Source: an optimization exercise on an open RTL-to-GDS flow (aim: small area, a short achievable clock period and few clock cycles). Production flows keep margins and buffers that such runs may drop. At most, simulation tests tie the RTL to the original design; equivalence was not proved. The series may have gaps, and a smaller design here may also do less where the tests do not look. The RTL of runs 2 to 5 and 8 was laid out without a check of its function. Power and IR drop assume default switching activity.

[flow/config.mk]
export PLATFORM = sky130hd
export DESIGN_NAME = Top
export DESIGN_NICKNAME = Top
export VERILOG_FILES = /design/flow/design.v
export SDC_FILE = /design/flow/constraint.sdc
export NUM_CORES = 4
export LEC_CHECK = 0
export CAP_MARGIN = 20
export CELL_PAD_IN_SITES_DETAIL_PLACEMENT = 1
export CELL_PAD_IN_SITES_GLOBAL_PLACEMENT = 1
export CORE_MARGIN = 2
export CORE_UTILIZATION = 30
export GPL_ROUTABILITY_DRIVEN = 1
export PLACE_DENSITY = 0.45
export SLEW_MARGIN = 20
[flow/constraint.sdc]
create_clock -name core_clock -period 10.0 [get_ports {clk}]
set_input_delay 2.0000 -clock core_clock [delete_from_list [all_inputs] [get_ports {clk}]]
set_output_delay 2.0000 -clock core_clock [all_outputs]
set_load 0.01 [all_outputs]
[flow/run.sh]
#!/bin/bash
# synth_recipe.tcl (not shown) runs the flow's synth.tcl, then flattens the netlist and writes it again
# the make line also repeats each setting of config.mk as NAME=value (left out here)
make -C /OpenROAD-flow-scripts/flow DESIGN_CONFIG=/design/flow/config.mk WORK_HOME=/design/flow/orfs CLKGATE_MAP_FILE= SYNTH_SCRIPT=/design/flow/synth_recipe.tcl finish
[flow/design.v]
module Adder(input [31:0] operand, output reg [31:0] adder_out);
    always @ (*)
	begin
		adder_out = operand + 4;
	end
endmodule
module ALU (
    input [4:0] opcode,
    input [2:0] func3,
    input func7,
    input [31:0] operand1,
    input [31:0] operand2,
    output reg [31:0] alu_out
);
    always @(*)
    begin
        case (opcode)
            5'b01100:        
            begin
                case (func3)
                    3'b000:
                    begin
                        case (func7)
                        1'b0:alu_out = operand1 + operand2;
                        default:alu_out = operand1 - operand2;
                        endcase
                    end
                    3'b001:alu_out = operand1 << operand2[4:0];
                    3'b010:alu_out = ($signed(operand1) < $signed(operand2))?32'b1:32'b0;
                    3'b011:alu_out = (operand1 < operand2)?32'b1:32'b0;
                    3'b100:alu_out = operand1 ^ operand2;
                    3'b101:
                    begin
                        case (func7)
                        1'b0:alu_out = operand1 >> operand2[4:0];
                        default:alu_out = $signed(operand1) >>> operand2[4:0];
                        endcase
                    end
                    3'b110:alu_out = operand1 | operand2;
                    default:alu_out = operand1 & operand2;  
                endcase
            end
            5'b00100:        
            begin
                case (func3)
                    3'b000:alu_out = operand1 + operand2;
                    3'b010:alu_out = ($signed(operand1) < $signed(operand2))?32'b1:32'b0;
                    3'b011:alu_out = (operand1 < operand2)?32'b1:32'b0;
                    3'b100:alu_out = operand1 ^ operand2;
                    3'b110:alu_out = operand1 | operand2;
                    3'b111:alu_out = operand1 & operand2;
                    3'b001:alu_out = operand1 << operand2[4:0];
                    default:  
                    begin
                        case (func7)
                        1'b0:alu_out = operand1 >> operand2[4:0];
                        default:alu_out = $signed(operand1) >>> operand2[4:0];
                        endcase
                    end
                endcase
            end
            5'b01101:        
            begin
                alu_out = operand2;
            end
            5'b00101:        
            begin
                alu_out = operand1 + operand2;
            end
            5'b00000:        
            begin
                alu_out = operand1 + operand2;
            end
            5'b01000:        
            begin
                alu_out = operand1 + operand2;
            end
            5'b11011:        
            begin
                alu_out = operand1 + 4;
            end
            5'b11001:        
            begin
                alu_out = operand1 + 4;
            end
            5'b11000:        
            begin
                case (func3)
                    3'b000:alu_out = ($signed(operand1) == $signed(operand2))?32'b1:32'b0;
                    3'b001:alu_out = ($signed(operand1) != $signed(operand2))?32'b1:32'b0;
                    3'b100:alu_out = ($signed(operand1) < $signed(operand2))?32'b1:32'b0;
                    3'b101:alu_out = ($signed(operand1) >= $signed(operand2))?32'b1:32'b0;
                    3'b110:alu_out = (operand1 < operand2)?32'b1:32'b0;
                    3'b111:alu_out = (operand1 >= operand2)?32'b1:32'b0;
                    default:alu_out=32'b0;
                endcase
            end
            default:alu_out=32'b0;
        endcase
    end
endmodule
module Controller (
    input clk,
    input rst,
    input [4:0] opcode_in,
    input [2:0] func3_in,
    input [4:0] rd_index,
    input [4:0] rs1_index,
    input [4:0] rs2_index,
    input func7_in,
    input [31:0] alu_out,
    input [31:0] a0_data,
    output reg stall,
    output reg next_pc_sel,
    output reg D_rs1_data_sel,
    output reg D_rs2_data_sel,
    output reg [1:0] E_rs1_data_sel,
    output reg [1:0] E_rs2_data_sel,
    output reg E_jb_op1_sel,
    output reg E_alu_op1_sel,
    output reg E_alu_op2_sel,
    output reg [4:0] E_opcode,
    output reg [2:0] E_func3,
    output reg E_func7,
    output reg [3:0] M_dm_w_en,
    output reg W_wb_en,
    output reg [4:0] W_rd_index,
    output reg [2:0] W_func3,
    output reg W_wb_data_sel,
    output reg halt
);
    reg [4:0] E_op;
    reg [2:0] E_f3;
    reg [4:0] E_rd;
    reg [4:0] E_rs1;
    reg [4:0] E_rs2;
    reg E_f7;
    reg [31:0] E_a0_data;
    reg [4:0] M_op;
    reg [2:0] M_f3;
    reg [4:0] M_rd;
    reg [31:0] M_a0_data;
    reg [4:0] W_op;
    reg [2:0] W_f3;
    reg [4:0] W_rd;
    reg [31:0] W_a0_data;
    always @(posedge clk or posedge rst) begin
        if (rst) begin
            E_op        <= 5'b0;
            E_f3        <= 3'b0;
            E_rd        <= 5'b0;
            E_rs1       <= 5'b0;
            E_rs2       <= 5'b0;
            E_f7        <= 1'b0;
            E_a0_data   <= 32'b0;
            M_op        <= 5'b0;
            M_f3        <= 3'b0;
            M_rd        <= 5'b0;
            M_a0_data   <= 32'b0;
            W_op        <= 5'b0;
            W_f3        <= 3'b0;
            W_rd        <= 5'b0;
            W_a0_data   <= 32'b0;
        end else if (stall) begin
            E_op        <= 5'b00100;  
            E_f3        <= 3'b000;
            E_rd        <= 5'b00000;
            E_rs1       <= 5'b00000;
            E_rs2       <= 5'b00000;
            E_f7        <= 1'b0;
            E_a0_data   <= 32'b0;
            M_op        <= E_op;
            M_f3        <= E_f3;
            M_rd        <= E_rd;
            M_a0_data   <= E_a0_data;
            W_op        <= M_op;
            W_f3        <= M_f3;
            W_rd        <= M_rd;
            W_a0_data   <= M_a0_data;
        end else if (next_pc_sel) begin
            E_op        <= 5'b00100;  
            E_f3        <= 3'b000;
            E_rd        <= 5'b00000;
            E_rs1       <= 5'b00000;
            E_rs2       <= 5'b00000;
            E_f7        <= 1'b0;
            E_a0_data   <= 32'b0;
            M_op        <= E_op;
            M_f3        <= E_f3;
            M_rd        <= E_rd;
            M_a0_data   <= E_a0_data;
            W_op        <= M_op;
            W_f3        <= M_f3;
            W_rd        <= M_rd;
            W_a0_data   <= M_a0_data;
        end else begin
            E_op        <= opcode_in;
            E_f3        <= func3_in;
            E_rd        <= rd_index;
            E_rs1       <= rs1_index;
            E_rs2       <= rs2_index;
            E_f7        <= func7_in;
            E_a0_data   <= a0_data;
            M_op        <= E_op;
            M_f3        <= E_f3;
            M_rd        <= E_rd;
            M_a0_data   <= E_a0_data;
            W_op        <= M_op;
            W_f3        <= M_f3;
            W_rd        <= M_rd;
            W_a0_data   <= M_a0_data;
        end
    end
    reg is_D_use_rs1;
    reg is_D_use_rs2;
    reg is_DE_overlap;
    reg is_D_rs1_E_rd_overlap;
    reg is_D_rs2_E_rd_overlap;
    always @(*) begin
        if ((opcode_in == 5'b01101) | (opcode_in == 5'b00101) | (opcode_in == 5'b11011)) begin
            is_D_use_rs1 = 1'b0;
        end else begin
            is_D_use_rs1 = 1'b1;
        end
    end
    always @(*) begin
        if ((opcode_in == 5'b11000) | (opcode_in == 5'b01000) | (opcode_in == 5'b01100)) begin
            is_D_use_rs2 = 1'b1;
        end else begin
            is_D_use_rs2 = 1'b0;
        end
    end
    always @(*) begin
        is_D_rs1_E_rd_overlap = (is_D_use_rs1 & (rs1_index == E_rd) & (E_rd != 0));
        is_D_rs2_E_rd_overlap = (is_D_use_rs2 & (rs2_index == E_rd) & (E_rd != 0));
        is_DE_overlap = (is_D_rs1_E_rd_overlap | is_D_rs2_E_rd_overlap);
        stall = ((E_op == 5'b00000) & is_DE_overlap);
    end
    always @(*) begin
        if (E_op == 5'b11011) begin
            next_pc_sel = 1'b1;
        end else if (E_op == 5'b11001) begin
            next_pc_sel = 1'b1;
        end else if (E_op == 5'b11000) begin
            if (alu_out[0] == 1) begin
                next_pc_sel = 1'b1;
            end else begin
                next_pc_sel = 1'b0;
            end
        end else begin
            next_pc_sel = 1'b0;
        end
    end
    reg is_D_rs1_W_rd_overlap;
    reg is_D_rs2_W_rd_overlap;
    reg is_W_use_rd;
    always @(*) begin
        if ((W_op == 5'b11000) | (W_op == 5'b01000)) begin
            is_W_use_rd = 1'b0;
        end else begin
            is_W_use_rd = 1'b1;
        end
    end
    always @(*) begin
        is_D_rs1_W_rd_overlap = is_D_use_rs1 & is_W_use_rd & (rs1_index == W_rd) & (W_rd != 0);
        is_D_rs2_W_rd_overlap = is_D_use_rs2 & is_W_use_rd & (rs2_index == W_rd) & (W_rd != 0);
    end
    always @(*) begin
        if (is_D_rs1_W_rd_overlap) begin
            D_rs1_data_sel = 1'd1;
        end else begin
            D_rs1_data_sel = 1'd0;
        end
    end
    always @(*) begin
        if (is_D_rs2_W_rd_overlap) begin
            D_rs2_data_sel = 1'd1;
        end else begin
            D_rs2_data_sel = 1'd0;
        end
    end
    reg is_E_rs1_W_rd_overlap;
    reg is_E_rs1_M_rd_overlap;
    reg is_E_rs2_W_rd_overlap;
    reg is_E_rs2_M_rd_overlap;
    reg is_E_use_rs1;
    reg is_E_use_rs2;
    reg is_M_use_rd;
    always @(*) begin
        if ((E_op == 5'b01101) | (E_op == 5'b00101) | (E_op == 5'b11011)) begin
            is_E_use_rs1 = 1'b0;
        end else begin
            is_E_use_rs1 = 1'b1;
        end
    end
    always @(*) begin
        if ((E_op == 5'b11000) | (E_op == 5'b01000) | (E_op == 5'b01100)) begin
            is_E_use_rs2 = 1'b1;
        end else begin
            is_E_use_rs2 = 1'b0;
        end
    end
    always @(*) begin
        if ((M_op == 5'b11000) | (M_op == 5'b01000)) begin
            is_M_use_rd = 1'b0;
        end else begin
            is_M_use_rd = 1'b1;
        end
    end
    always @(*) begin
        is_E_rs1_W_rd_overlap = is_E_use_rs1 & is_W_use_rd & (E_rs1 == W_rd) & (W_rd != 0);
        is_E_rs1_M_rd_overlap = is_E_use_rs1 & is_M_use_rd & (E_rs1 == M_rd) & (M_rd != 0);
        is_E_rs2_W_rd_overlap = is_E_use_rs2 & is_W_use_rd & (E_rs2 == W_rd) & (W_rd != 0);
        is_E_rs2_M_rd_overlap = is_E_use_rs2 & is_M_use_rd & (E_rs2 == M_rd) & (M_rd != 0);
    end
    always @(*) begin
        if (is_E_rs1_M_rd_overlap) begin
            E_rs1_data_sel = 2'd1;
        end else begin
            if (is_E_rs1_W_rd_overlap) begin
                E_rs1_data_sel = 2'd0;
            end else begin
                E_rs1_data_sel = 2'd2;
            end
        end
    end
    always @(*) begin
        if (is_E_rs2_M_rd_overlap) begin
            E_rs2_data_sel = 2'd1;
        end else begin
            if (is_E_rs2_W_rd_overlap) begin
                E_rs2_data_sel = 2'd0;
            end else begin
                E_rs2_data_sel = 2'd2;
            end
        end
    end
    always @(*) begin
        E_opcode = E_op;
        E_func3  = E_f3;
        E_func7  = E_f7;
    end
    always @(*) begin
        E_alu_op1_sel = 1'b0;
        E_alu_op2_sel = 1'b0;
        E_jb_op1_sel  = 1'b0;
        case (E_op)
            5'b01100:
            begin
                E_alu_op1_sel = 1'b1;
                E_alu_op2_sel = 1'b1;
            end
            5'b00100:
            begin
                E_alu_op1_sel = 1'b1;
                E_alu_op2_sel = 1'b0;
            end
            5'b01101:
            begin
                E_alu_op2_sel = 1'b0;
            end
            5'b00101:
            begin
                E_alu_op1_sel = 1'b0;
                E_alu_op2_sel = 1'b0;
            end
            5'b00000:
            begin
                E_alu_op1_sel = 1'b1;
                E_alu_op2_sel = 1'b0;
            end
            5'b01000:
            begin
                E_alu_op1_sel = 1'b1;
                E_alu_op2_sel = 1'b0;
            end
            5'b11011:
            begin
                E_alu_op1_sel = 1'b0;
                E_jb_op1_sel  = 1'b0;
            end
            5'b11001:
            begin
                E_alu_op1_sel = 1'b0;
                E_jb_op1_sel  = 1'b1;
            end
            5'b11000:
            begin
                E_alu_op1_sel = 1'b1;
                E_alu_op2_sel = 1'b1;
                E_jb_op1_sel  = 1'b0;
            end
            default: begin
                E_alu_op1_sel = 1'b0;
                E_alu_op2_sel = 1'b0;
                E_jb_op1_sel  = 1'b0;
            end
        endcase
    end
    always @(*) begin
        if (M_op == 5'b01000) begin
            case (M_f3)
                3'b000:  M_dm_w_en = 4'b0001;
                3'b001:  M_dm_w_en = 4'b0011;
                3'b010:  M_dm_w_en = 4'b1111;
                default: M_dm_w_en = 4'b0000;
            endcase
        end else begin
            M_dm_w_en = 4'b0000;
        end
    end
    always @(*) begin
        W_func3 = W_f3;
        W_rd_index = W_rd;
    end
    always @(*) begin
        if (W_op == 5'b00000) begin
            W_wb_data_sel = 1'b0;
        end else begin
            W_wb_data_sel = 1'b1;
        end
    end
    always @(*) begin
        if (W_op == 5'b01000) begin
            W_wb_en = 1'b0;
        end else if (W_op == 5'b11000) begin
            W_wb_en = 1'b0;
        end else begin
            W_wb_en = 1'b1;
        end
    end
    reg halt_q;
    always @(posedge clk or posedge rst) begin
        if (rst) halt_q <= 1'b0;
        else halt_q <= halt;
    end
    always @(*) begin
        halt = halt_q | ((W_op == 5'b11100) && (a0_data == 0));
    end
endmodule
module Decoder (
    input [31:0] inst,
    output [4:0] dc_out_opcode,
    output [2:0] dc_out_func3,
    output dc_out_func7,
    output [4:0] dc_out_rs1_index,
    output [4:0] dc_out_rs2_index,
    output [4:0] dc_out_rd_index
);
    assign dc_out_opcode[4:0] = inst[6:2];
    assign dc_out_func3[2:0] = inst[14:12];
    assign dc_out_func7 = inst[30];
    assign dc_out_rs1_index[4:0] = inst[19:15];
    assign dc_out_rs2_index[4:0] = inst[24:20];
    assign dc_out_rd_index[4:0] = inst[11:7];
endmodule
module Imme_Ext (
    input [31:0] inst,
    output reg [31:0] imm_ext_out
);
    reg [4:0] opcode;
    always @(*)
    begin
	opcode[4:0] = inst[6:2];
    end
    always @(*)
    begin
        case (opcode)
            5'b01000:        
            begin
                imm_ext_out[31:0] = {{20{inst[31]}},inst[31:25],inst[11:7]};
            end
            5'b11000:        
            begin
                imm_ext_out[31:0] = {{20{inst[31]}},inst[7],inst[30:25],inst[11:8],1'b0};
            end
            5'b11011:        
            begin
                imm_ext_out[31:0] = {{12{inst[31]}},inst[19:12],inst[20],inst[30:21],1'b0};
            end
            5'b01101:        
            begin
                imm_ext_out[31:0] = {inst[31:12],12'b0};
            end
            5'b00101:        
            begin
                imm_ext_out[31:0] = {inst[31:12],12'b0};
            end
            default:         
            begin
                imm_ext_out[31:0] = {{20{inst[31]}},inst[31:20]};
            end
        endcase
    end
endmodule
module JB_Unit (
    input [31:0] operand1,
    input [31:0] operand2,
    output [31:0] jb_out
);
    assign jb_out[31:0] = (operand1[31:0] + operand2[31:0]) & (~32'd1);
endmodule
module LD_Filter (
    input [2:0] func3,
    input [31:0] ld_data,
    output reg [31:0] ld_data_f
);
    always @(*)
    begin
        case (func3)
            3'b000:      
            begin
                ld_data_f[31:0] = {{24{ld_data[7]}},ld_data[7:0]};
            end
            3'b001:      
            begin
                ld_data_f[31:0] = {{16{ld_data[15]}},ld_data[15:0]};
            end
            3'b010:      
            begin
                ld_data_f[31:0] = ld_data[31:0];
            end
            3'b100:      
            begin
                ld_data_f[31:0] = {24'b0,ld_data[7:0]};
            end
            3'b101:      
            begin
                ld_data_f[31:0] = {16'b0,ld_data[15:0]};
            end
            default:ld_data_f[31:0] = ld_data[31:0];
        endcase
    end
endmodule
module Mux2 (
    input sel,
    input [31:0] operand1,
    input [31:0] operand0,
    output reg [31:0] mux_out
);
    always @(*)
    begin
        if (sel == 1'b1)
        begin
            mux_out = operand1;
        end
        else 
        begin
            mux_out = operand0;
        end
    end
endmodule
module Mux3 (
    input [1:0] sel,
    input [31:0] operand0,
    input [31:0] operand1,
    input [31:0] operand2,
    output reg [31:0] mux_out
);
    always @(*)
    begin
        if (sel == 2'b10)
        begin
            mux_out = operand2;
        end
        else if(sel == 2'b01)
        begin
            mux_out = operand1;
        end
        else 
        begin
            mux_out = operand0;
        end
    end
endmodule
module Reg_D (
    input clk,
    input rst,
    input stall,
    input jb,
    input [31:0] next_pc,
    input [31:0] next_inst,
    output reg [31:0] current_pc,
    output reg [31:0] current_inst
);
    always @(posedge clk or posedge rst)
    begin
        if(rst)
        begin
            current_pc <= 0;
            current_inst <= 0;
        end
        else if(stall)
        begin
            current_pc <= current_pc;
            current_inst <= current_inst;
        end
        else if(jb)
        begin
            current_pc <= 0;
            current_inst <= 32'b00000000000000000000000000010011;
        end
        else
        begin
            current_pc <= next_pc;
            current_inst <= next_inst;
        end
    end
endmodule
module Reg_E (
    input clk,
    input rst,
    input stall,
    input jb,
    input [31:0] next_pc,
    input [31:0] next_rs1_data,
    input [31:0] next_rs2_data,
    input [31:0] next_sext_imm,
    output reg [31:0] current_pc,
    output reg [31:0] current_rs1_data,
    output reg [31:0] current_rs2_data,
    output reg [31:0] current_sext_imm
);
    always @(posedge clk or posedge rst)
    begin
        if(rst)
        begin
            current_pc <= 0;
            current_rs1_data <= 0;
            current_rs2_data <= 0;
            current_sext_imm <= 0;
        end
        else if(stall)
        begin
            current_pc <= 0;
            current_rs1_data <= 0;
            current_rs2_data <= 0;
            current_sext_imm <= 0;
        end
        else if(jb)
        begin
            current_pc <= 0;
            current_rs1_data <= 0;
            current_rs2_data <= 0;
            current_sext_imm <= 0;
        end
        else
        begin
            current_pc <= next_pc;
            current_rs1_data <= next_rs1_data;
            current_rs2_data <= next_rs2_data;
            current_sext_imm <= next_sext_imm;
        end
    end
endmodule
module Reg_M (
    input clk,
    input rst,
    input [31:0] next_alu_out,
    input [31:0] next_rs2_data,
    output reg [31:0] current_alu_out,
    output reg [31:0] current_rs2_data
);
    always @(posedge clk or posedge rst)
    begin
        if(rst)
        begin
            current_alu_out <= 0;
            current_rs2_data <= 0;
        end
        else
        begin
            current_alu_out <= next_alu_out;
            current_rs2_data <= next_rs2_data;
        end
    end
endmodule
module Reg_PC (
    input clk,
    input rst,
    input stall,
    input [31:0] next_pc,
    output reg [31:0] current_pc
);
    always @(posedge clk or posedge rst)
    begin
        if(rst)
            current_pc <= 0;
        else if(stall)
            current_pc <= current_pc;
        else
            current_pc <= next_pc;
    end
endmodule
module Reg_W (
    input clk,
    input rst,
    input [31:0] next_alu_out,
    input [31:0] next_ld_data,
    output reg [31:0] current_alu_out,
    output reg [31:0] current_ld_data
);
    always @(posedge clk or posedge rst)
    begin
        if(rst)
        begin
            current_alu_out <= 0;
            current_ld_data <= 0;
        end
        else
        begin
            current_alu_out <= next_alu_out;
            current_ld_data <= next_ld_data;
        end
    end
endmodule
module RegFile (
    input clk,
    input rst,
    input wb_en,
    input [31:0] wb_data,
    input [4:0] rd_index,
    input [4:0] rs1_index,
    input [4:0] rs2_index,
    output reg [31:0] rs1_data_out,
    output reg [31:0] rs2_data_out,
    output reg [31:0] a0_data
);
    reg [31:0] registers[0:31];
	wire [31:0] a1;
	assign a1 = registers[11];
    always @(*) begin
        rs1_data_out = registers[rs1_index];
        rs2_data_out = registers[rs2_index];
        a0_data = registers[10];
    end
    always @(posedge clk or posedge rst) begin
        if (rst) begin
            registers[0][31:0]  <= 32'b0;
            registers[1][31:0]  <= 32'b0;
            registers[2][31:0]  <= 32'h10000;
            registers[3][31:0]  <= 32'b0;
            registers[4][31:0]  <= 32'b0;
            registers[5][31:0]  <= 32'b0;
            registers[6][31:0]  <= 32'b0;
            registers[7][31:0]  <= 32'b0;
            registers[8][31:0]  <= 32'b0;
            registers[9][31:0]  <= 32'b0;
            registers[10][31:0] <= 32'b0;
            registers[11][31:0] <= 32'b0;
            registers[12][31:0] <= 32'b0;
            registers[13][31:0] <= 32'b0;
            registers[14][31:0] <= 32'b0;
            registers[15][31:0] <= 32'b0;
            registers[16][31:0] <= 32'b0;
            registers[17][31:0] <= 32'b0;
            registers[18][31:0] <= 32'b0;
            registers[19][31:0] <= 32'b0;
            registers[20][31:0] <= 32'b0;
            registers[21][31:0] <= 32'b0;
            registers[22][31:0] <= 32'b0;
            registers[23][31:0] <= 32'b0;
            registers[24][31:0] <= 32'b0;
            registers[25][31:0] <= 32'b0;
            registers[26][31:0] <= 32'b0;
            registers[27][31:0] <= 32'b0;
            registers[28][31:0] <= 32'b0;
            registers[29][31:0] <= 32'b0;
            registers[30][31:0] <= 32'b0;
            registers[31][31:0] <= 32'b0;
        end else begin
            if (wb_en) begin
                if (rd_index != 0) registers[rd_index][31:0] <= wb_data[31:0];
                else registers[rd_index][31:0] <= 32'b0;
            end
        end
    end
endmodule
module Top (
    input clk,
    input rst,
    output halt,
    input [31:0] M_ld_data,
    output [3:0] M_dm_w_en,
    output [15:0] M_alu_out_15_0,
    output [31:0] M_rs2_data,
    output [15:0] pc_15_0,
    input [31:0] inst
);
    wire [31:0] next_pc;
    wire [31:0] pc;
    wire [31:0] adder_out;
    wire [31:0] D_pc;
    wire [31:0] D_inst;
    wire [4:0] opcode_in;
    wire [2:0] func3_in;
    wire func7_in;
    wire [4:0] rs1_index;
    wire [4:0] rs2_index;
    wire [4:0] rd_index;
    wire [31:0] D_sext_imme;
    wire [31:0] rs1_data;
    wire [31:0] rs2_data;
    wire [31:0] a0_data;
    wire [31:0] D_rs1_data;
    wire [31:0] D_rs2_data;
    wire [31:0] E_pc;
    wire [31:0] E_rs1_data;
    wire [31:0] E_rs2_data;
    wire [31:0] E_sext_imme;
    wire [31:0] newest_rs1_data;
    wire [31:0] newest_rs2_data;
    wire [31:0] mux2_1_out;
    wire [31:0] mux2_2_out;
    wire [31:0] mux2_3_out;
    wire [31:0] E_alu_out;
    wire [31:0] jb_pc;
    wire [31:0] M_alu_out;
    wire [31:0] W_alu_out;
    wire [31:0] W_ld_data;
    wire [31:0] ld_data_f;
    wire [31:0] wb_data;
    wire stall;
    wire next_pc_sel;
    wire D_rs1_data_sel;
    wire D_rs2_data_sel;
    wire [1:0] E_rs1_data_sel;
    wire [1:0] E_rs2_data_sel;
    wire E_jb_op1_sel;
    wire E_alu_op1_sel;
    wire E_alu_op2_sel;
    wire [4:0] E_opcode;
    wire [2:0] E_func3;
    wire E_func7;
    wire W_wb_en;
    wire [4:0] W_rd_index;
    wire [2:0] W_func3;
    wire W_wb_data_sel;
    assign M_alu_out_15_0 = M_alu_out[15:0];
    assign pc_15_0 = pc[15:0];
    Reg_PC regpc (
        .clk(clk),
        .rst(rst),
        .stall(stall),
        .next_pc(next_pc),
        .current_pc(pc)
    );
    Adder adder (
        .operand  (pc),
        .adder_out(adder_out)
    );
    Mux2 mux2_0 (
        .sel(next_pc_sel),
        .operand1(jb_pc),
        .operand0(adder_out),
        .mux_out(next_pc)
    );
    Decoder decoder (
        .inst(D_inst),
        .dc_out_opcode(opcode_in),
        .dc_out_func3(func3_in),
        .dc_out_func7(func7_in),
        .dc_out_rs1_index(rs1_index),
        .dc_out_rs2_index(rs2_index),
        .dc_out_rd_index(rd_index)
    );
    Imme_Ext immext (
        .inst(D_inst),
        .imm_ext_out(D_sext_imme)
    );
    RegFile regfile (
        .clk(clk),
        .rst(rst),
        .wb_en(W_wb_en),
        .wb_data(wb_data),
        .rd_index(W_rd_index),
        .rs1_index(rs1_index),
        .rs2_index(rs2_index),
        .rs1_data_out(rs1_data),
        .rs2_data_out(rs2_data),
        .a0_data(a0_data)
    );
    Controller controller (
        .clk(clk),
        .rst(rst),
        .opcode_in(opcode_in),
        .func3_in(func3_in),
        .rd_index(rd_index),
        .rs1_index(rs1_index),
        .rs2_index(rs2_index),
        .func7_in(func7_in),
        .alu_out(E_alu_out),
        .a0_data(a0_data),
        .stall(stall),
        .next_pc_sel(next_pc_sel),
        .D_rs1_data_sel(D_rs1_data_sel),
        .D_rs2_data_sel(D_rs2_data_sel),
        .E_rs1_data_sel(E_rs1_data_sel),
        .E_rs2_data_sel(E_rs2_data_sel),
        .E_jb_op1_sel(E_jb_op1_sel),
        .E_alu_op1_sel(E_alu_op1_sel),
        .E_alu_op2_sel(E_alu_op2_sel),
        .E_opcode(E_opcode),
        .E_func3(E_func3),
        .E_func7(E_func7),
        .M_dm_w_en(M_dm_w_en),
        .W_wb_en(W_wb_en),
        .W_rd_index(W_rd_index),
        .W_func3(W_func3),
        .W_wb_data_sel(W_wb_data_sel),
        .halt(halt)
    );
    Mux2 mux2_1 (
        .sel(E_alu_op1_sel),
        .operand1(newest_rs1_data),
        .operand0(E_pc),
        .mux_out(mux2_1_out)
    );
    Mux2 mux2_2 (
        .sel(E_alu_op2_sel),
        .operand1(newest_rs2_data),
        .operand0(E_sext_imme),
        .mux_out(mux2_2_out)
    );
    Mux2 mux2_3 (
        .sel(E_jb_op1_sel),
        .operand1(newest_rs1_data),
        .operand0(E_pc),
        .mux_out(mux2_3_out)
    );
    Mux2 mux2_4 (
        .sel(W_wb_data_sel),
        .operand1(W_alu_out),
        .operand0(ld_data_f),
        .mux_out(wb_data)
    );
    Mux2 mux2_5 (
        .sel(D_rs1_data_sel),
        .operand1(wb_data),
        .operand0(rs1_data),
        .mux_out(D_rs1_data)
    );
    Mux2 mux2_6 (
        .sel(D_rs2_data_sel),
        .operand1(wb_data),
        .operand0(rs2_data),
        .mux_out(D_rs2_data)
    );
    ALU alu (
        .opcode(E_opcode),
        .func3(E_func3),
        .func7(E_func7),
        .operand1(mux2_1_out),
        .operand2(mux2_2_out),
        .alu_out(E_alu_out)
    );
    JB_Unit jbunit (
        .operand1(mux2_3_out),
        .operand2(E_sext_imme),
        .jb_out  (jb_pc)
    );
    LD_Filter ldfilter (
        .func3(W_func3),
        .ld_data(W_ld_data),
        .ld_data_f(ld_data_f)
    );
    Mux3 mux3_1 (
        .sel(E_rs1_data_sel),
        .operand0(wb_data),
        .operand1(M_alu_out),
        .operand2(E_rs1_data),
        .mux_out(newest_rs1_data)
    );
    Mux3 mux3_2 (
        .sel(E_rs2_data_sel),
        .operand0(wb_data),
        .operand1(M_alu_out),
        .operand2(E_rs2_data),
        .mux_out(newest_rs2_data)
    );
    Reg_D regd (
        .clk(clk),
        .rst(rst),
        .stall(stall),
        .jb(next_pc_sel),
        .next_pc(pc),
        .next_inst(inst),
        .current_pc(D_pc),
        .current_inst(D_inst)
    );
    Reg_E rege (
        .clk(clk),
        .rst(rst),
        .stall(stall),
        .jb(next_pc_sel),
        .next_pc(D_pc),
        .next_rs1_data(D_rs1_data),
        .next_rs2_data(D_rs2_data),
        .next_sext_imm(D_sext_imme),
        .current_pc(E_pc),
        .current_rs1_data(E_rs1_data),
        .current_rs2_data(E_rs2_data),
        .current_sext_imm(E_sext_imme)
    );
    Reg_M regm (
        .clk(clk),
        .rst(rst),
        .next_alu_out(E_alu_out),
        .next_rs2_data(newest_rs2_data),
        .current_alu_out(M_alu_out),
        .current_rs2_data(M_rs2_data)
    );
    Reg_W regw (
        .clk(clk),
        .rst(rst),
        .next_alu_out(M_alu_out),
        .next_ld_data(M_ld_data),
        .current_alu_out(W_alu_out),
        .current_ld_data(W_ld_data)
    );
endmodule
Fig. 1: run 1, where the registers sit
Drawn at 1.5 px/um.
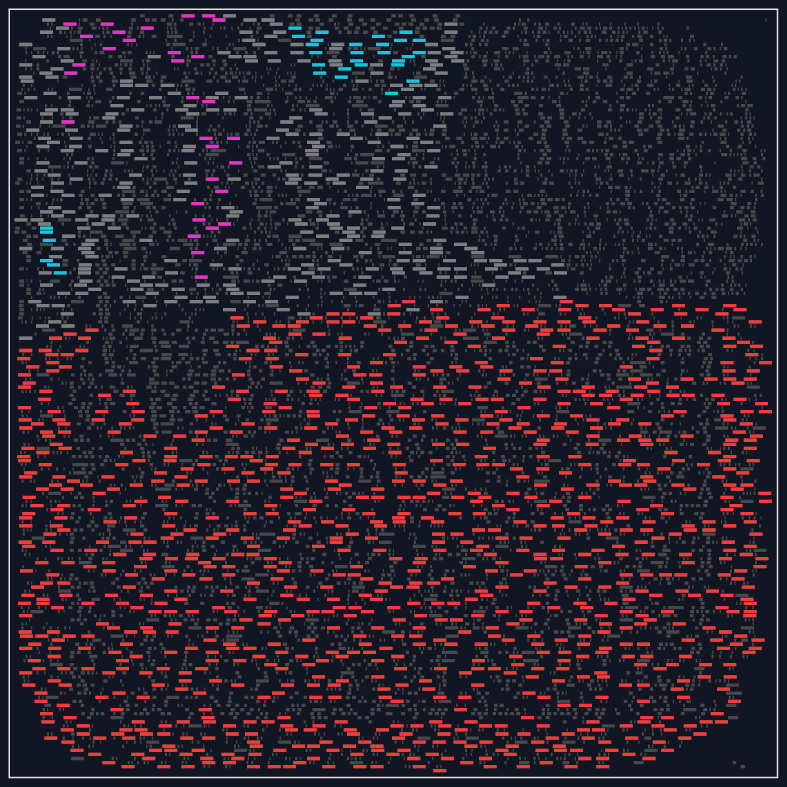
[cyan] `regw.current_ld_data` | placed flops: 32
[red] `regfile.registers` | placed flops: 1024
[magenta] `regpc.current_pc` | placed flops: 31 | where: upper left
sequential cell area share: 0.399
final core occ: 0.348
Seq group: 9.01 mW
sequential cell area: 0.0356 sq mm

Fig. 2: run 1, met2 routing
Drawn at 1 px/um. Cells faint in the background.
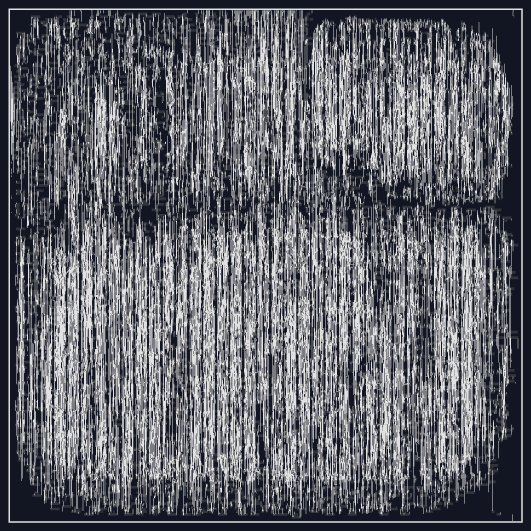
longest straight run: 200 um
main direction: vertical
wire length on this layer: 206 mm
vias: 76200
routed wire length: 493000 um

Fig. 3: run 1, CTS result over the die
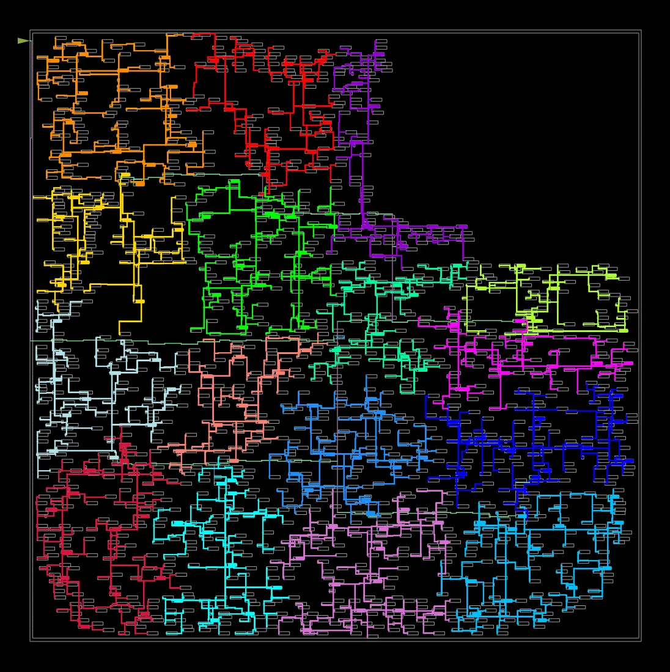
root buffer cell: clkbuf_16
TritonCTS Buffers: 177
FFs & Latches: 1424

==> flow_summary.yaml, run 1 <==
status:
  status: "timing/DRC/antenna clean"
finish:
  multi_input_gates: 6289
  multi_input_area_share: 0.434
  fin_nets: 8643
  largest_reg_flops: 1024
  final-nonclk-buf-share: 0.0443
  n_all_buffers: 441
  finalInstanceArea_sq_mm: 0.0892
  largest_class: "multi-input combinational cells"
  fillers: 29200
  layout_common_cells: "nand2_1, dfrtp_1, o21ai_0"
  clock_cell_area_share: 0.0693
  area_growth_pct: 15.6
  drive_gt1_frac: 0.102
  multi_input_area_sq_mm: 0.0387
  layout_commonest_cell: "nand2_1"
  top_register: "regfile.registers"
  num_antenna_cells: 19
  n_all_inverters: 112
  clkbuf_count: 258
  layout.cells.non_filler: 12000
power:
  peakVddDrop_uv: 194
  seqPwrFrac: 0.377
  p_sw_mw: 9.97
  p_clk_frac: 0.290
  p_int_mw: 13.9
  p_clk_mw: 6.93
  fin_total_pwr_mw: 23.9
  pwr_density_cell_mw_per_mm2: 267
  combPwrFrac: 0.332
  swShare: 0.418
  p_leak_nw: 37.3
  comb-power_mw: 7.93
  maxPowerGroup: "registers"
route:
  wl_met3_um: 43300
  drc: 0
  met2WireLength_um: 206000
  vias_per_cell: 6.35
  top_layer: "met5"
  drt_iter0_drc: 9378
  firstDrtPassIters: 8
  m1WireLength_um: 221000
  wl_per_cell_um: 41.1
  ant_nets: 0
worst_setup_path:
  crit_path_max_incr_delay_ns: 0.96
  crit_path_frequent_cell: "buf_4"
  worstPathArrival_ns: 9.02
  cp-endpoint: "regm.current_alu_out[29]$_DFF_PP0_"
  worstSetupStartpointType: "register"
  r2r_end: "regm.current_alu_out[29]$_DFF_PP0_"
  slowest_stage: "mux2i_1"
  timing.rr.start: "controller.W_op[3]$_DFF_PP0_"
  criticalPathCategory: "reg -> reg"
  crit_fanout: 25
  required_ns: 10.67
  rr_worst_depth: 24
  r2r_slack_ns: 1.65
  worst-path-buf-inv: 7
  startpoint: "controller.W_op[3]$_DFF_PP0_"
  crit_chain: "buf_4 -> nor2_2 -> buf_4 -> and2_2 -> buf_4 -> a31oi_2 -> buf_4 -> mux2i_1 -> o21ai_0 -> mux2i_1 -> inv_1 -> ha_1 -> inv_1 -> or3_1 -> o31ai_1 -> a211oi_1 -> buf_4 -> o31ai_1 -> a41oi_1 -> a21oi_1 -> xnor2_1 -> o21ai_0 -> a21oi_1 -> or4b_1"
  critPathCaptureType: "register"
  cp_num_cells: 24
  cp_top_family: "compound AO/OA/AOI/OAI gates"
synth:
  synth-xor-area-share: 0.0184
  synth_compound_area_frac: 0.268
  synth_edf_count: 0
  synthesis.area_sq_mm: 0.0772
  synthAdderAreaFrac: 0.0217
  synth_common_cells: "nand2_1, dfrtp_1, o21ai_0"
  syn_nets: 8815
  synth-seq-area-share: 0.462
  avgSynthCellArea_sq_um: 8.96
  yosysTopAreaCell: "dfrtp_1"
  yosysMostFrequentCell: "nand2_1"
  synth_top_family_by_area: "compound AO/OA/AOI/OAI gates"
  yosysWarningCount: 14
  yosys_register_bits: 1424
  synthSimpleGateAreaFrac: 0.148
  postSynthCellCount: 8617
  synth_mux_area_frac: 0.0342
  synth_top_cell_area_share: 0.461
  ys.flop_type: "dfrtp_1"
  ys_types: 112
  async_flop_share: 1.00
  synth_area_leaders: "dfrtp_1, o21ai_0, nand2_1, a221oi_1, a22o_1"
cts:
  clk_path_buf_depth: 3
  clk_latency_ns: 0.84
  post_cts_buffers: 0
  cts.sinks: 1424
  htree_levels: 4
  cts_tree: "done"
  cts_resized: 0
  ctsHoldBuffers: 0
  clk_pin_slew_worst_paths_ns: 0.06
placement:
  gp_congestion: 0.929
  dp.final_hpwl_um: 316000
  place_ws_ns: 1.85
  dpl_cell_area_sq_mm: 0.0830
  placedCellCount: 11600
  io_buffers: 131
grt:
  grt_pass1_vias: 75600
  antenna_found_initial: 25
  track_usage: 0.368
  grt_max_degree: 151
  grt-ovfl-total: 0
  grt_first_pass_wirelength_um: 668000
  use_met2: 0.532
  grtUsageMet3: 0.0877
  grt_use_met1: 0.522
  grt-busiest-layer: "met2"
timing:
  fin_skew_ns: 0.0456
  max_freq_mhz: 120
  rsz0062_at_grt: "no"
  setup_viol: 0
  final.period_utilization: 0.835
  period_minus_slack_ns: 8.35
  slew_violations: 0
  finalHoldViolCount: 0
  setup_slack_ns: 1.65
  worstMarginPinSlew_ns: 1.26
  relSlewSlack: 0.152
  setup_tns_ns: 0
  holdWs_ns: 0.379
floorplanning:
  core_area_sq_mm: 0.256
  die_area_sq_mm: 0.261
  fp.dieW_um: 511
  taps: 3384
  initial_core_util: 0.301
  die_h_um: 511
  num_io_pins: 135
  num_rows: 186
worst_hold_path:
  hold_class: "reg -> reg"
  holdPathStages: 0
  worstHoldEndpoint: "controller.W_op[0]$_DFF_PP0_"
  min_from: "controller.M_op[0]$_DFF_PP0_"
job:
  drv_cap: 0
Testbench counts for the RTL of run 1, summed over its fixed seeds: cycles 437,106.
Fig. 4: run 1, cell classes on the final placement
Drawn at 1 px/um.
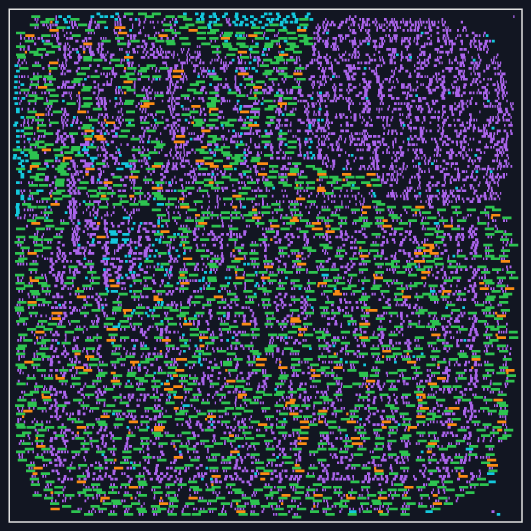

==> run 2: a larger rewrite; changed files in full <==
==> flow/design.v <==
module RegFile (
    input clk,
    input rst,
    input we,
    input [4:0] wa,
    input [31:0] wd,
    input [4:0] ra1,
    input [4:0] ra2,
    output [31:0] rd1,
    output [31:0] rd2,
    output a0_zero
);
    reg [31:1] valid;
    wire [31:0] q [1:31];
    always @(posedge clk or posedge rst) begin
        if (rst) valid <= 31'b0;
        else if (we && wa != 5'd0) valid[wa] <= 1'b1;
    end
    genvar r;
    generate
        for (r = 1; r < 32; r = r + 1) begin : g_reg
            reg [31:0] data;
            always @(posedge clk) begin
                if (we && wa == r) data <= wd;
            end
            assign q[r] = data;
        end
    endgenerate
    reg [31:0] o1, o2;
    integer k;
    always @(*) begin
        o1 = {15'b0, (ra1 == 5'd2) & ~valid[2], 16'b0};
        o2 = {15'b0, (ra2 == 5'd2) & ~valid[2], 16'b0};
        for (k = 1; k < 32; k = k + 1) begin
            o1 = o1 | (q[k] & {32{(ra1 == k) & valid[k]}});
            o2 = o2 | (q[k] & {32{(ra2 == k) & valid[k]}});
        end
    end
    assign rd1 = o1;
    assign rd2 = o2;
    assign a0_zero = ~valid[10] | (q[10] == 32'b0);
endmodule
module Top (
    input clk,
    input rst,
    output halt,
    input [31:0] M_ld_data,
    output [3:0] M_dm_w_en,
    output [15:0] M_alu_out_15_0,
    output [31:0] M_rs2_data,
    output [15:0] pc_15_0,
    input [31:0] inst
);
    localparam OP_LUI   = 5'b01101;
    localparam OP_AUIPC = 5'b00101;
    localparam OP_JAL   = 5'b11011;
    localparam OP_JALR  = 5'b11001;
    localparam OP_BR    = 5'b11000;
    localparam OP_LD    = 5'b00000;
    localparam OP_ST    = 5'b01000;
    localparam OP_IMM   = 5'b00100;
    localparam OP_OP    = 5'b01100;
    localparam OP_SYS   = 5'b11100;
    reg [31:0] pc;
    reg        x_valid;
    reg        halt_q;
    reg [31:0] x_a;         
    reg [31:0] x_b;         
    reg [31:0] x_c;         
    reg [4:0]  x_rd;
    reg [2:0]  x_f3;
    reg        x_wr;        
    reg        x_ld;
    reg        x_st;
    reg        x_br;
    reg        x_jalr;
    reg        x_link;      
    reg        x_ecall;
    reg        x_pred;      
    reg        x_arith;     
    reg        x_sub;
    reg        x_sra;
    wire [31:0] sum = x_a + x_b;
    wire [32:0] diff = {1'b0, x_a} - {1'b0, x_b};
    wire ltu = diff[32];
    wire lt = (x_a[31] ^ x_b[31]) ? x_a[31] : diff[31];
    wire eq = (x_a == x_b);
    wire sh_left = ~x_f3[2];
    wire [31:0] a_rev;
    genvar gi;
    generate
        for (gi = 0; gi < 32; gi = gi + 1) begin : g_rev
            assign a_rev[gi] = x_a[31 - gi];
        end
    endgenerate
    wire [31:0] sh_in = sh_left ? a_rev : x_a;
    wire sh_fill = x_sra & x_a[31] & ~sh_left;
    wire [63:0] sh_ext = {{32{sh_fill}}, sh_in} >> x_b[4:0];
    wire [31:0] sh_r = sh_ext[31:0];
    wire [31:0] sh_out;
    generate
        for (gi = 0; gi < 32; gi = gi + 1) begin : g_rev2
            assign sh_out[gi] = sh_left ? sh_r[31 - gi] : sh_r[gi];
        end
    endgenerate
    reg [31:0] alu;
    always @(*) begin
        if (x_arith) begin
            case (x_f3)
                3'd0: alu = x_sub ? diff[31:0] : sum;
                3'd1: alu = sh_out;
                3'd2: alu = {31'b0, lt};
                3'd3: alu = {31'b0, ltu};
                3'd4: alu = x_a ^ x_b;
                3'd5: alu = sh_out;
                3'd6: alu = x_a | x_b;
                default: alu = x_a & x_b;
            endcase
        end else begin
            alu = sum;
        end
    end
    reg [31:0] ldf;
    always @(*) begin
        case (x_f3)
            3'b000: ldf = {{24{M_ld_data[7]}}, M_ld_data[7:0]};
            3'b001: ldf = {{16{M_ld_data[15]}}, M_ld_data[15:0]};
            3'b100: ldf = {24'b0, M_ld_data[7:0]};
            3'b101: ldf = {16'b0, M_ld_data[15:0]};
            default: ldf = M_ld_data;
        endcase
    end
    wire [31:0] wb = x_ld ? ldf : (x_link ? x_c : alu);
    wire wen = x_valid & x_wr;
    reg taken;
    always @(*) begin
        case (x_f3)
            3'b000: taken = eq;
            3'b001: taken = ~eq;
            3'b100: taken = lt;
            3'b101: taken = ~lt;
            3'b110: taken = ltu;
            3'b111: taken = ~ltu;
            default: taken = 1'b0;
        endcase
    end
    wire redirect = x_valid & (x_jalr | (x_br & (taken ^ x_pred)));
    wire [31:0] redirect_pc = x_jalr ? {sum[31:1], 1'b0} : x_c;
    assign M_alu_out_15_0 = sum[15:0];
    assign M_rs2_data = x_c;
    assign M_dm_w_en = (x_valid & x_st) ?
                       ((x_f3 == 3'b000) ? 4'b0001 :
                        (x_f3 == 3'b001) ? 4'b0011 :
                        (x_f3 == 3'b010) ? 4'b1111 : 4'b0000) : 4'b0000;
    wire a0_zero;
    assign halt = halt_q | (x_valid & x_ecall & a0_zero);
    assign pc_15_0 = pc[15:0];
    wire [4:0] f_op  = inst[6:2];
    wire [4:0] f_rd  = inst[11:7];
    wire [2:0] f_f3  = inst[14:12];
    wire [4:0] f_rs1 = inst[19:15];
    wire [4:0] f_rs2 = inst[24:20];
    wire f_lui   = (f_op == OP_LUI);
    wire f_auipc = (f_op == OP_AUIPC);
    wire f_jal   = (f_op == OP_JAL);
    wire f_jalr  = (f_op == OP_JALR);
    wire f_br    = (f_op == OP_BR);
    wire f_ld    = (f_op == OP_LD);
    wire f_st    = (f_op == OP_ST);
    wire f_opimm = (f_op == OP_IMM);
    wire f_opop  = (f_op == OP_OP);
    wire f_sys   = (f_op == OP_SYS);
    wire [31:0] imm_i = {{20{inst[31]}}, inst[31:20]};
    wire [31:0] imm_s = {{20{inst[31]}}, inst[31:25], inst[11:7]};
    wire [31:0] imm_b = {{20{inst[31]}}, inst[7], inst[30:25], inst[11:8], 1'b0};
    wire [31:0] imm_j = {{12{inst[31]}}, inst[19:12], inst[20], inst[30:21], 1'b0};
    wire [31:0] imm_u = {inst[31:12], 12'b0};
    wire f_pred = f_jal | (f_br & inst[31]);
    wire [31:0] f_tgt = pc + (f_jal ? imm_j : imm_b);
    wire [31:0] f_pc4 = pc + 32'd4;
    wire [31:0] f_npc = f_pred ? f_tgt : f_pc4;
    wire [31:0] rf_rd1, rf_rd2;
    RegFile regfile (
        .clk(clk),
        .rst(rst),
        .we(wen),
        .wa(x_rd),
        .wd(wb),
        .ra1(f_rs1),
        .ra2(f_rs2),
        .rd1(rf_rd1),
        .rd2(rf_rd2),
        .a0_zero(a0_zero)
    );
    wire [31:0] rs1v = (wen && x_rd == f_rs1) ? wb : rf_rd1;
    wire [31:0] rs2v = (wen && x_rd == f_rs2) ? wb : rf_rd2;
    wire [31:0] a_n = f_auipc ? pc : (f_lui ? 32'b0 : rs1v);
    wire [31:0] b_n = (f_opop | f_br) ? rs2v :
                      (f_lui | f_auipc) ? imm_u :
                      f_st ? imm_s : imm_i;
    wire [31:0] c_n = f_st ? rs2v : ((f_pred | f_jalr) ? f_pc4 : f_tgt);
    wire f_wr = ~(f_st | f_br | f_sys) & (f_rd != 5'd0);
    always @(posedge clk or posedge rst) begin
        if (rst) begin
            pc      <= 32'b0;
            x_valid <= 1'b0;
            halt_q  <= 1'b0;
        end else begin
            pc      <= redirect ? redirect_pc : f_npc;
            x_valid <= ~redirect;
            halt_q  <= halt;
        end
    end
    always @(posedge clk) begin
        x_a     <= a_n;
        x_b     <= b_n;
        x_c     <= c_n;
        x_rd    <= f_rd;
        x_f3    <= f_f3;
        x_wr    <= f_wr;
        x_ld    <= f_ld;
        x_st    <= f_st;
        x_br    <= f_br;
        x_jalr  <= f_jalr;
        x_link  <= f_jal | f_jalr;
        x_ecall <= f_sys;
        x_pred  <= f_pred;
        x_arith <= f_opimm | f_opop;
        x_sub   <= f_opop & inst[30];
        x_sra   <= inst[30];
    end
endmodule
Fig. 5: run 2, cell classes on the final placement
Drawn at 1 px/um.
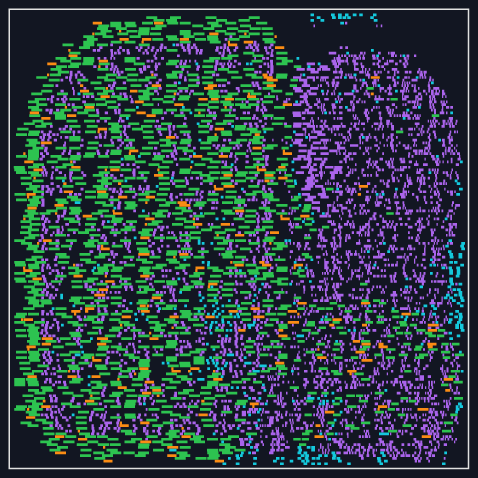
[green] flip-flops | cells: 1172
[purple] all other logic | cells: 3753
[cyan] other buffers and delay cells | cells: 405
[orange] clock drivers and dummy loads | cells: 257
sequential cell area share: 0.467
Final Instance Area: 0.0722 sq mm
final core occ: 0.353

Fig. 6: run 2, CTS result over the die
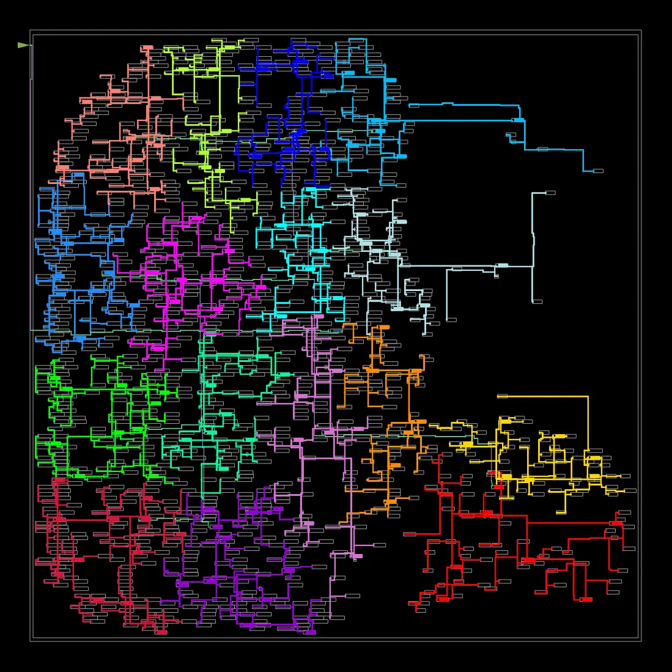
H-tree depth: 4
clk sinks: 1172
TritonCTS Buffers: 141

==> flow_summary.yaml, run 2 <==
route:
  vias_per_cell: 6.87
  m1WireLength_um: 156000
  wl_per_cell_um: 49.5
  firstDrtPassIters: 9
  ant_nets: 0
  top_layer: "met5"
worst_setup_path:
  rr_worst_depth: 20
  critPathCaptureType: "register"
  criticalPathCategory: "reg -> reg"
  crit_path_max_incr_delay_ns: 1.04
  worst-path-buf-inv: 3
  timing.rr.start: "x_b[4]$_DFF_P_"
  crit_path_frequent_cell: "o21ai_0"
power:
  comb-power_mw: 6.28
  p_clk_mw: 5.37
  fin_total_pwr_mw: 18.8
  p_sw_mw: 7.41
  seqPwrFrac: 0.380
  pwr_density_cell_mw_per_mm2: 260
  p_clk_frac: 0.286
  p_int_mw: 11.4
  swShare: 0.395
timing:
  period_minus_slack_ns: 8.13
  relSlewSlack: 0.161
  setup_tns_ns: 0
  slew_violations: 0
  holdWs_ns: 0.500
  finalHoldViolCount: 0
  rsz0062_at_grt: "no"
  setup_viol: 0
  fin_skew_ns: 0.0440
  worstMarginPinSlew_ns: 1.26
  setup_slack_ns: 1.87
synth:
  synth_area_leaders: "edfxtp_1, a22oi_1, a221oi_1, dfxtp_1, a22o_1"
  synth_mux_area_frac: 0.0384
  synthSimpleGateAreaFrac: 0.102
  avgSynthCellArea_sq_um: 11.5
  synth_compound_area_frac: 0.229
  yosysWarningCount: 2
  yosys_register_bits: 1172
  synth-xor-area-share: 0.0159
placement:
  gp_congestion: 0.937
  dpl_cell_area_sq_mm: 0.0674
  io_buffers: 132
  placedCellCount: 8015
cts:
  ctsHoldBuffers: 0
  cts_resized: 0
  clk_path_buf_depth: 3
  clk_latency_ns: 0.85
  post_cts_buffers: 0
finish:
  seq_cells: 1172
  area_growth_pct: 16.8
  top_register: "regfile.g.data"
  final-nonclk-buf-share: 0.0488
  clkbuf_count: 182
floorplanning:
  num_rows: 166
  num_io_pins: 135
  die_h_um: 458
  initial_core_util: 0.302
  core_area_sq_mm: 0.205
grt:
  antenna_found_initial: 25
  grt_use_met1: 0.472
  grt_pass1_vias: 55200
status:
  status: "timing/DRC/antenna clean"
worst_hold_path:
  min_from: "halt_q$_DFF_PP0_"
Fig. 7: run 2, where the registers sit
Drawn at 1.5 px/um.
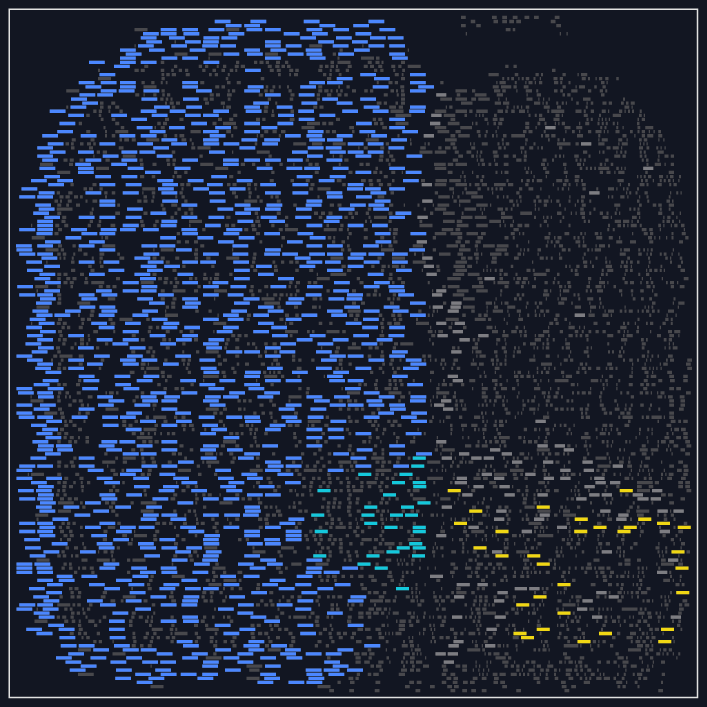
sequential cell area: 0.0337 sq mm
Seq group: 7.14 mW

Fig. 8: run 2, met2 routing
Drawn at 1 px/um. Cells faint in the background.
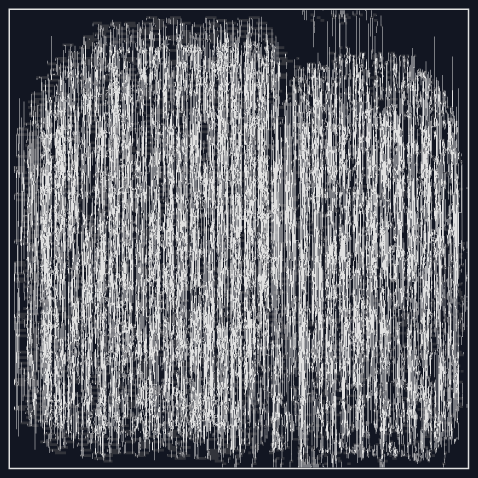
wire length on this layer: 184 mm
longest straight run: 316 um
vias: 57000
routed wire length: 411000 um

==> run 3, diff against run 2 <==
--- a/flow/config.mk
+++ b/flow/config.mk
@@ -12,4 +12,5 @@
 export CORE_UTILIZATION = 30
 export GPL_ROUTABILITY_DRIVEN = 1
 export PLACE_DENSITY = 0.45
+export SETUP_SLACK_MARGIN = 4.5
 export SLEW_MARGIN = 20
Fig. 9: run 3, CTS result over the die
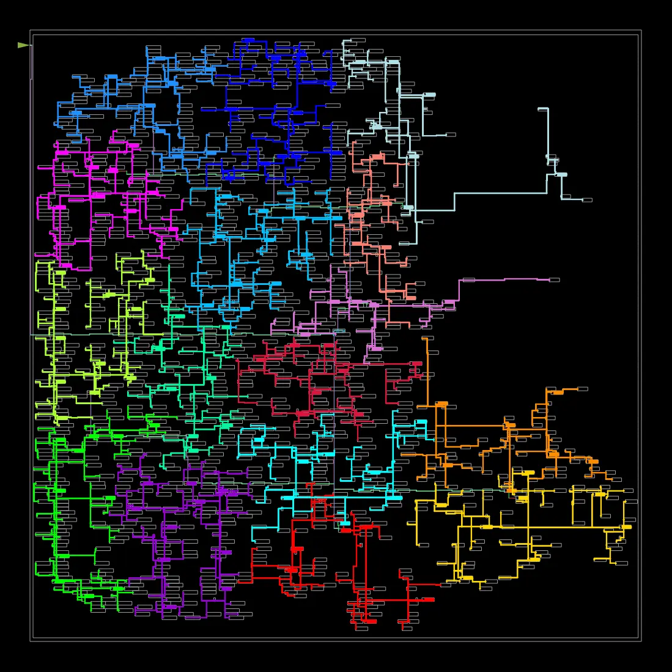
TritonCTS Buffers: 140
FFs & Latches: 1172

Fig. 10: run 3, where the registers sit
Drawn at 1.5 px/um.
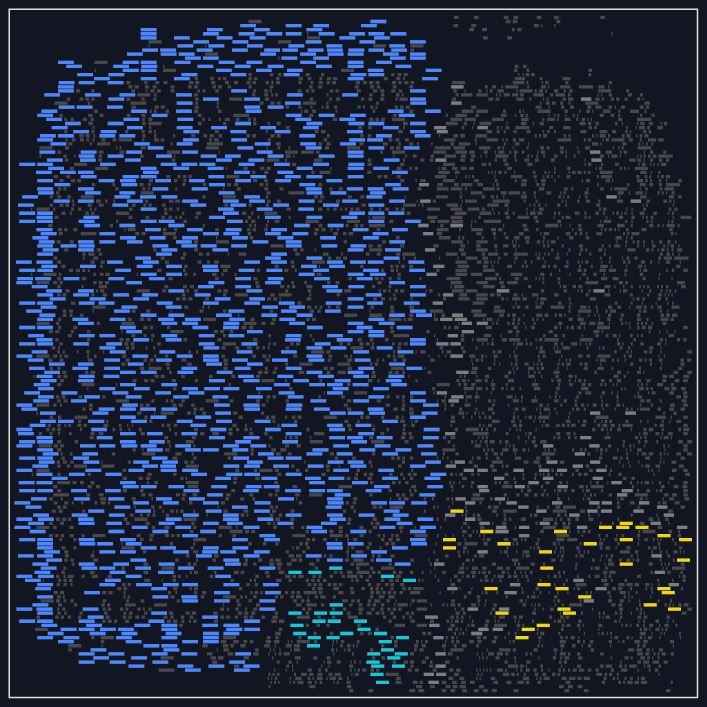
sequential cell area share: 0.461
final core occ: 0.358
sequential cell area: 0.0338 sq mm

Fig. 11: run 3, cell classes on the final placement
Drawn at 1 px/um.
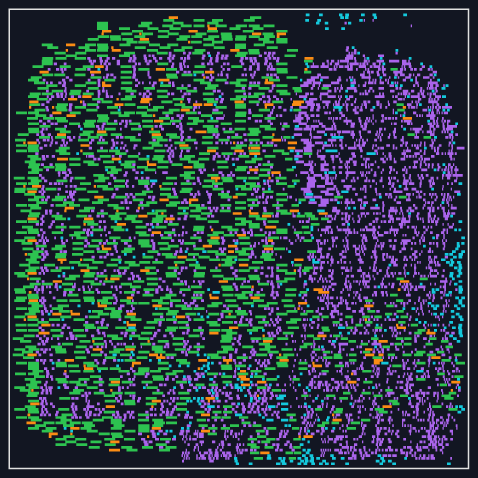
[purple] all other logic | cells: 3755
[cyan] other buffers and delay cells | cells: 435
[green] flip-flops | cells: 1172
[orange] clock drivers and dummy loads | cells: 248
Final Instance Area: 0.0733 sq mm
Core Rows: 166
Core ar.: 0.205 sq mm

Fig. 12: run 3, met2 routing
Drawn at 1 px/um. Cells faint in the background.
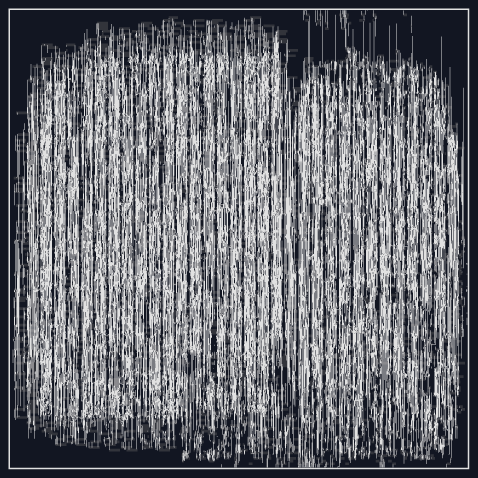
longest straight run: 226 um
main direction: vertical
met2 Track Usage GR: 0.606
routed wire length: 410000 um
vias: 57400

==> flow_summary.yaml, run 3 <==
route:
  wl_per_cell_um: 49.4
  m1WireLength_um: 154000
  drc: 0
  vias_per_cell: 6.90
  firstDrtPassIters: 7
  top_layer: "met5"
  wl_met3_um: 38400
  ant_nets: 0
  met2WireLength_um: 187000
  drt_iter0_drc: 9257
timing:
  setup_slack_ns: 4.33
  rsz0062_at_grt: "yes"
  max_freq_mhz: 176
  relSlewSlack: 0.148
  slew_violations: 0
  holdWs_ns: 0.483
  period_minus_slack_ns: 5.67
  setup_viol: 0
  worstMarginPinSlew_ns: 1.28
  fin_skew_ns: 0.0397
  final.period_utilization: 0.567
  setup_tns_ns: 0
  finalHoldViolCount: 0
cts:
  clk_path_buf_depth: 3
  cts_root_buffer: "clkbuf_16"
  clk_pin_slew_worst_paths_ns: 0.06
  ctsHoldBuffers: 0
  cts_tree: "done"
  clk_latency_ns: 0.80
  cts.sinks: 1172
  post_cts_buffers: 33
  htree_levels: 4
  cts_resized: 182
finish:
  fillers: 21700
  clock_cell_area_share: 0.0603
  fin_nets: 5713
  multi_input_gates: 3610
  top_register: "regfile.g.data"
  clkbuf_count: 172
  n_all_buffers: 435
  drive_gt1_frac: 0.158
  num_antenna_cells: 16
  layout.cells.non_filler: 8314
  n_all_inverters: 145
  layout_common_cells: "edfxtp_1, a22oi_1, nand2_1"
  largest_reg_flops: 992
  multi_input_area_sq_mm: 0.0272
  multi_input_area_share: 0.370
  final-nonclk-buf-share: 0.0545
  layout_commonest_cell: "edfxtp_1"
  area_growth_pct: 18.7
  largest_class: "registers"
synth:
  yosysWarningCount: 2
  synthSimpleGateAreaFrac: 0.102
  avgSynthCellArea_sq_um: 11.5
  synth_compound_area_frac: 0.229
  synth_mux_area_frac: 0.0384
  yosysTopAreaCell: "edfxtp_1"
  synth_common_cells: "edfxtp_1, a22oi_1, clkbuf_1"
  synth_area_leaders: "edfxtp_1, a22oi_1, a221oi_1, dfxtp_1, a22o_1"
  postSynthCellCount: 5384
  ys.flop_type: "edfxtp_1"
  synthesis.area_sq_mm: 0.0618
  synthAdderAreaFrac: 0.0294
  yosys_register_bits: 1172
  synth-xor-area-share: 0.0159
  syn_nets: 5593
  synth_edf_count: 992
  synth-seq-area-share: 0.546
  synth_top_cell_area_share: 0.482
  yosysMostFrequentCell: "edfxtp_1"
  synth_top_family_by_area: "compound AO/OA/AOI/OAI gates"
  async_flop_share: 0.0555
  ys_types: 93
grt:
  grt_max_degree: 56
  grt_first_pass_wirelength_um: 535000
  grt_use_met1: 0.464
  grt-busiest-layer: "met2"
  grtUsageMet3: 0.0830
  grt_pass1_vias: 55700
  antenna_found_initial: 31
  track_usage: 0.379
  grt-ovfl-total: 0
placement:
  io_buffers: 132
  dpl_cell_area_sq_mm: 0.0672
  gp_congestion: 0.960
  place_ws_ns: 2.53
  placedCellCount: 7996
  dp.final_hpwl_um: 263000
worst_setup_path:
  slowest_stage: "clkdlybuf4s50_1"
  crit_path_max_incr_delay_ns: 1.01
  crit_chain: "clkdlybuf4s50_1 -> nand2_1 -> nor2_1 -> and3_2 -> buf_4 -> buf_4 -> a22oi_1 -> nand4_1 -> nor3_1 -> a31oi_2 -> o21ai_0 -> nand2_1"
  worst-path-buf-inv: 3
  startpoint: "inst[18]"
  criticalPathCategory: "in -> reg"
  worstSetupStartpointType: "input port"
  timing.rr.start: "x_b[1]$_DFF_P_"
  cp_num_cells: 12
  r2r_slack_ns: 4.49
  required_ns: 10.64
  crit_fanout: 18
  cp_top_family: "buffers and inverters"
  cp-endpoint: "x_a[8]$_DFF_P_"
  worstPathArrival_ns: 6.31
  rr_worst_depth: 15
  critPathCaptureType: "register"
  r2r_end: "x_b[20]$_DFF_P_"
power:
  combPwrFrac: 0.349
  pg_seq_mw: 7.11
  p_int_mw: 11.4
  p_clk_mw: 5.13
  seqPwrFrac: 0.379
  p_sw_mw: 7.42
  maxPowerGroup: "registers"
  comb-power_mw: 6.55
  p_clk_frac: 0.273
  swShare: 0.395
  fin_total_pwr_mw: 18.8
  peakVddDrop_uv: 187
  pwr_density_cell_mw_per_mm2: 256
  p_leak_nw: 24.9
floorplanning:
  num_io_pins: 135
  taps: 2688
  initial_core_util: 0.302
  fp.dieW_um: 458
  die_area_sq_mm: 0.210
  die_h_um: 458
job:
  drv_cap: 0
worst_hold_path:
  hold_class: "reg -> reg"
  holdPathStages: 1
  worstHoldEndpoint: "halt_q$_DFF_PP0_"
  min_from: "halt_q$_DFF_PP0_"
status:
  status: "timing/DRC/antenna clean"
==> run 4, diff against run 3 <==
--- a/flow/config.mk
+++ b/flow/config.mk
@@ -12,5 +12,5 @@
 export CORE_UTILIZATION = 30
 export GPL_ROUTABILITY_DRIVEN = 1
 export PLACE_DENSITY = 0.45
-export SETUP_SLACK_MARGIN = 4.5
+export SETUP_SLACK_MARGIN = 5
 export SLEW_MARGIN = 20
Fig. 13: run 4, met2 routing
Drawn at 1 px/um. Cells faint in the background.
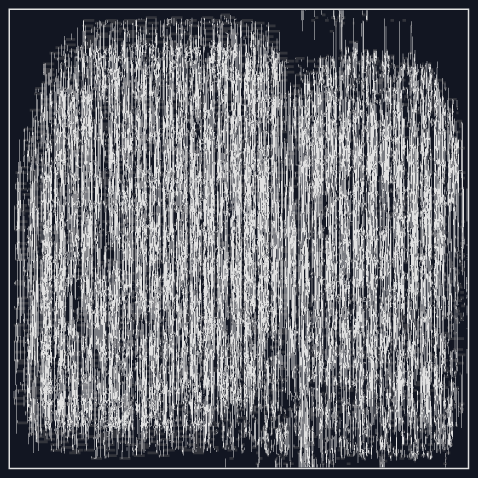
met2 Track Usage GR: 0.605
vias: 58100
routed wire length: 416000 um

Fig. 14: run 4, CTS result over the die
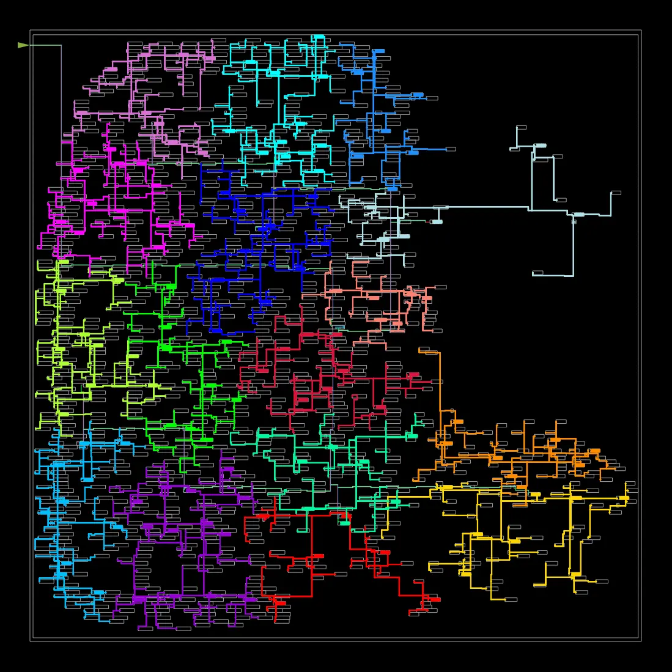
TritonCTS Buffers: 144

Fig. 15: run 4, where the registers sit
Drawn at 1.5 px/um.
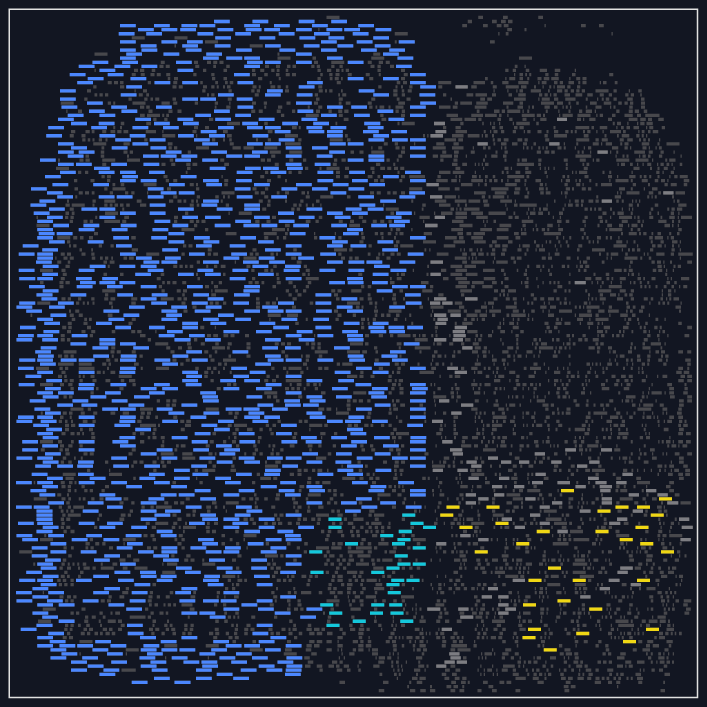
sequential cell area: 0.0338 sq mm
final core occ: 0.368
sequential cell area share: 0.449
Seq group: 7.17 mW

Fig. 16: run 4, cell classes on the final placement
Drawn at 1 px/um.
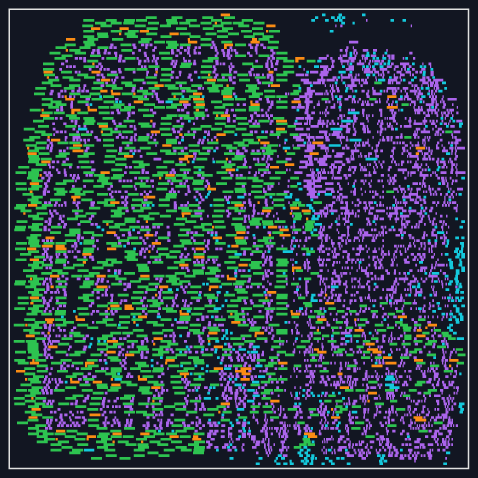
[purple] all other logic | cells: 3760
[orange] clock drivers and dummy loads | cells: 265
[green] flip-flops | cells: 1172
[cyan] other buffers and delay cells | cells: 497
Final Instance Area: 0.0752 sq mm

==> flow_summary.yaml, run 4 <==
floorplanning:
  num_rows: 166
  taps: 2688
  die_h_um: 458
  core_area_sq_mm: 0.205
  fp.dieW_um: 458
  die_area_sq_mm: 0.210
  num_io_pins: 135
  initial_core_util: 0.302
finish:
  clkbuf_count: 182
  clock_cell_area_share: 0.0637
  fillers: 21700
  area_growth_pct: 21.8
  multi_input_area_sq_mm: 0.0278
  layout.cells.non_filler: 8407
  fin_nets: 5784
  seq_cells: 1172
  final-nonclk-buf-share: 0.0640
  multi_input_gates: 3610
  layout_commonest_cell: "edfxtp_1"
  num_antenna_cells: 25
  n_all_buffers: 497
  largest_class: "registers"
  layout_common_cells: "edfxtp_1, a22oi_1, nand2_1"
  drive_gt1_frac: 0.193
  n_all_inverters: 150
  top_register: "regfile.g.data"
  multi_input_area_share: 0.369
worst_setup_path:
  criticalPathCategory: "in -> reg"
  critPathCaptureType: "register"
  startpoint: "inst[22]"
  crit_chain: "clkdlybuf4s15_2 -> nor2b_1 -> and3_2 -> buf_4 -> a22o_1 -> a221oi_1 -> nand4_1 -> nor3_2 -> nand2_1 -> o21ai_1 -> o22ai_1"
  cp-endpoint: "x_b[3]$_DFF_P_"
  worstSetupStartpointType: "input port"
  crit_fanout: 10
  cp_top_family: "simple AND/OR/NAND/NOR gates"
  r2r_end: "x_b[10]$_DFF_P_"
  cp_num_cells: 11
  crit_path_max_incr_delay_ns: 0.66
  worstPathArrival_ns: 5.73
  worst-path-buf-inv: 2
  required_ns: 10.58
  r2r_slack_ns: 4.95
power:
  p_clk_mw: 5.43
  seqPwrFrac: 0.365
  maxPowerGroup: "registers"
  swShare: 0.398
  p_leak_nw: 25.6
  comb-power_mw: 7.05
  p_sw_mw: 7.83
  p_int_mw: 11.8
  peakVddDrop_uv: 187
synth:
  ys.flop_type: "edfxtp_1"
  synth_edf_count: 992
  synth_mux_area_frac: 0.0384
  synth_top_family_by_area: "compound AO/OA/AOI/OAI gates"
  synth_top_cell_area_share: 0.482
  synth-seq-area-share: 0.546
  synth_area_leaders: "edfxtp_1, a22oi_1, a221oi_1, dfxtp_1, a22o_1"
  synth-xor-area-share: 0.0159
  synth_common_cells: "edfxtp_1, a22oi_1, clkbuf_1"
  syn_nets: 5593
  yosysMostFrequentCell: "edfxtp_1"
  ys_types: 93
  synth_compound_area_frac: 0.229
  synthesis.area_sq_mm: 0.0618
  synthAdderAreaFrac: 0.0294
  yosys_register_bits: 1172
  async_flop_share: 0.0555
  yosysTopAreaCell: "edfxtp_1"
placement:
  placedCellCount: 7986
  io_buffers: 132
  gp_congestion: 0.942
worst_hold_path:
  min_from: "halt_q$_DFF_PP0_"
  worstHoldEndpoint: "halt_q$_DFF_PP0_"
  holdPathStages: 1
timing:
  setup_slack_ns: 4.85
  setup_tns_ns: 0
  fin_skew_ns: 0.0710
  period_minus_slack_ns: 5.15
  max_freq_mhz: 194
  holdWs_ns: 0.477
  setup_viol: 0
  slew_violations: 0
  rsz0062_at_grt: "yes"
route:
  drt_iter0_drc: 9251
  m1WireLength_um: 156000
  wl_per_cell_um: 49.4
  firstDrtPassIters: 6
  wl_met3_um: 40100
  vias_per_cell: 6.91
  met2WireLength_um: 188000
  top_layer: "met5"
  drc: 0
cts:
  clk_pin_slew_worst_paths_ns: 0.06
  clk_latency_ns: 0.83
  cts.sinks: 1172
  post_cts_buffers: 74
  cts_tree: "done"
  clk_path_buf_depth: 3
  cts_root_buffer: "clkbuf_16"
grt:
  grt_pass1_vias: 56100
  grt_first_pass_wirelength_um: 540000
  grt-ovfl-total: 0
  grtUsageMet3: 0.0901
  grt_use_met1: 0.470
  grt_max_degree: 70
  track_usage: 0.383
  grt-busiest-layer: "met2"
status:
  status: "timing/DRC/antenna clean"
job:
  drv_cap: 0
==> run 5, diff against run 4 <==
--- a/flow/config.mk
+++ b/flow/config.mk
@@ -10,6 +10,7 @@
 export CELL_PAD_IN_SITES_GLOBAL_PLACEMENT = 1
 export CORE_MARGIN = 2
 export CORE_UTILIZATION = 30
+export CTS_BUF_LIST = sky130_fd_sc_hd__clkbuf_8
 export GPL_ROUTABILITY_DRIVEN = 1
 export PLACE_DENSITY = 0.45
 export SETUP_SLACK_MARGIN = 5
Fig. 17: run 5, cell classes on the final placement
Drawn at 1 px/um.
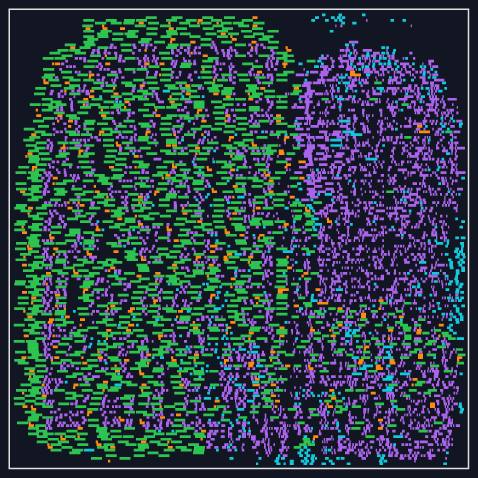
Final Instance Area: 0.0751 sq mm
final core occ: 0.367

Fig. 18: run 5, CTS result over the die
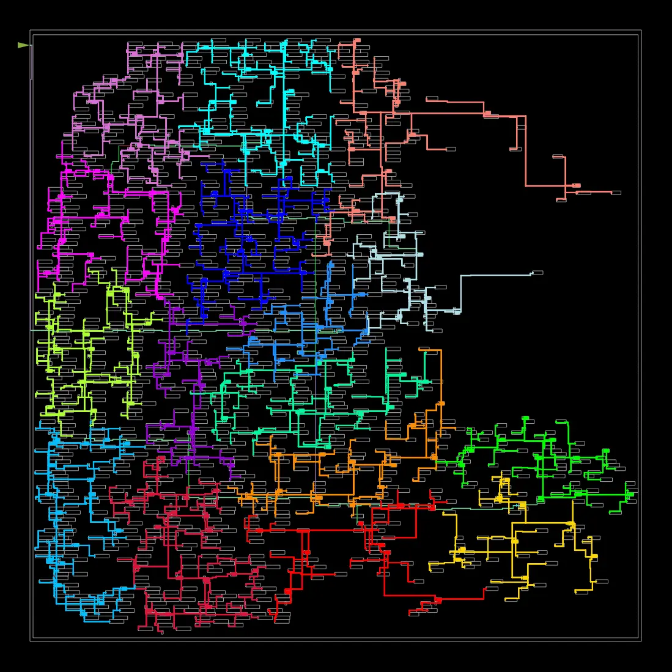
root buffer cell: clkbuf_8
TritonCTS Buffers: 213

Fig. 19: run 5, met2 routing
Drawn at 1 px/um. Cells faint in the background.
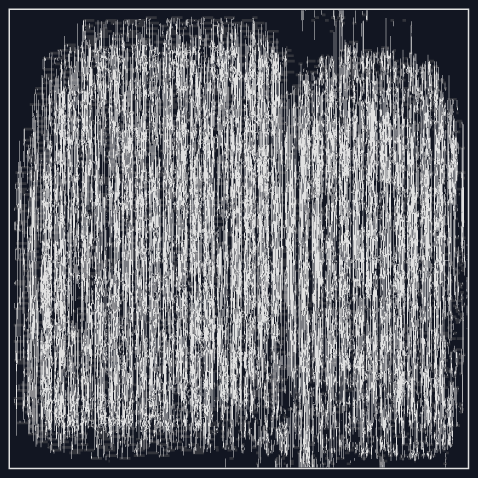
routed wire length: 418000 um
met2 Track Usage GR: 0.608
vias: 58400

Fig. 20: run 5, where the registers sit
Drawn at 1.5 px/um.
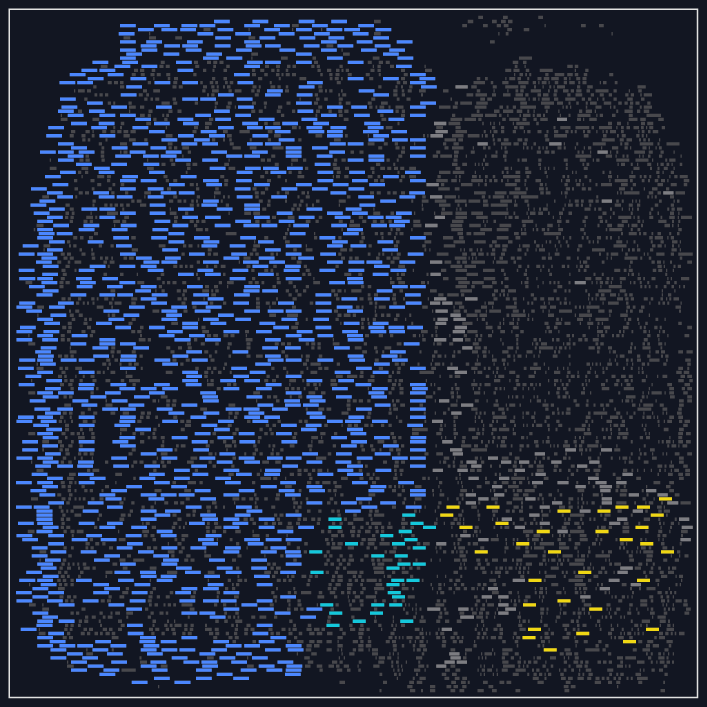
[yellow] `pc` | placed flops: 32 | where: lower right
[cyan] `regfile.valid` | placed flops: 31 | where: bottom center
[blue] `regfile.g_reg.data` | placed flops: 992
not colored: 117
sequential cell area share: 0.450
Seq group: 7.18 mW
sequential cell area: 0.0338 sq mm

==> flow_summary.yaml, run 5 <==
route:
  m1WireLength_um: 156000
  wl_met3_um: 41900
  drc: 0
  drt_iter0_drc: 9177
  top_layer: "met5"
  wl_per_cell_um: 48.9
  vias_per_cell: 6.82
  firstDrtPassIters: 9
worst_setup_path:
  worstSetupStartpointType: "register"
  crit_path_max_incr_delay_ns: 0.36
  cp_num_cells: 13
  worstPathArrival_ns: 3.31
  cp_top_family: "buffers and inverters"
  cp-endpoint: "M_alu_out_15_0[14]"
  startpoint: "x_b[2]$_DFF_P_"
  required_ns: 8.00
  critPathCaptureType: "primary output"
  criticalPathCategory: "reg -> out"
  crit_fanout: 4
  slowest_stage: "dfxtp_4"
  r2r_slack_ns: 4.90
  r2r_end: "pc[31]$_DFF_PP0_"
  crit_chain: "buf_12 -> clkinvlp_4 -> buf_12 -> ha_4 -> buf_6 -> a211oi_4 -> buf_4 -> o211ai_1 -> buf_4 -> nand2_4 -> o31ai_4 -> xnor2_2 -> buf_2"
  worst-path-buf-inv: 7
cts:
  cts.sinks: 1172
  clk_latency_ns: 1.02
  cts_tree: "done"
  post_cts_buffers: 89
  clk_pin_slew_worst_paths_ns: 0.07
  clk_path_buf_depth: 3
floorplanning:
  die_h_um: 458
  die_area_sq_mm: 0.210
  num_rows: 166
  initial_core_util: 0.302
  taps: 2688
  fp.dieW_um: 458
  num_io_pins: 135
  core_area_sq_mm: 0.205
status:
  status: "timing/DRC/antenna clean"
worst_hold_path:
  worstHoldEndpoint: "halt_q$_DFF_PP0_"
  holdPathStages: 1
  min_from: "halt_q$_DFF_PP0_"
  hold_class: "reg -> reg"
synth:
  synth-xor-area-share: 0.0159
  synth_mux_area_frac: 0.0384
  yosys_register_bits: 1172
  synth_compound_area_frac: 0.229
  synthAdderAreaFrac: 0.0294
  syn_nets: 5593
  synth_top_family_by_area: "compound AO/OA/AOI/OAI gates"
  ys_types: 93
  synth_top_cell_area_share: 0.482
  yosysWarningCount: 2
  ys.flop_type: "edfxtp_1"
  async_flop_share: 0.0555
  synth_area_leaders: "edfxtp_1, a22oi_1, a221oi_1, dfxtp_1, a22o_1"
  synth_edf_count: 992
  synthesis.area_sq_mm: 0.0618
  yosysMostFrequentCell: "edfxtp_1"
  synth-seq-area-share: 0.546
  synth_common_cells: "edfxtp_1, a22oi_1, clkbuf_1"
  yosysTopAreaCell: "edfxtp_1"
  synthSimpleGateAreaFrac: 0.102
timing:
  slew_violations: 0
  rsz0062_at_grt: "yes"
  period_minus_slack_ns: 5.31
  max_freq_mhz: 188
  holdWs_ns: 0.487
  fin_skew_ns: 0.116
  setup_tns_ns: 0
  setup_slack_ns: 4.69
  setup_viol: 0
finish:
  multi_input_area_share: 0.372
  drive_gt1_frac: 0.205
  largest_reg_flops: 992
  area_growth_pct: 21.5
  top_register: "regfile.g.data"
  multi_input_gates: 3609
  largest_class: "registers"
  n_all_buffers: 524
  clock_cell_area_share: 0.0539
  clkbuf_count: 228
  layout_common_cells: "edfxtp_1, a22oi_1, nand2_1"
  fin_nets: 5879
  layout_commonest_cell: "edfxtp_1"
  seq_cells: 1172
  fillers: 21900
  multi_input_area_sq_mm: 0.0279
  final-nonclk-buf-share: 0.0697
  num_antenna_cells: 28
  layout.cells.non_filler: 8563
power:
  maxPowerGroup: "registers"
  peakVddDrop_uv: 150
  comb-power_mw: 7.11
  seqPwrFrac: 0.381
  p_clk_mw: 4.56
  p_sw_mw: 7.83
  swShare: 0.416
  p_int_mw: 11.0
  p_leak_nw: 25.9
grt:
  grt-busiest-layer: "met2"
  grt-ovfl-total: 0
  grt_max_degree: 70
  grtUsageMet3: 0.0965
  grt_first_pass_wirelength_um: 545000
  grt_pass1_vias: 57000
  grt_use_met1: 0.470
  track_usage: 0.386
placement:
  io_buffers: 132
  gp_congestion: 0.942
  placedCellCount: 7986
job:
  drv_cap: 0
==> run 6, diff against run 5 <==
--- a/flow/design.v
+++ b/flow/design.v
@@ -10,35 +10,20 @@
     output [31:0] rd2,
     output a0_zero
 );
-    reg [31:1] valid;
-    wire [31:0] q [1:31];
+    reg [31:0] regs [0:31];
+    reg [31:0] valid;
+    always @(posedge clk) begin
+        if (we && wa != 5'd0) regs[wa] <= wd;
+    end
     always @(posedge clk or posedge rst) begin
-        if (rst) valid <= 31'b0;
+        if (rst) valid <= 32'b0;
         else if (we && wa != 5'd0) valid[wa] <= 1'b1;
     end
-    genvar r;
-    generate
-        for (r = 1; r < 32; r = r + 1) begin : g_reg
-            reg [31:0] data;
-            always @(posedge clk) begin
-                if (we && wa == r) data <= wd;
-            end
-            assign q[r] = data;
-        end
-    endgenerate
-    reg [31:0] o1, o2;
-    integer k;
-    always @(*) begin
-        o1 = {15'b0, (ra1 == 5'd2) & ~valid[2], 16'b0};
-        o2 = {15'b0, (ra2 == 5'd2) & ~valid[2], 16'b0};
-        for (k = 1; k < 32; k = k + 1) begin
-            o1 = o1 | (q[k] & {32{(ra1 == k) & valid[k]}});
-            o2 = o2 | (q[k] & {32{(ra2 == k) & valid[k]}});
-        end
-    end
-    assign rd1 = o1;
-    assign rd2 = o2;
-    assign a0_zero = ~valid[10] | (q[10] == 32'b0);
+    wire v1 = valid[ra1];
+    wire v2 = valid[ra2];
+    assign rd1 = v1 ? regs[ra1] : {15'b0, ra1 == 5'd2, 16'b0};
+    assign rd2 = v2 ? regs[ra2] : {15'b0, ra2 == 5'd2, 16'b0};
+    assign a0_zero = ~valid[10] | (regs[10] == 32'b0);
 endmodule
 module Top (
     input clk,
--- a/flow/config.mk
+++ b/flow/config.mk
@@ -10,8 +10,6 @@
 export CELL_PAD_IN_SITES_GLOBAL_PLACEMENT = 1
 export CORE_MARGIN = 2
 export CORE_UTILIZATION = 30
-export CTS_BUF_LIST = sky130_fd_sc_hd__clkbuf_8
 export GPL_ROUTABILITY_DRIVEN = 1
 export PLACE_DENSITY = 0.45
-export SETUP_SLACK_MARGIN = 5
 export SLEW_MARGIN = 20
Fig. 21: run 6, cell classes on the final placement
Drawn at 1 px/um.
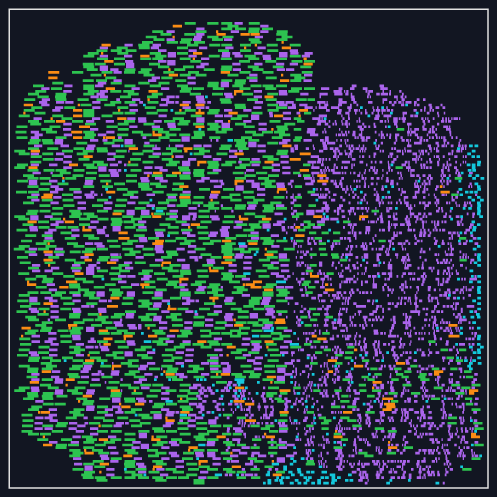
Core ar.: 0.222 sq mm
final core occ: 0.349
Core Rows: 173
Final Instance Area: 0.0776 sq mm
sequential cell area share: 0.447

Fig. 22: run 6, met2 routing
Drawn at 1 px/um. Cells faint in the background.
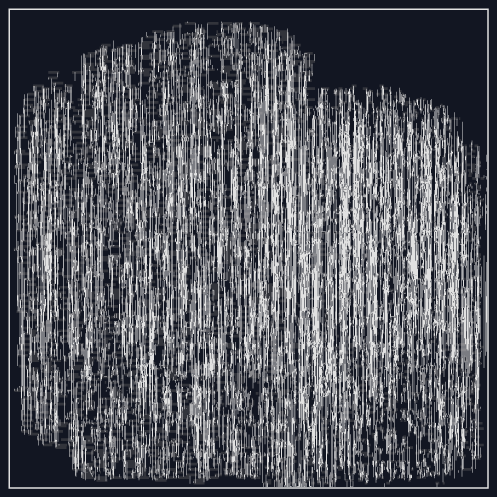
share of all routed wire: 48%
nets with wire on the layer: 4374
wire length on this layer: 148 mm
vias: 45600
routed wire length: 307000 um
met2 Track Usage GR: 0.438

==> flow_summary.yaml, run 6 <==
status:
  status: "timing/DRC/antenna clean"
finish:
  fillers: 22700
  layout_commonest_cell: "edfxtp_1"
  fin_nets: 4894
  clkbuf_count: 182
  top_register: "regfile.regs"
  layout_common_cells: "edfxtp_1, mux4_2, nor2_1"
  n_all_buffers: 305
  multi_input_area_share: 0.398
  area_growth_pct: 15.5
  num_antenna_cells: 10
  final-nonclk-buf-share: 0.0369
  largest_class: "registers"
cts:
  cts_root_buffer: "clkbuf_16"
  post_cts_buffers: 0
  clk_pin_slew_worst_paths_ns: 0.06
  cts.sinks: 1205
  clk_latency_ns: 0.83
  clk_path_buf_depth: 3
  cts_tree: "done"
route:
  m1WireLength_um: 125000
  firstDrtPassIters: 5
  wl_met3_um: 16100
  drc: 0
  vias_per_cell: 5.86
  drt_iter0_drc: 4256
worst_setup_path:
  crit_fanout: 35
  worstPathArrival_ns: 5.57
  crit_chain: "buf_4 -> inv_1 -> ha_1 -> o211ai_1 -> o211ai_1 -> a21boi_1 -> o21ai_0 -> a21oi_1 -> xnor2_1 -> clkdlybuf4s50_1"
  startpoint: "x_b[4]$_DFF_P_"
  critPathCaptureType: "primary output"
  cp_num_cells: 10
  required_ns: 8.00
  worstSetupStartpointType: "register"
  crit_path_max_incr_delay_ns: 0.74
  worst-path-buf-inv: 3
synth:
  synth_mux_area_frac: 0.263
  synth_edf_count: 1024
  yosys_register_bits: 1205
  synth_common_cells: "edfxtp_1, mux4_2, nor2_1"
  synthAdderAreaFrac: 0.0275
  yosysMostFrequentCell: "edfxtp_1"
  syn_nets: 4789
  synth-seq-area-share: 0.517
  yosysTopAreaCell: "edfxtp_1"
  synthesis.area_sq_mm: 0.0672
  synth_top_family_by_area: "multiplexers"
  synth_compound_area_frac: 0.0890
  yosysWarningCount: 2
  synthSimpleGateAreaFrac: 0.0578
  synth-xor-area-share: 0.0151
power:
  seqPwrFrac: 0.380
  p_sw_mw: 7.32
  p_clk_mw: 5.40
  swShare: 0.384
  comb-power_mw: 6.43
  maxPowerGroup: "registers"
  peakVddDrop_uv: 154
grt:
  grt-ovfl-total: 0
  grt_pass1_vias: 48000
  grt_use_met1: 0.340
  grt-busiest-layer: "met2"
  track_usage: 0.266
  grt_first_pass_wirelength_um: 418000
  grt_max_degree: 93
floorplanning:
  die_h_um: 477
  initial_core_util: 0.302
  fp.dieW_um: 477
  num_io_pins: 135
  taps: 2975
  die_area_sq_mm: 0.228
timing:
  slew_violations: 0
  rsz0062_at_grt: "no"
  setup_tns_ns: 0
  setup_viol: 0
  fin_skew_ns: 0.0605
placement:
  gp_congestion: 0.958
  placedCellCount: 7504
worst_hold_path:
  worstHoldEndpoint: "regfile.valid[25]$_DFFE_PP0P_"
  min_from: "regfile.valid[25]$_DFFE_PP0P_"
  holdPathStages: 1
job:
  drv_cap: 0
Testbench counts for the RTL of run 6, summed over its fixed seeds: cycles 337,112.
Fig. 23: run 6, where the registers sit
Drawn at 1.5 px/um.
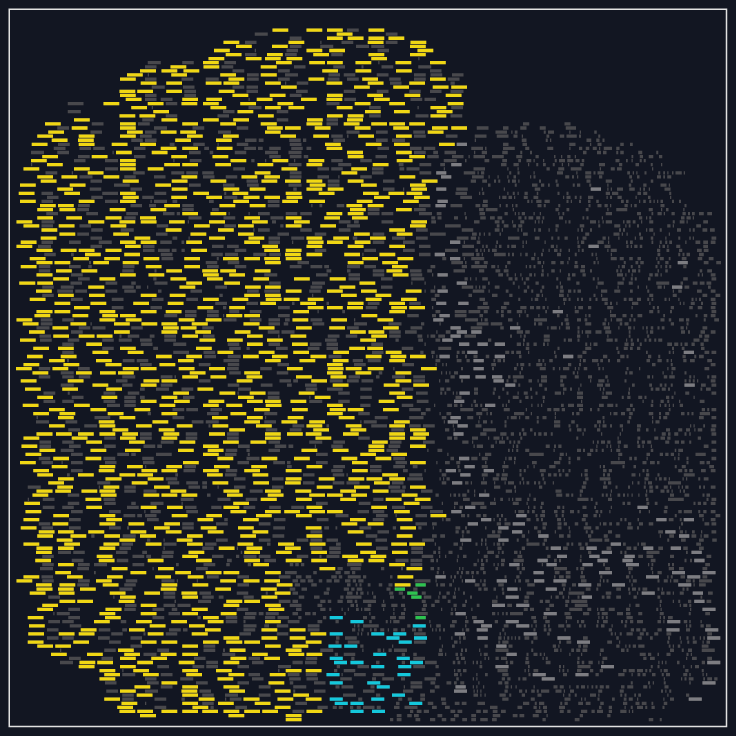
Seq group: 7.25 mW
sequential cell area: 0.0347 sq mm

Fig. 24: run 6, CTS result over the die
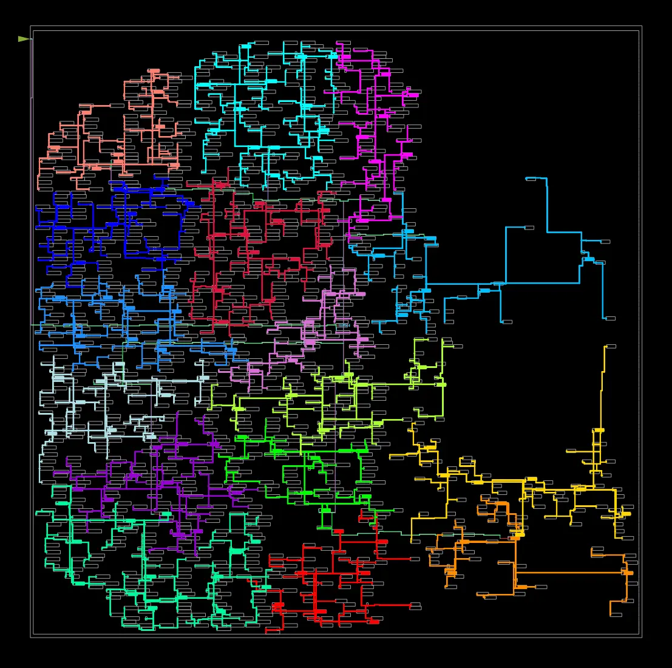
FFs & Latches: 1205
TritonCTS Buffers: 147

--- run 7 (changed files replaced; the others as in run 6) ---
==> flow/design.v <==
module RegFile (
    input clk,
    input rst,
    input we,
    input [4:0] wa,
    input [31:0] wd,
    input [4:0] ra1,
    input [4:0] ra2,
    output [31:0] rd1,
    output [31:0] rd2,
    output a0_zero
);
    reg [31:1] valid;
    wire [31:0] q [1:31];
    always @(posedge clk or posedge rst) begin
        if (rst) valid <= 31'b0;
        else if (we && wa != 5'd0) valid[wa] <= 1'b1;
    end
    genvar r;
    generate
        for (r = 1; r < 32; r = r + 1) begin : g_reg
            reg [31:0] data;
            always @(posedge clk) begin
                if (we && wa == r) data <= wd;
            end
            assign q[r] = data;
        end
    endgenerate
    reg [31:0] o1, o2;
    integer k;
    always @(*) begin
        o1 = {15'b0, (ra1 == 5'd2) & ~valid[2], 16'b0};
        o2 = {15'b0, (ra2 == 5'd2) & ~valid[2], 16'b0};
        for (k = 1; k < 32; k = k + 1) begin
            o1 = o1 | (q[k] & {32{(ra1 == k) & valid[k]}});
            o2 = o2 | (q[k] & {32{(ra2 == k) & valid[k]}});
        end
    end
    assign rd1 = o1;
    assign rd2 = o2;
    assign a0_zero = ~valid[10] | (q[10] == 32'b0);
endmodule
module Top (
    input clk,
    input rst,
    output halt,
    input [31:0] M_ld_data,
    output [3:0] M_dm_w_en,
    output [15:0] M_alu_out_15_0,
    output [31:0] M_rs2_data,
    output [15:0] pc_15_0,
    input [31:0] inst
);
    localparam OP_LUI   = 5'b01101;
    localparam OP_AUIPC = 5'b00101;
    localparam OP_JAL   = 5'b11011;
    localparam OP_JALR  = 5'b11001;
    localparam OP_BR    = 5'b11000;
    localparam OP_LD    = 5'b00000;
    localparam OP_ST    = 5'b01000;
    localparam OP_IMM   = 5'b00100;
    localparam OP_OP    = 5'b01100;
    localparam OP_SYS   = 5'b11100;
    reg [31:0] pc;
    reg        x_valid;
    reg        halt_q;
    reg [31:0] x_a;         
    reg [31:0] x_b;         
    reg [31:0] x_c;         
    reg [4:0]  x_rd;
    reg [2:0]  x_f3;
    reg        x_wr;        
    reg        x_ld;
    reg        x_st;
    reg        x_br;
    reg        x_jalr;
    reg        x_link;      
    reg        x_ecall;
    reg [4:0]  x_sh;        
    reg        x_sra;
    reg        r_add, r_sub, r_shl, r_shr, r_slt, r_sltu, r_xor, r_or, r_and;
    reg        m_eq, m_ne, m_lt, m_ge, m_ltu, m_geu;
    wire [31:0] sum = x_a + x_b;
    wire [32:0] diff = {1'b0, x_a} - {1'b0, x_b};
    wire ltu = diff[32];
    wire lt = (x_a[31] ^ x_b[31]) ? x_a[31] : diff[31];
    wire eq = (x_a == x_b);
    wire [31:0] a_rev;
    genvar gi;
    generate
        for (gi = 0; gi < 32; gi = gi + 1) begin : g_rev
            assign a_rev[gi] = x_a[31 - gi];
        end
    endgenerate
    wire [31:0] sh_in = r_shl ? a_rev : x_a;
    wire sh_fill = x_sra & x_a[31] & ~r_shl;
    wire [63:0] sh_ext = {{32{sh_fill}}, sh_in} >> x_sh;
    wire [31:0] sh_r = sh_ext[31:0];
    wire [31:0] sh_l;
    generate
        for (gi = 0; gi < 32; gi = gi + 1) begin : g_rev2
            assign sh_l[gi] = sh_r[31 - gi];
        end
    endgenerate
    reg [31:0] ldf;
    always @(*) begin
        case (x_f3)
            3'b000: ldf = {{24{M_ld_data[7]}}, M_ld_data[7:0]};
            3'b001: ldf = {{16{M_ld_data[15]}}, M_ld_data[15:0]};
            3'b100: ldf = {24'b0, M_ld_data[7:0]};
            3'b101: ldf = {16'b0, M_ld_data[15:0]};
            default: ldf = M_ld_data;
        endcase
    end
    wire [31:0] wb = ({32{r_add}}  & sum)
                   | ({32{r_sub}}  & diff[31:0])
                   | ({32{r_shl}}  & sh_l)
                   | ({32{r_shr}}  & sh_r)
                   | {31'b0, (r_slt & lt) | (r_sltu & ltu)}
                   | ({32{r_xor}}  & (x_a ^ x_b))
                   | ({32{r_or}}   & (x_a | x_b))
                   | ({32{r_and}}  & (x_a & x_b))
                   | ({32{x_ld}}   & ldf)
                   | ({32{x_link}} & x_c);
    wire wen = x_valid & x_wr;
    wire mispredict = (m_eq & eq) | (m_ne & ~eq) | (m_lt & lt) | (m_ge & ~lt)
                    | (m_ltu & ltu) | (m_geu & ~ltu);
    wire redirect = x_valid & (x_jalr | mispredict);
    wire [31:0] redirect_pc = x_jalr ? {sum[31:1], 1'b0} : x_c;
    wire [15:0] addr = x_a[15:0] + x_b[15:0];
    assign M_alu_out_15_0 = addr;
    assign M_rs2_data = x_c;
    assign M_dm_w_en = (x_valid & x_st) ?
                       ((x_f3 == 3'b000) ? 4'b0001 :
                        (x_f3 == 3'b001) ? 4'b0011 :
                        (x_f3 == 3'b010) ? 4'b1111 : 4'b0000) : 4'b0000;
    wire a0_zero;
    assign halt = halt_q | (x_valid & x_ecall & a0_zero);
    assign pc_15_0 = pc[15:0];
    wire [4:0] f_op  = inst[6:2];
    wire [4:0] f_rd  = inst[11:7];
    wire [2:0] f_f3  = inst[14:12];
    wire [4:0] f_rs1 = inst[19:15];
    wire [4:0] f_rs2 = inst[24:20];
    wire f_lui   = (f_op == OP_LUI);
    wire f_auipc = (f_op == OP_AUIPC);
    wire f_jal   = (f_op == OP_JAL);
    wire f_jalr  = (f_op == OP_JALR);
    wire f_br    = (f_op == OP_BR);
    wire f_ld    = (f_op == OP_LD);
    wire f_st    = (f_op == OP_ST);
    wire f_opimm = (f_op == OP_IMM);
    wire f_opop  = (f_op == OP_OP);
    wire f_sys   = (f_op == OP_SYS);
    wire [31:0] imm_i = {{20{inst[31]}}, inst[31:20]};
    wire [31:0] imm_s = {{20{inst[31]}}, inst[31:25], inst[11:7]};
    wire [31:0] imm_b = {{20{inst[31]}}, inst[7], inst[30:25], inst[11:8], 1'b0};
    wire [31:0] imm_j = {{12{inst[31]}}, inst[19:12], inst[20], inst[30:21], 1'b0};
    wire [31:0] imm_u = {inst[31:12], 12'b0};
    wire f_pred = f_jal | (f_br & inst[31]);
    wire [31:0] f_tgt = pc + (f_jal ? imm_j : imm_b);
    wire [31:0] f_pc4 = pc + 32'd4;
    wire [31:0] f_npc = f_pred ? f_tgt : f_pc4;
    wire [31:0] rf_rd1, rf_rd2;
    RegFile regfile (
        .clk(clk),
        .rst(rst),
        .we(wen),
        .wa(x_rd),
        .wd(wb),
        .ra1(f_rs1),
        .ra2(f_rs2),
        .rd1(rf_rd1),
        .rd2(rf_rd2),
        .a0_zero(a0_zero)
    );
    wire [31:0] rs1v = (wen && x_rd == f_rs1) ? wb : rf_rd1;
    wire [31:0] rs2v = (wen && x_rd == f_rs2) ? wb : rf_rd2;
    wire [31:0] a_n = f_auipc ? pc : (f_lui ? 32'b0 : rs1v);
    wire [31:0] b_n = (f_opop | f_br) ? rs2v :
                      (f_lui | f_auipc) ? imm_u :
                      f_st ? imm_s : imm_i;
    wire [31:0] c_n = f_st ? rs2v : ((f_pred | f_jalr) ? f_pc4 : f_tgt);
    wire f_wr = ~(f_st | f_br | f_sys) & (f_rd != 5'd0);
    wire f_arith = f_opimm | f_opop;
    wire [2:0] f_bc = f_f3 ^ {2'b00, f_pred};
    always @(posedge clk or posedge rst) begin
        if (rst) begin
            pc      <= 32'b0;
            x_valid <= 1'b0;
            halt_q  <= 1'b0;
        end else begin
            pc      <= redirect ? redirect_pc : f_npc;
            x_valid <= ~redirect;
            halt_q  <= halt;
        end
    end
    always @(posedge clk) begin
        x_a     <= a_n;
        x_b     <= b_n;
        x_c     <= c_n;
        x_rd    <= f_rd;
        x_f3    <= f_f3;
        x_wr    <= f_wr;
        x_ld    <= f_ld;
        x_st    <= f_st;
        x_br    <= f_br;
        x_jalr  <= f_jalr;
        x_link  <= f_jal | f_jalr;
        x_ecall <= f_sys;
        x_sh    <= b_n[4:0];
        x_sra   <= inst[30];
        r_add   <= f_lui | f_auipc | (f_arith & (f_f3 == 3'd0) & ~(f_opop & inst[30]));
        r_sub   <= f_arith & (f_f3 == 3'd0) & f_opop & inst[30];
        r_shl   <= f_arith & (f_f3 == 3'd1);
        r_slt   <= f_arith & (f_f3 == 3'd2);
        r_sltu  <= f_arith & (f_f3 == 3'd3);
        r_xor   <= f_arith & (f_f3 == 3'd4);
        r_shr   <= f_arith & (f_f3 == 3'd5);
        r_or    <= f_arith & (f_f3 == 3'd6);
        r_and   <= f_arith & (f_f3 == 3'd7);
        m_eq    <= f_br & (f_bc == 3'b000);
        m_ne    <= f_br & (f_bc == 3'b001);
        m_lt    <= f_br & (f_bc == 3'b100);
        m_ge    <= f_br & (f_bc == 3'b101);
        m_ltu   <= f_br & (f_bc == 3'b110);
        m_geu   <= f_br & (f_bc == 3'b111);
    end
endmodule
==> flow/config.mk <==
export PLATFORM = sky130hd
export DESIGN_NAME = Top
export DESIGN_NICKNAME = Top
export VERILOG_FILES = /design/flow/design.v
export SDC_FILE = /design/flow/constraint.sdc
export NUM_CORES = 4
export LEC_CHECK = 0
export CAP_MARGIN = 20
export CELL_PAD_IN_SITES_DETAIL_PLACEMENT = 1
export CELL_PAD_IN_SITES_GLOBAL_PLACEMENT = 1
export CORE_MARGIN = 2
export CORE_UTILIZATION = 30
export GPL_ROUTABILITY_DRIVEN = 1
export PLACE_DENSITY = 0.45
export SETUP_SLACK_MARGIN = 5
export SLEW_MARGIN = 20
Fig. 25: run 7, where the registers sit
Drawn at 1.5 px/um.
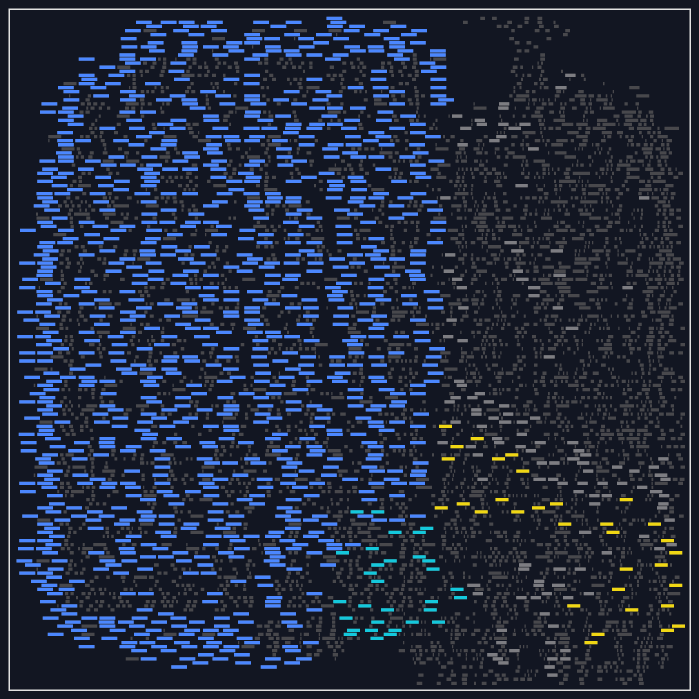
sequential cell area: 0.0340 sq mm
Seq group: 6.60 mW
sequential cell area share: 0.465

Fig. 26: run 7, met2 routing
Drawn at 1 px/um. Cells faint in the background.
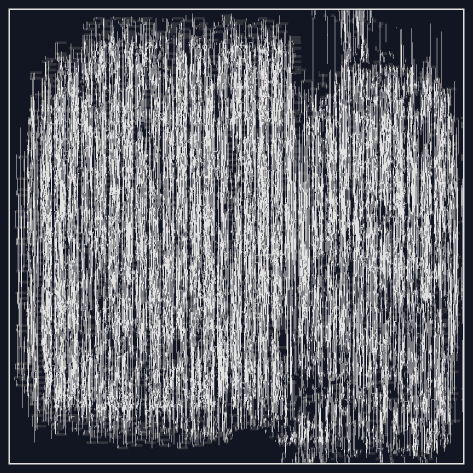
longest straight run: 215 um
wire length on this layer: 178 mm
main direction: vertical
share of all routed wire: 45%
nets with wire on the layer: 4907
met2 Track Usage GR: 0.591
vias: 55300
routed wire length: 397000 um

Fig. 27: run 7, CTS result over the die
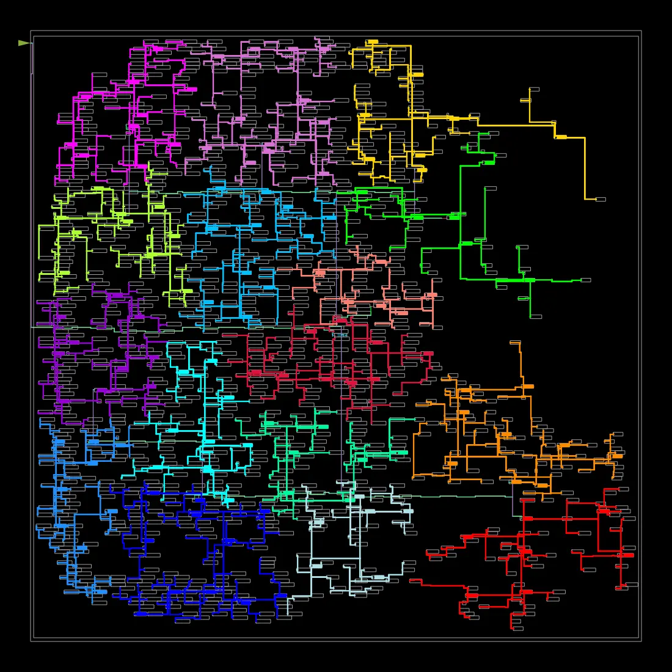
FFs & Latches: 1183
clk sinks: 1183
TritonCTS Buffers: 141
root buffer cell: clkbuf_16

Fig. 28: run 7, cell classes on the final placement
Drawn at 1 px/um.
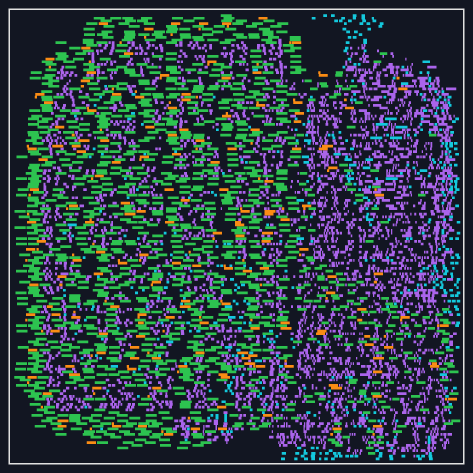
[green] flip-flops | cells: 1183
[orange] clock drivers and dummy loads | cells: 253
[purple] all other logic | cells: 3495
[cyan] other buffers and delay cells | cells: 503
final core occ: 0.366
Final Instance Area: 0.0732 sq mm
Core Rows: 164
Core ar.: 0.200 sq mm

==> flow_summary.yaml, run 7 <==
status:
  status: "timing/DRC/antenna clean"
route:
  m1WireLength_um: 148000
  drc: 0
  wl_met3_um: 39100
  firstDrtPassIters: 8
power:
  p_clk_mw: 5.24
  comb-power_mw: 5.55
  p_sw_mw: 6.49
  peakVddDrop_uv: 197
  maxPowerGroup: "registers"
  swShare: 0.373
grt:
  grt-busiest-layer: "met2"
  grt_pass1_vias: 53900
  grt_max_degree: 44
  track_usage: 0.375
placement:
  gp_congestion: 0.936
  placedCellCount: 7688
cts:
  clk_latency_ns: 0.84
  clk_pin_slew_worst_paths_ns: 0.06
  post_cts_buffers: 97
  clk_path_buf_depth: 3
synth:
  synth_compound_area_frac: 0.227
  yosysMostFrequentCell: "edfxtp_1"
  synthSimpleGateAreaFrac: 0.0911
  yosys_register_bits: 1183
  synth_top_family_by_area: "compound AO/OA/AOI/OAI gates"
  synthesis.area_sq_mm: 0.0605
  synth_edf_count: 992
  syn_nets: 5329
  yosysTopAreaCell: "edfxtp_1"
  synth-xor-area-share: 0.0161
  synth-seq-area-share: 0.561
  yosysWarningCount: 2
  synth_common_cells: "edfxtp_1, a22oi_1, clkbuf_1"
  synthAdderAreaFrac: 0.0301
floorplanning:
  num_io_pins: 135
  die_area_sq_mm: 0.205
  initial_core_util: 0.302
  fp.dieW_um: 453
finish:
  num_antenna_cells: 19
  final-nonclk-buf-share: 0.0628
  top_register: "regfile.g.data"
  area_growth_pct: 21.1
  clkbuf_count: 182
  layout_commonest_cell: "edfxtp_1"
  fillers: 21200
  fin_nets: 5533
  multi_input_area_share: 0.356
  largest_class: "registers"
worst_setup_path:
  required_ns: 8.00
  startpoint: "x_sh[0]$_DFF_P_"
  crit_path_max_incr_delay_ns: 0.39
  worstPathArrival_ns: 3.19
  crit_chain: "buf_12 -> ha_4 -> fa_2 -> a211oi_4 -> o21ai_4 -> a21oi_4 -> buf_4 -> o21ai_1 -> xnor2_2 -> buf_2"
  worstSetupStartpointType: "register"
  crit_fanout: 3
  cp_num_cells: 10
  worst-path-buf-inv: 3
  critPathCaptureType: "primary output"
worst_hold_path:
  holdPathStages: 1
  worstHoldEndpoint: "halt_q$_DFF_PP0_"
  min_from: "halt_q$_DFF_PP0_"
timing:
  fin_skew_ns: 0.0597
  rsz0062_at_grt: "yes"
  setup_viol: 0
  setup_tns_ns: 0
Testbench counts for the RTL of run 7, summed over its fixed seeds: cycles 337,112.
## Run 8: files that changed since run 7, shown whole
==> flow/design.v <==
module Adder #(
    parameter W = 32
) (
    input  [W-1:0] a,
    input  [W-1:0] b,
    input          ci,
    output [W-1:0] s,
    output         co
);
    localparam L = $clog2(W);
    wire [W-1:0] g [0:L];
    wire [W-1:0] p [0:L];
    wire [W-1:0] p0 = a ^ b;
    assign g[0] = (a & b) | {{(W-1){1'b0}}, p0[0] & ci};
    assign p[0] = p0;
    genvar k, i;
    generate
        for (k = 0; k < L; k = k + 1) begin : g_lvl
            for (i = 0; i < W; i = i + 1) begin : g_bit
                if (i >= (1 << k)) begin : g_op
                    assign g[k+1][i] = g[k][i] | (p[k][i] & g[k][i-(1<<k)]);
                    assign p[k+1][i] = p[k][i] & p[k][i-(1<<k)];
                end else begin : g_pass
                    assign g[k+1][i] = g[k][i];
                    assign p[k+1][i] = p[k][i];
                end
            end
        end
    endgenerate
    assign s = p0 ^ {g[L][W-2:0], ci};
    assign co = g[L][W-1];
endmodule
module RegFile (
    input clk,
    input rst,
    input we,
    input [4:0] wa,
    input [31:0] wd,
    input [4:0] ra1,
    input [4:0] ra2,
    output [31:0] rd1,
    output [31:0] rd2,
    output a0_zero
);
    reg [31:1] valid;
    wire [31:0] q [1:31];
    always @(posedge clk or posedge rst) begin
        if (rst) valid <= 31'b0;
        else if (we && wa != 5'd0) valid[wa] <= 1'b1;
    end
    genvar r;
    generate
        for (r = 1; r < 32; r = r + 1) begin : g_reg
            reg [31:0] data;
            always @(posedge clk) begin
                if (we && wa == r) data <= wd;
            end
            assign q[r] = data;
        end
    endgenerate
    reg [31:0] o1, o2;
    integer k;
    always @(*) begin
        o1 = {15'b0, (ra1 == 5'd2) & ~valid[2], 16'b0};
        o2 = {15'b0, (ra2 == 5'd2) & ~valid[2], 16'b0};
        for (k = 1; k < 32; k = k + 1) begin
            o1 = o1 | (q[k] & {32{(ra1 == k) & valid[k]}});
            o2 = o2 | (q[k] & {32{(ra2 == k) & valid[k]}});
        end
    end
    assign rd1 = o1;
    assign rd2 = o2;
    assign a0_zero = ~valid[10] | (q[10] == 32'b0);
endmodule
module Top (
    input clk,
    input rst,
    output halt,
    input [31:0] M_ld_data,
    output [3:0] M_dm_w_en,
    output [15:0] M_alu_out_15_0,
    output [31:0] M_rs2_data,
    output [15:0] pc_15_0,
    input [31:0] inst
);
    localparam OP_LUI   = 5'b01101;
    localparam OP_AUIPC = 5'b00101;
    localparam OP_JAL   = 5'b11011;
    localparam OP_JALR  = 5'b11001;
    localparam OP_BR    = 5'b11000;
    localparam OP_LD    = 5'b00000;
    localparam OP_ST    = 5'b01000;
    localparam OP_IMM   = 5'b00100;
    localparam OP_OP    = 5'b01100;
    localparam OP_SYS   = 5'b11100;
    reg [31:0] pc;
    reg        x_valid;
    reg        halt_q;
    reg [31:0] x_a;         
    reg [31:0] x_b;         
    reg [31:0] x_c;         
    reg [4:0]  x_rd;
    reg [2:0]  x_f3;
    reg        x_wr;        
    reg        x_ld;
    reg        x_st;
    reg        x_br;
    reg        x_jalr;
    reg        x_link;      
    reg        x_ecall;
    reg [4:0]  x_sh;        
    reg        x_sra;
    reg        r_add, r_sub, r_shl, r_shr, r_slt, r_sltu, r_xor, r_or, r_and;
    reg        m_eq, m_ne, m_lt, m_ge, m_ltu, m_geu;
    reg        l_lo, l_mid, l_hi, l_sb, l_sh;
    wire [31:0] sum;
    wire [31:0] diff;
    wire sum_co, diff_co;
    Adder #(.W(32)) add_sum (.a(x_a), .b(x_b), .ci(1'b0), .s(sum), .co(sum_co));
    Adder #(.W(32)) add_diff (.a(x_a), .b(~x_b), .ci(1'b1), .s(diff), .co(diff_co));
    wire ltu = ~diff_co;
    wire lt = (x_a[31] ^ x_b[31]) ? x_a[31] : diff[31];
    wire eq = (x_a == x_b);
    wire [31:0] a_rev;
    genvar gi;
    generate
        for (gi = 0; gi < 32; gi = gi + 1) begin : g_rev
            assign a_rev[gi] = x_a[31 - gi];
        end
    endgenerate
    wire [31:0] sh_in = r_shl ? a_rev : x_a;
    wire sh_fill = x_sra & x_a[31] & ~r_shl;
    wire [63:0] sh_ext = {{32{sh_fill}}, sh_in} >> x_sh;
    wire [31:0] sh_r = sh_ext[31:0];
    wire [31:0] sh_l;
    generate
        for (gi = 0; gi < 32; gi = gi + 1) begin : g_rev2
            assign sh_l[gi] = sh_r[31 - gi];
        end
    endgenerate
    wire [31:0] ldf;
    assign ldf[7:0]   = {8{l_lo}} & M_ld_data[7:0];
    assign ldf[15:8]  = ({8{l_mid}} & M_ld_data[15:8]) | {8{l_sb & M_ld_data[7]}};
    assign ldf[31:16] = ({16{l_hi}} & M_ld_data[31:16])
                      | {16{(l_sb & M_ld_data[7]) | (l_sh & M_ld_data[15])}};
    wire [31:0] wb = ({32{r_add}}  & sum)
                   | ({32{r_sub}}  & diff)
                   | ({32{r_shl}}  & sh_l)
                   | ({32{r_shr}}  & sh_r)
                   | {31'b0, (r_slt & lt) | (r_sltu & ltu)}
                   | ({32{r_xor}}  & (x_a ^ x_b))
                   | ({32{r_or}}   & (x_a | x_b))
                   | ({32{r_and}}  & (x_a & x_b))
                   | ldf
                   | ({32{x_link}} & x_c);
    wire wen = x_valid & x_wr;
    wire mispredict = (m_eq & eq) | (m_ne & ~eq) | (m_lt & lt) | (m_ge & ~lt)
                    | (m_ltu & ltu) | (m_geu & ~ltu);
    wire redirect = x_valid & (x_jalr | mispredict);
    wire [31:0] redirect_pc = x_jalr ? {sum[31:1], 1'b0} : x_c;
    wire [15:0] addr;
    wire addr_co;
    Adder #(.W(16)) add_addr (.a(x_a[15:0]), .b(x_b[15:0]), .ci(1'b0), .s(addr), .co(addr_co));
    assign M_alu_out_15_0 = addr;
    assign M_rs2_data = x_c;
    assign M_dm_w_en = (x_valid & x_st) ?
                       ((x_f3 == 3'b000) ? 4'b0001 :
                        (x_f3 == 3'b001) ? 4'b0011 :
                        (x_f3 == 3'b010) ? 4'b1111 : 4'b0000) : 4'b0000;
    wire a0_zero;
    assign halt = halt_q | (x_valid & x_ecall & a0_zero);
    assign pc_15_0 = pc[15:0];
    wire [4:0] f_op  = inst[6:2];
    wire [4:0] f_rd  = inst[11:7];
    wire [2:0] f_f3  = inst[14:12];
    wire [4:0] f_rs1 = inst[19:15];
    wire [4:0] f_rs2 = inst[24:20];
    wire f_lui   = (f_op == OP_LUI);
    wire f_auipc = (f_op == OP_AUIPC);
    wire f_jal   = (f_op == OP_JAL);
    wire f_jalr  = (f_op == OP_JALR);
    wire f_br    = (f_op == OP_BR);
    wire f_ld    = (f_op == OP_LD);
    wire f_st    = (f_op == OP_ST);
    wire f_opimm = (f_op == OP_IMM);
    wire f_opop  = (f_op == OP_OP);
    wire f_sys   = (f_op == OP_SYS);
    wire [31:0] imm_i = {{20{inst[31]}}, inst[31:20]};
    wire [31:0] imm_s = {{20{inst[31]}}, inst[31:25], inst[11:7]};
    wire [31:0] imm_b = {{20{inst[31]}}, inst[7], inst[30:25], inst[11:8], 1'b0};
    wire [31:0] imm_j = {{12{inst[31]}}, inst[19:12], inst[20], inst[30:21], 1'b0};
    wire [31:0] imm_u = {inst[31:12], 12'b0};
    wire f_pred = f_jal | (f_br & inst[31]);
    wire [31:0] f_tgt;
    wire f_tgt_co;
    Adder #(.W(32)) add_tgt (.a(pc), .b(f_jal ? imm_j : imm_b), .ci(1'b0), .s(f_tgt), .co(f_tgt_co));
    wire [31:0] f_pc4 = pc + 32'd4;
    wire [31:0] f_npc = f_pred ? f_tgt : f_pc4;
    wire [31:0] rf_rd1, rf_rd2;
    RegFile regfile (
        .clk(clk),
        .rst(rst),
        .we(wen),
        .wa(x_rd),
        .wd(wb),
        .ra1(f_rs1),
        .ra2(f_rs2),
        .rd1(rf_rd1),
        .rd2(rf_rd2),
        .a0_zero(a0_zero)
    );
    wire byp1 = wen & (x_rd == f_rs1);
    wire byp2 = wen & (x_rd == f_rs2);
    wire a_reg = ~(f_auipc | f_lui);
    wire b_reg = f_opop | f_br;
    wire [31:0] imm = (f_lui | f_auipc) ? imm_u : (f_st ? imm_s : imm_i);
    wire [31:0] pc_alt = (f_pred | f_jalr) ? f_pc4 : f_tgt;
    wire [31:0] a_n = ({32{f_auipc}} & pc)
                    | ({32{a_reg & byp1}} & wb)
                    | ({32{a_reg & ~byp1}} & rf_rd1);
    wire [31:0] b_n = ({32{~b_reg}} & imm)
                    | ({32{b_reg & byp2}} & wb)
                    | ({32{b_reg & ~byp2}} & rf_rd2);
    wire [31:0] c_n = ({32{~f_st}} & pc_alt)
                    | ({32{f_st & byp2}} & wb)
                    | ({32{f_st & ~byp2}} & rf_rd2);
    wire [4:0] sh_n = f_opop ? (byp2 ? wb[4:0] : rf_rd2[4:0]) : f_rs2;
    wire f_wr = ~(f_st | f_br | f_sys) & (f_rd != 5'd0);
    wire f_arith = f_opimm | f_opop;
    wire [2:0] f_bc = f_f3 ^ {2'b00, f_pred};
    always @(posedge clk or posedge rst) begin
        if (rst) begin
            pc      <= 32'b0;
            x_valid <= 1'b0;
            halt_q  <= 1'b0;
        end else begin
            pc      <= redirect ? redirect_pc : f_npc;
            x_valid <= ~redirect;
            halt_q  <= halt;
        end
    end
    always @(posedge clk) begin
        x_a     <= a_n;
        x_b     <= b_n;
        x_c     <= c_n;
        x_rd    <= f_rd;
        x_f3    <= f_f3;
        x_wr    <= f_wr;
        x_ld    <= f_ld;
        x_st    <= f_st;
        x_br    <= f_br;
        x_jalr  <= f_jalr;
        x_link  <= f_jal | f_jalr;
        x_ecall <= f_sys;
        x_sh    <= sh_n;
        x_sra   <= inst[30];
        r_add   <= f_lui | f_auipc | (f_arith & (f_f3 == 3'd0) & ~(f_opop & inst[30]));
        r_sub   <= f_arith & (f_f3 == 3'd0) & f_opop & inst[30];
        r_shl   <= f_arith & (f_f3 == 3'd1);
        r_slt   <= f_arith & (f_f3 == 3'd2);
        r_sltu  <= f_arith & (f_f3 == 3'd3);
        r_xor   <= f_arith & (f_f3 == 3'd4);
        r_shr   <= f_arith & (f_f3 == 3'd5);
        r_or    <= f_arith & (f_f3 == 3'd6);
        r_and   <= f_arith & (f_f3 == 3'd7);
        m_eq    <= f_br & (f_bc == 3'b000);
        m_ne    <= f_br & (f_bc == 3'b001);
        m_lt    <= f_br & (f_bc == 3'b100);
        m_ge    <= f_br & (f_bc == 3'b101);
        m_ltu   <= f_br & (f_bc == 3'b110);
        m_geu   <= f_br & (f_bc == 3'b111);
        l_lo    <= f_ld;
        l_mid   <= f_ld & (f_f3[1:0] != 2'b00);
        l_hi    <= f_ld & f_f3[1];
        l_sb    <= f_ld & (f_f3 == 3'b000);
        l_sh    <= f_ld & (f_f3 == 3'b001);
    end
endmodule
==> flow/config.mk <==
export PLATFORM = sky130hd
export DESIGN_NAME = Top
export DESIGN_NICKNAME = Top
export VERILOG_FILES = /design/flow/design.v
export SDC_FILE = /design/flow/constraint.sdc
export NUM_CORES = 4
export LEC_CHECK = 0
export CAP_MARGIN = 20
export CELL_PAD_IN_SITES_DETAIL_PLACEMENT = 1
export CELL_PAD_IN_SITES_GLOBAL_PLACEMENT = 1
export CORE_MARGIN = 2
export CORE_UTILIZATION = 30
export CTS_CLUSTER_DIAMETER = 100
export CTS_CLUSTER_SIZE = 22
export GPL_ROUTABILITY_DRIVEN = 1
export PLACE_DENSITY = 0.45
export SETUP_SLACK_MARGIN = 5
export SLEW_MARGIN = 20
Fig. 29: run 8, cell classes on the final placement
Drawn at 1 px/um.
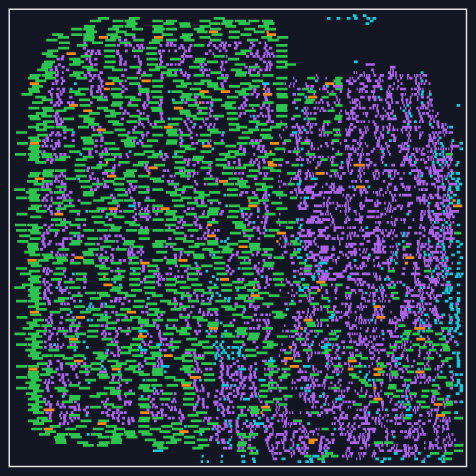
[purple] all other logic | cells: 3533
[orange] clock drivers and dummy loads | cells: 104
[cyan] other buffers and delay cells | cells: 504
[green] flip-flops | cells: 1192
final core occ: 0.353
Final Instance Area: 0.0715 sq mm
Core Rows: 165
Core ar.: 0.203 sq mm
sequential cell area share: 0.478

Fig. 30: run 8, met2 routing
Drawn at 1 px/um. Cells faint in the background.
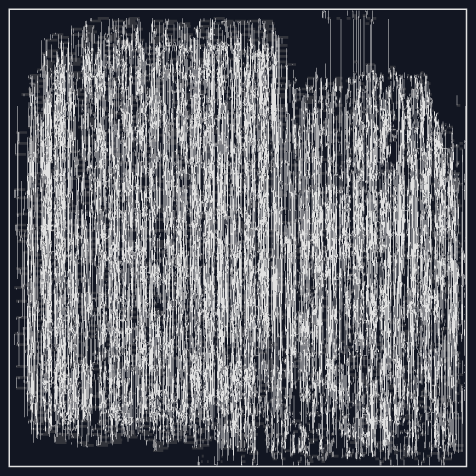
nets with wire on the layer: 4901
longest straight run: 201 um
vias: 55100
met2 Track Usage GR: 0.574
routed wire length: 393000 um

==> flow_summary.yaml, run 8 <==
timing:
  setup_slack_ns: 4.59
  relSlewSlack: 0.144
  rsz0062_at_grt: "yes"
  fin_skew_ns: 0.0787
  setup_viol: 0
  max_freq_mhz: 185
  setup_tns_ns: 0
  period_minus_slack_ns: 5.41
  holdWs_ns: 0.512
  finalHoldViolCount: 0
grt:
  grt_pass1_vias: 53500
  grt_first_pass_wirelength_um: 513000
  track_usage: 0.364
  grt-busiest-layer: "met2"
  grt_max_degree: 62
worst_setup_path:
  worst-path-buf-inv: 1
  r2r_slack_ns: 4.90
  startpoint: "regfile.g_reg[10].data[2]$_DFFE_PP_"
  critPathCaptureType: "primary output"
  cp_top_family: "simple AND/OR/NAND/NOR gates"
  crit_chain: "nor4_4 -> nand4_1 -> o21ai_4 -> a31o_4 -> buf_6"
  worstSetupStartpointType: "register"
  crit_fanout: 2
  cp_num_cells: 5
  rr_worst_depth: 20
  worstPathArrival_ns: 3.41
  crit_path_max_incr_delay_ns: 0.72
  required_ns: 8.00
synth:
  yosysMostFrequentCell: "edfxtp_1"
  synthesis.area_sq_mm: 0.0612
  syn_nets: 5379
  synth_top_cell_area_share: 0.487
  postSynthCellCount: 5168
  yosys_register_bits: 1192
  synthAdderAreaFrac: 0.0301
  synth_top_family_by_area: "compound AO/OA/AOI/OAI gates"
  yosysTopAreaCell: "edfxtp_1"
  yosysWarningCount: 4
  synth-xor-area-share: 0.0150
  synth_edf_count: 992
  synth_common_cells: "edfxtp_1, a22oi_1, clkbuf_1"
  synth_compound_area_frac: 0.226
  synth-seq-area-share: 0.557
  synthSimpleGateAreaFrac: 0.0971
power:
  swShare: 0.391
  seqPwrFrac: 0.436
  combPwrFrac: 0.343
  comb-power_mw: 5.23
  maxPowerGroup: "registers"
  p_clk_mw: 3.37
  p_sw_mw: 5.96
  peakVddDrop_uv: 142
  p_leak_nw: 24.7
finish:
  area_growth_pct: 16.8
  top_register: "regfile.g.data"
  fin_nets: 5514
  multi_input_area_share: 0.374
  num_antenna_cells: 7
  layout_commonest_cell: "edfxtp_1"
  multi_input_gates: 3392
  largest_class: "registers"
  fillers: 21500
  final-nonclk-buf-share: 0.0623
  clkbuf_count: 76
  layout.cells.non_filler: 8012
  n_all_buffers: 504
  seq_cells: 1192
cts:
  clk_latency_ns: 0.78
  post_cts_buffers: 78
  cts_root_buffer: "clkbuf_16"
  ctsHoldBuffers: 0
  cts_tree: "done"
  clk_pin_slew_worst_paths_ns: 0.10
  clk_path_buf_depth: 3
route:
  vias_per_cell: 6.87
  wl_per_cell_um: 49.0
  drc: 0
  m1WireLength_um: 150000
  ant_nets: 0
  met2WireLength_um: 176000
  firstDrtPassIters: 8
  wl_met3_um: 36400
floorplanning:
  initial_core_util: 0.302
  taps: 2672
  num_io_pins: 135
  fp.dieW_um: 456
  die_area_sq_mm: 0.208
  die_h_um: 456
worst_hold_path:
  min_from: "regfile.valid[24]$_DFFE_PP0P_"
  holdPathStages: 1
  worstHoldEndpoint: "regfile.valid[24]$_DFFE_PP0P_"
placement:
  gp_congestion: 0.918
  io_buffers: 132
  placedCellCount: 7775
  dp.final_hpwl_um: 251000
  dpl_cell_area_sq_mm: 0.0666
status:
  status: "timing/DRC/antenna clean"
Fig. 31: run 8, CTS result over the die
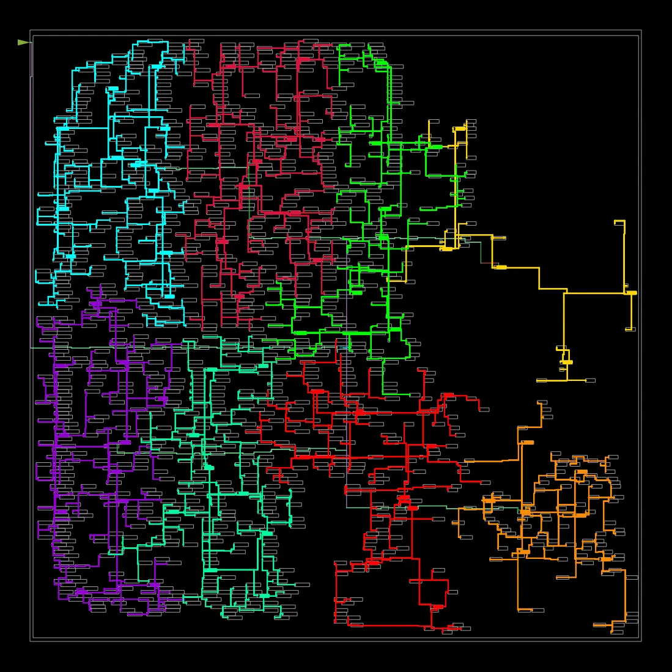
clk sinks: 1192
TritonCTS Buffers: 72
H-tree depth: 3

Fig. 32: run 8, where the registers sit
Drawn at 1.5 px/um.
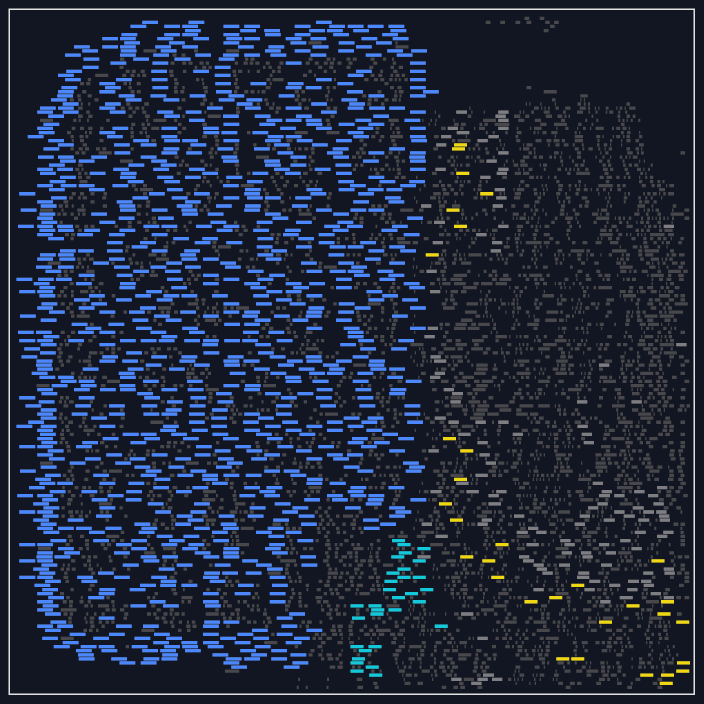
[blue] `regfile.g_reg.data` | placed flops: 992
[cyan] `regfile.valid` | placed flops: 31 | where: bottom center
[yellow] `pc` | placed flops: 32
sequential cell area: 0.0342 sq mm
Seq group: 6.63 mW

==> static timing again, ports no longer ideal <==
The flow's constraints put no driver on any port. The routed layouts listed below were extracted and timed again, unchanged, in two steps. Step 1: set_driving_cell puts a clkbuf_16 on clk and a buf_2 on each other input, an assumption about the parent block. Step 2, shift: input delay + t, output delay - t, t = (earliest + latest rising clock arrival at the registers) / 2. This alone moves slack from input paths to output paths. Three values: ideal, step 1, step 2; two values: the first two.
run | t, ns | slack for setup (ns) | worst register clock-pin slew, ns
run 1 | 0.938 | 1.652 / 1.652 / 1.652 | 0.07 / 0.07
run 2 | 0.911 | 1.871 / 1.871 / 1.871 | 0.08 / 0.08
run 3 | 0.870 | 4.333 / 4.364 / 3.512 | 0.07 / 0.07
run 4 | 0.899 | 4.854 / 4.759 / 4.032 | 0.07 / 0.07
run 5 | 1.050 | 4.689 / 4.606 / 3.901 | 0.08 / 0.08
run 6 | 0.888 | 2.432 / 2.345 / 2.689 | 0.07 / 0.07
run 7 | 0.894 | 4.814 / 4.726 / 4.041 | 0.07 / 0.07
run 8 | 0.825 | 4.588 / 4.501 / 4.125 | 0.11 / 0.11
After both steps every run listed still meets setup and hold. The setup slack of run 4, which loses most, moves by -0.095 ns with the drivers and by -0.822 ns with both steps.
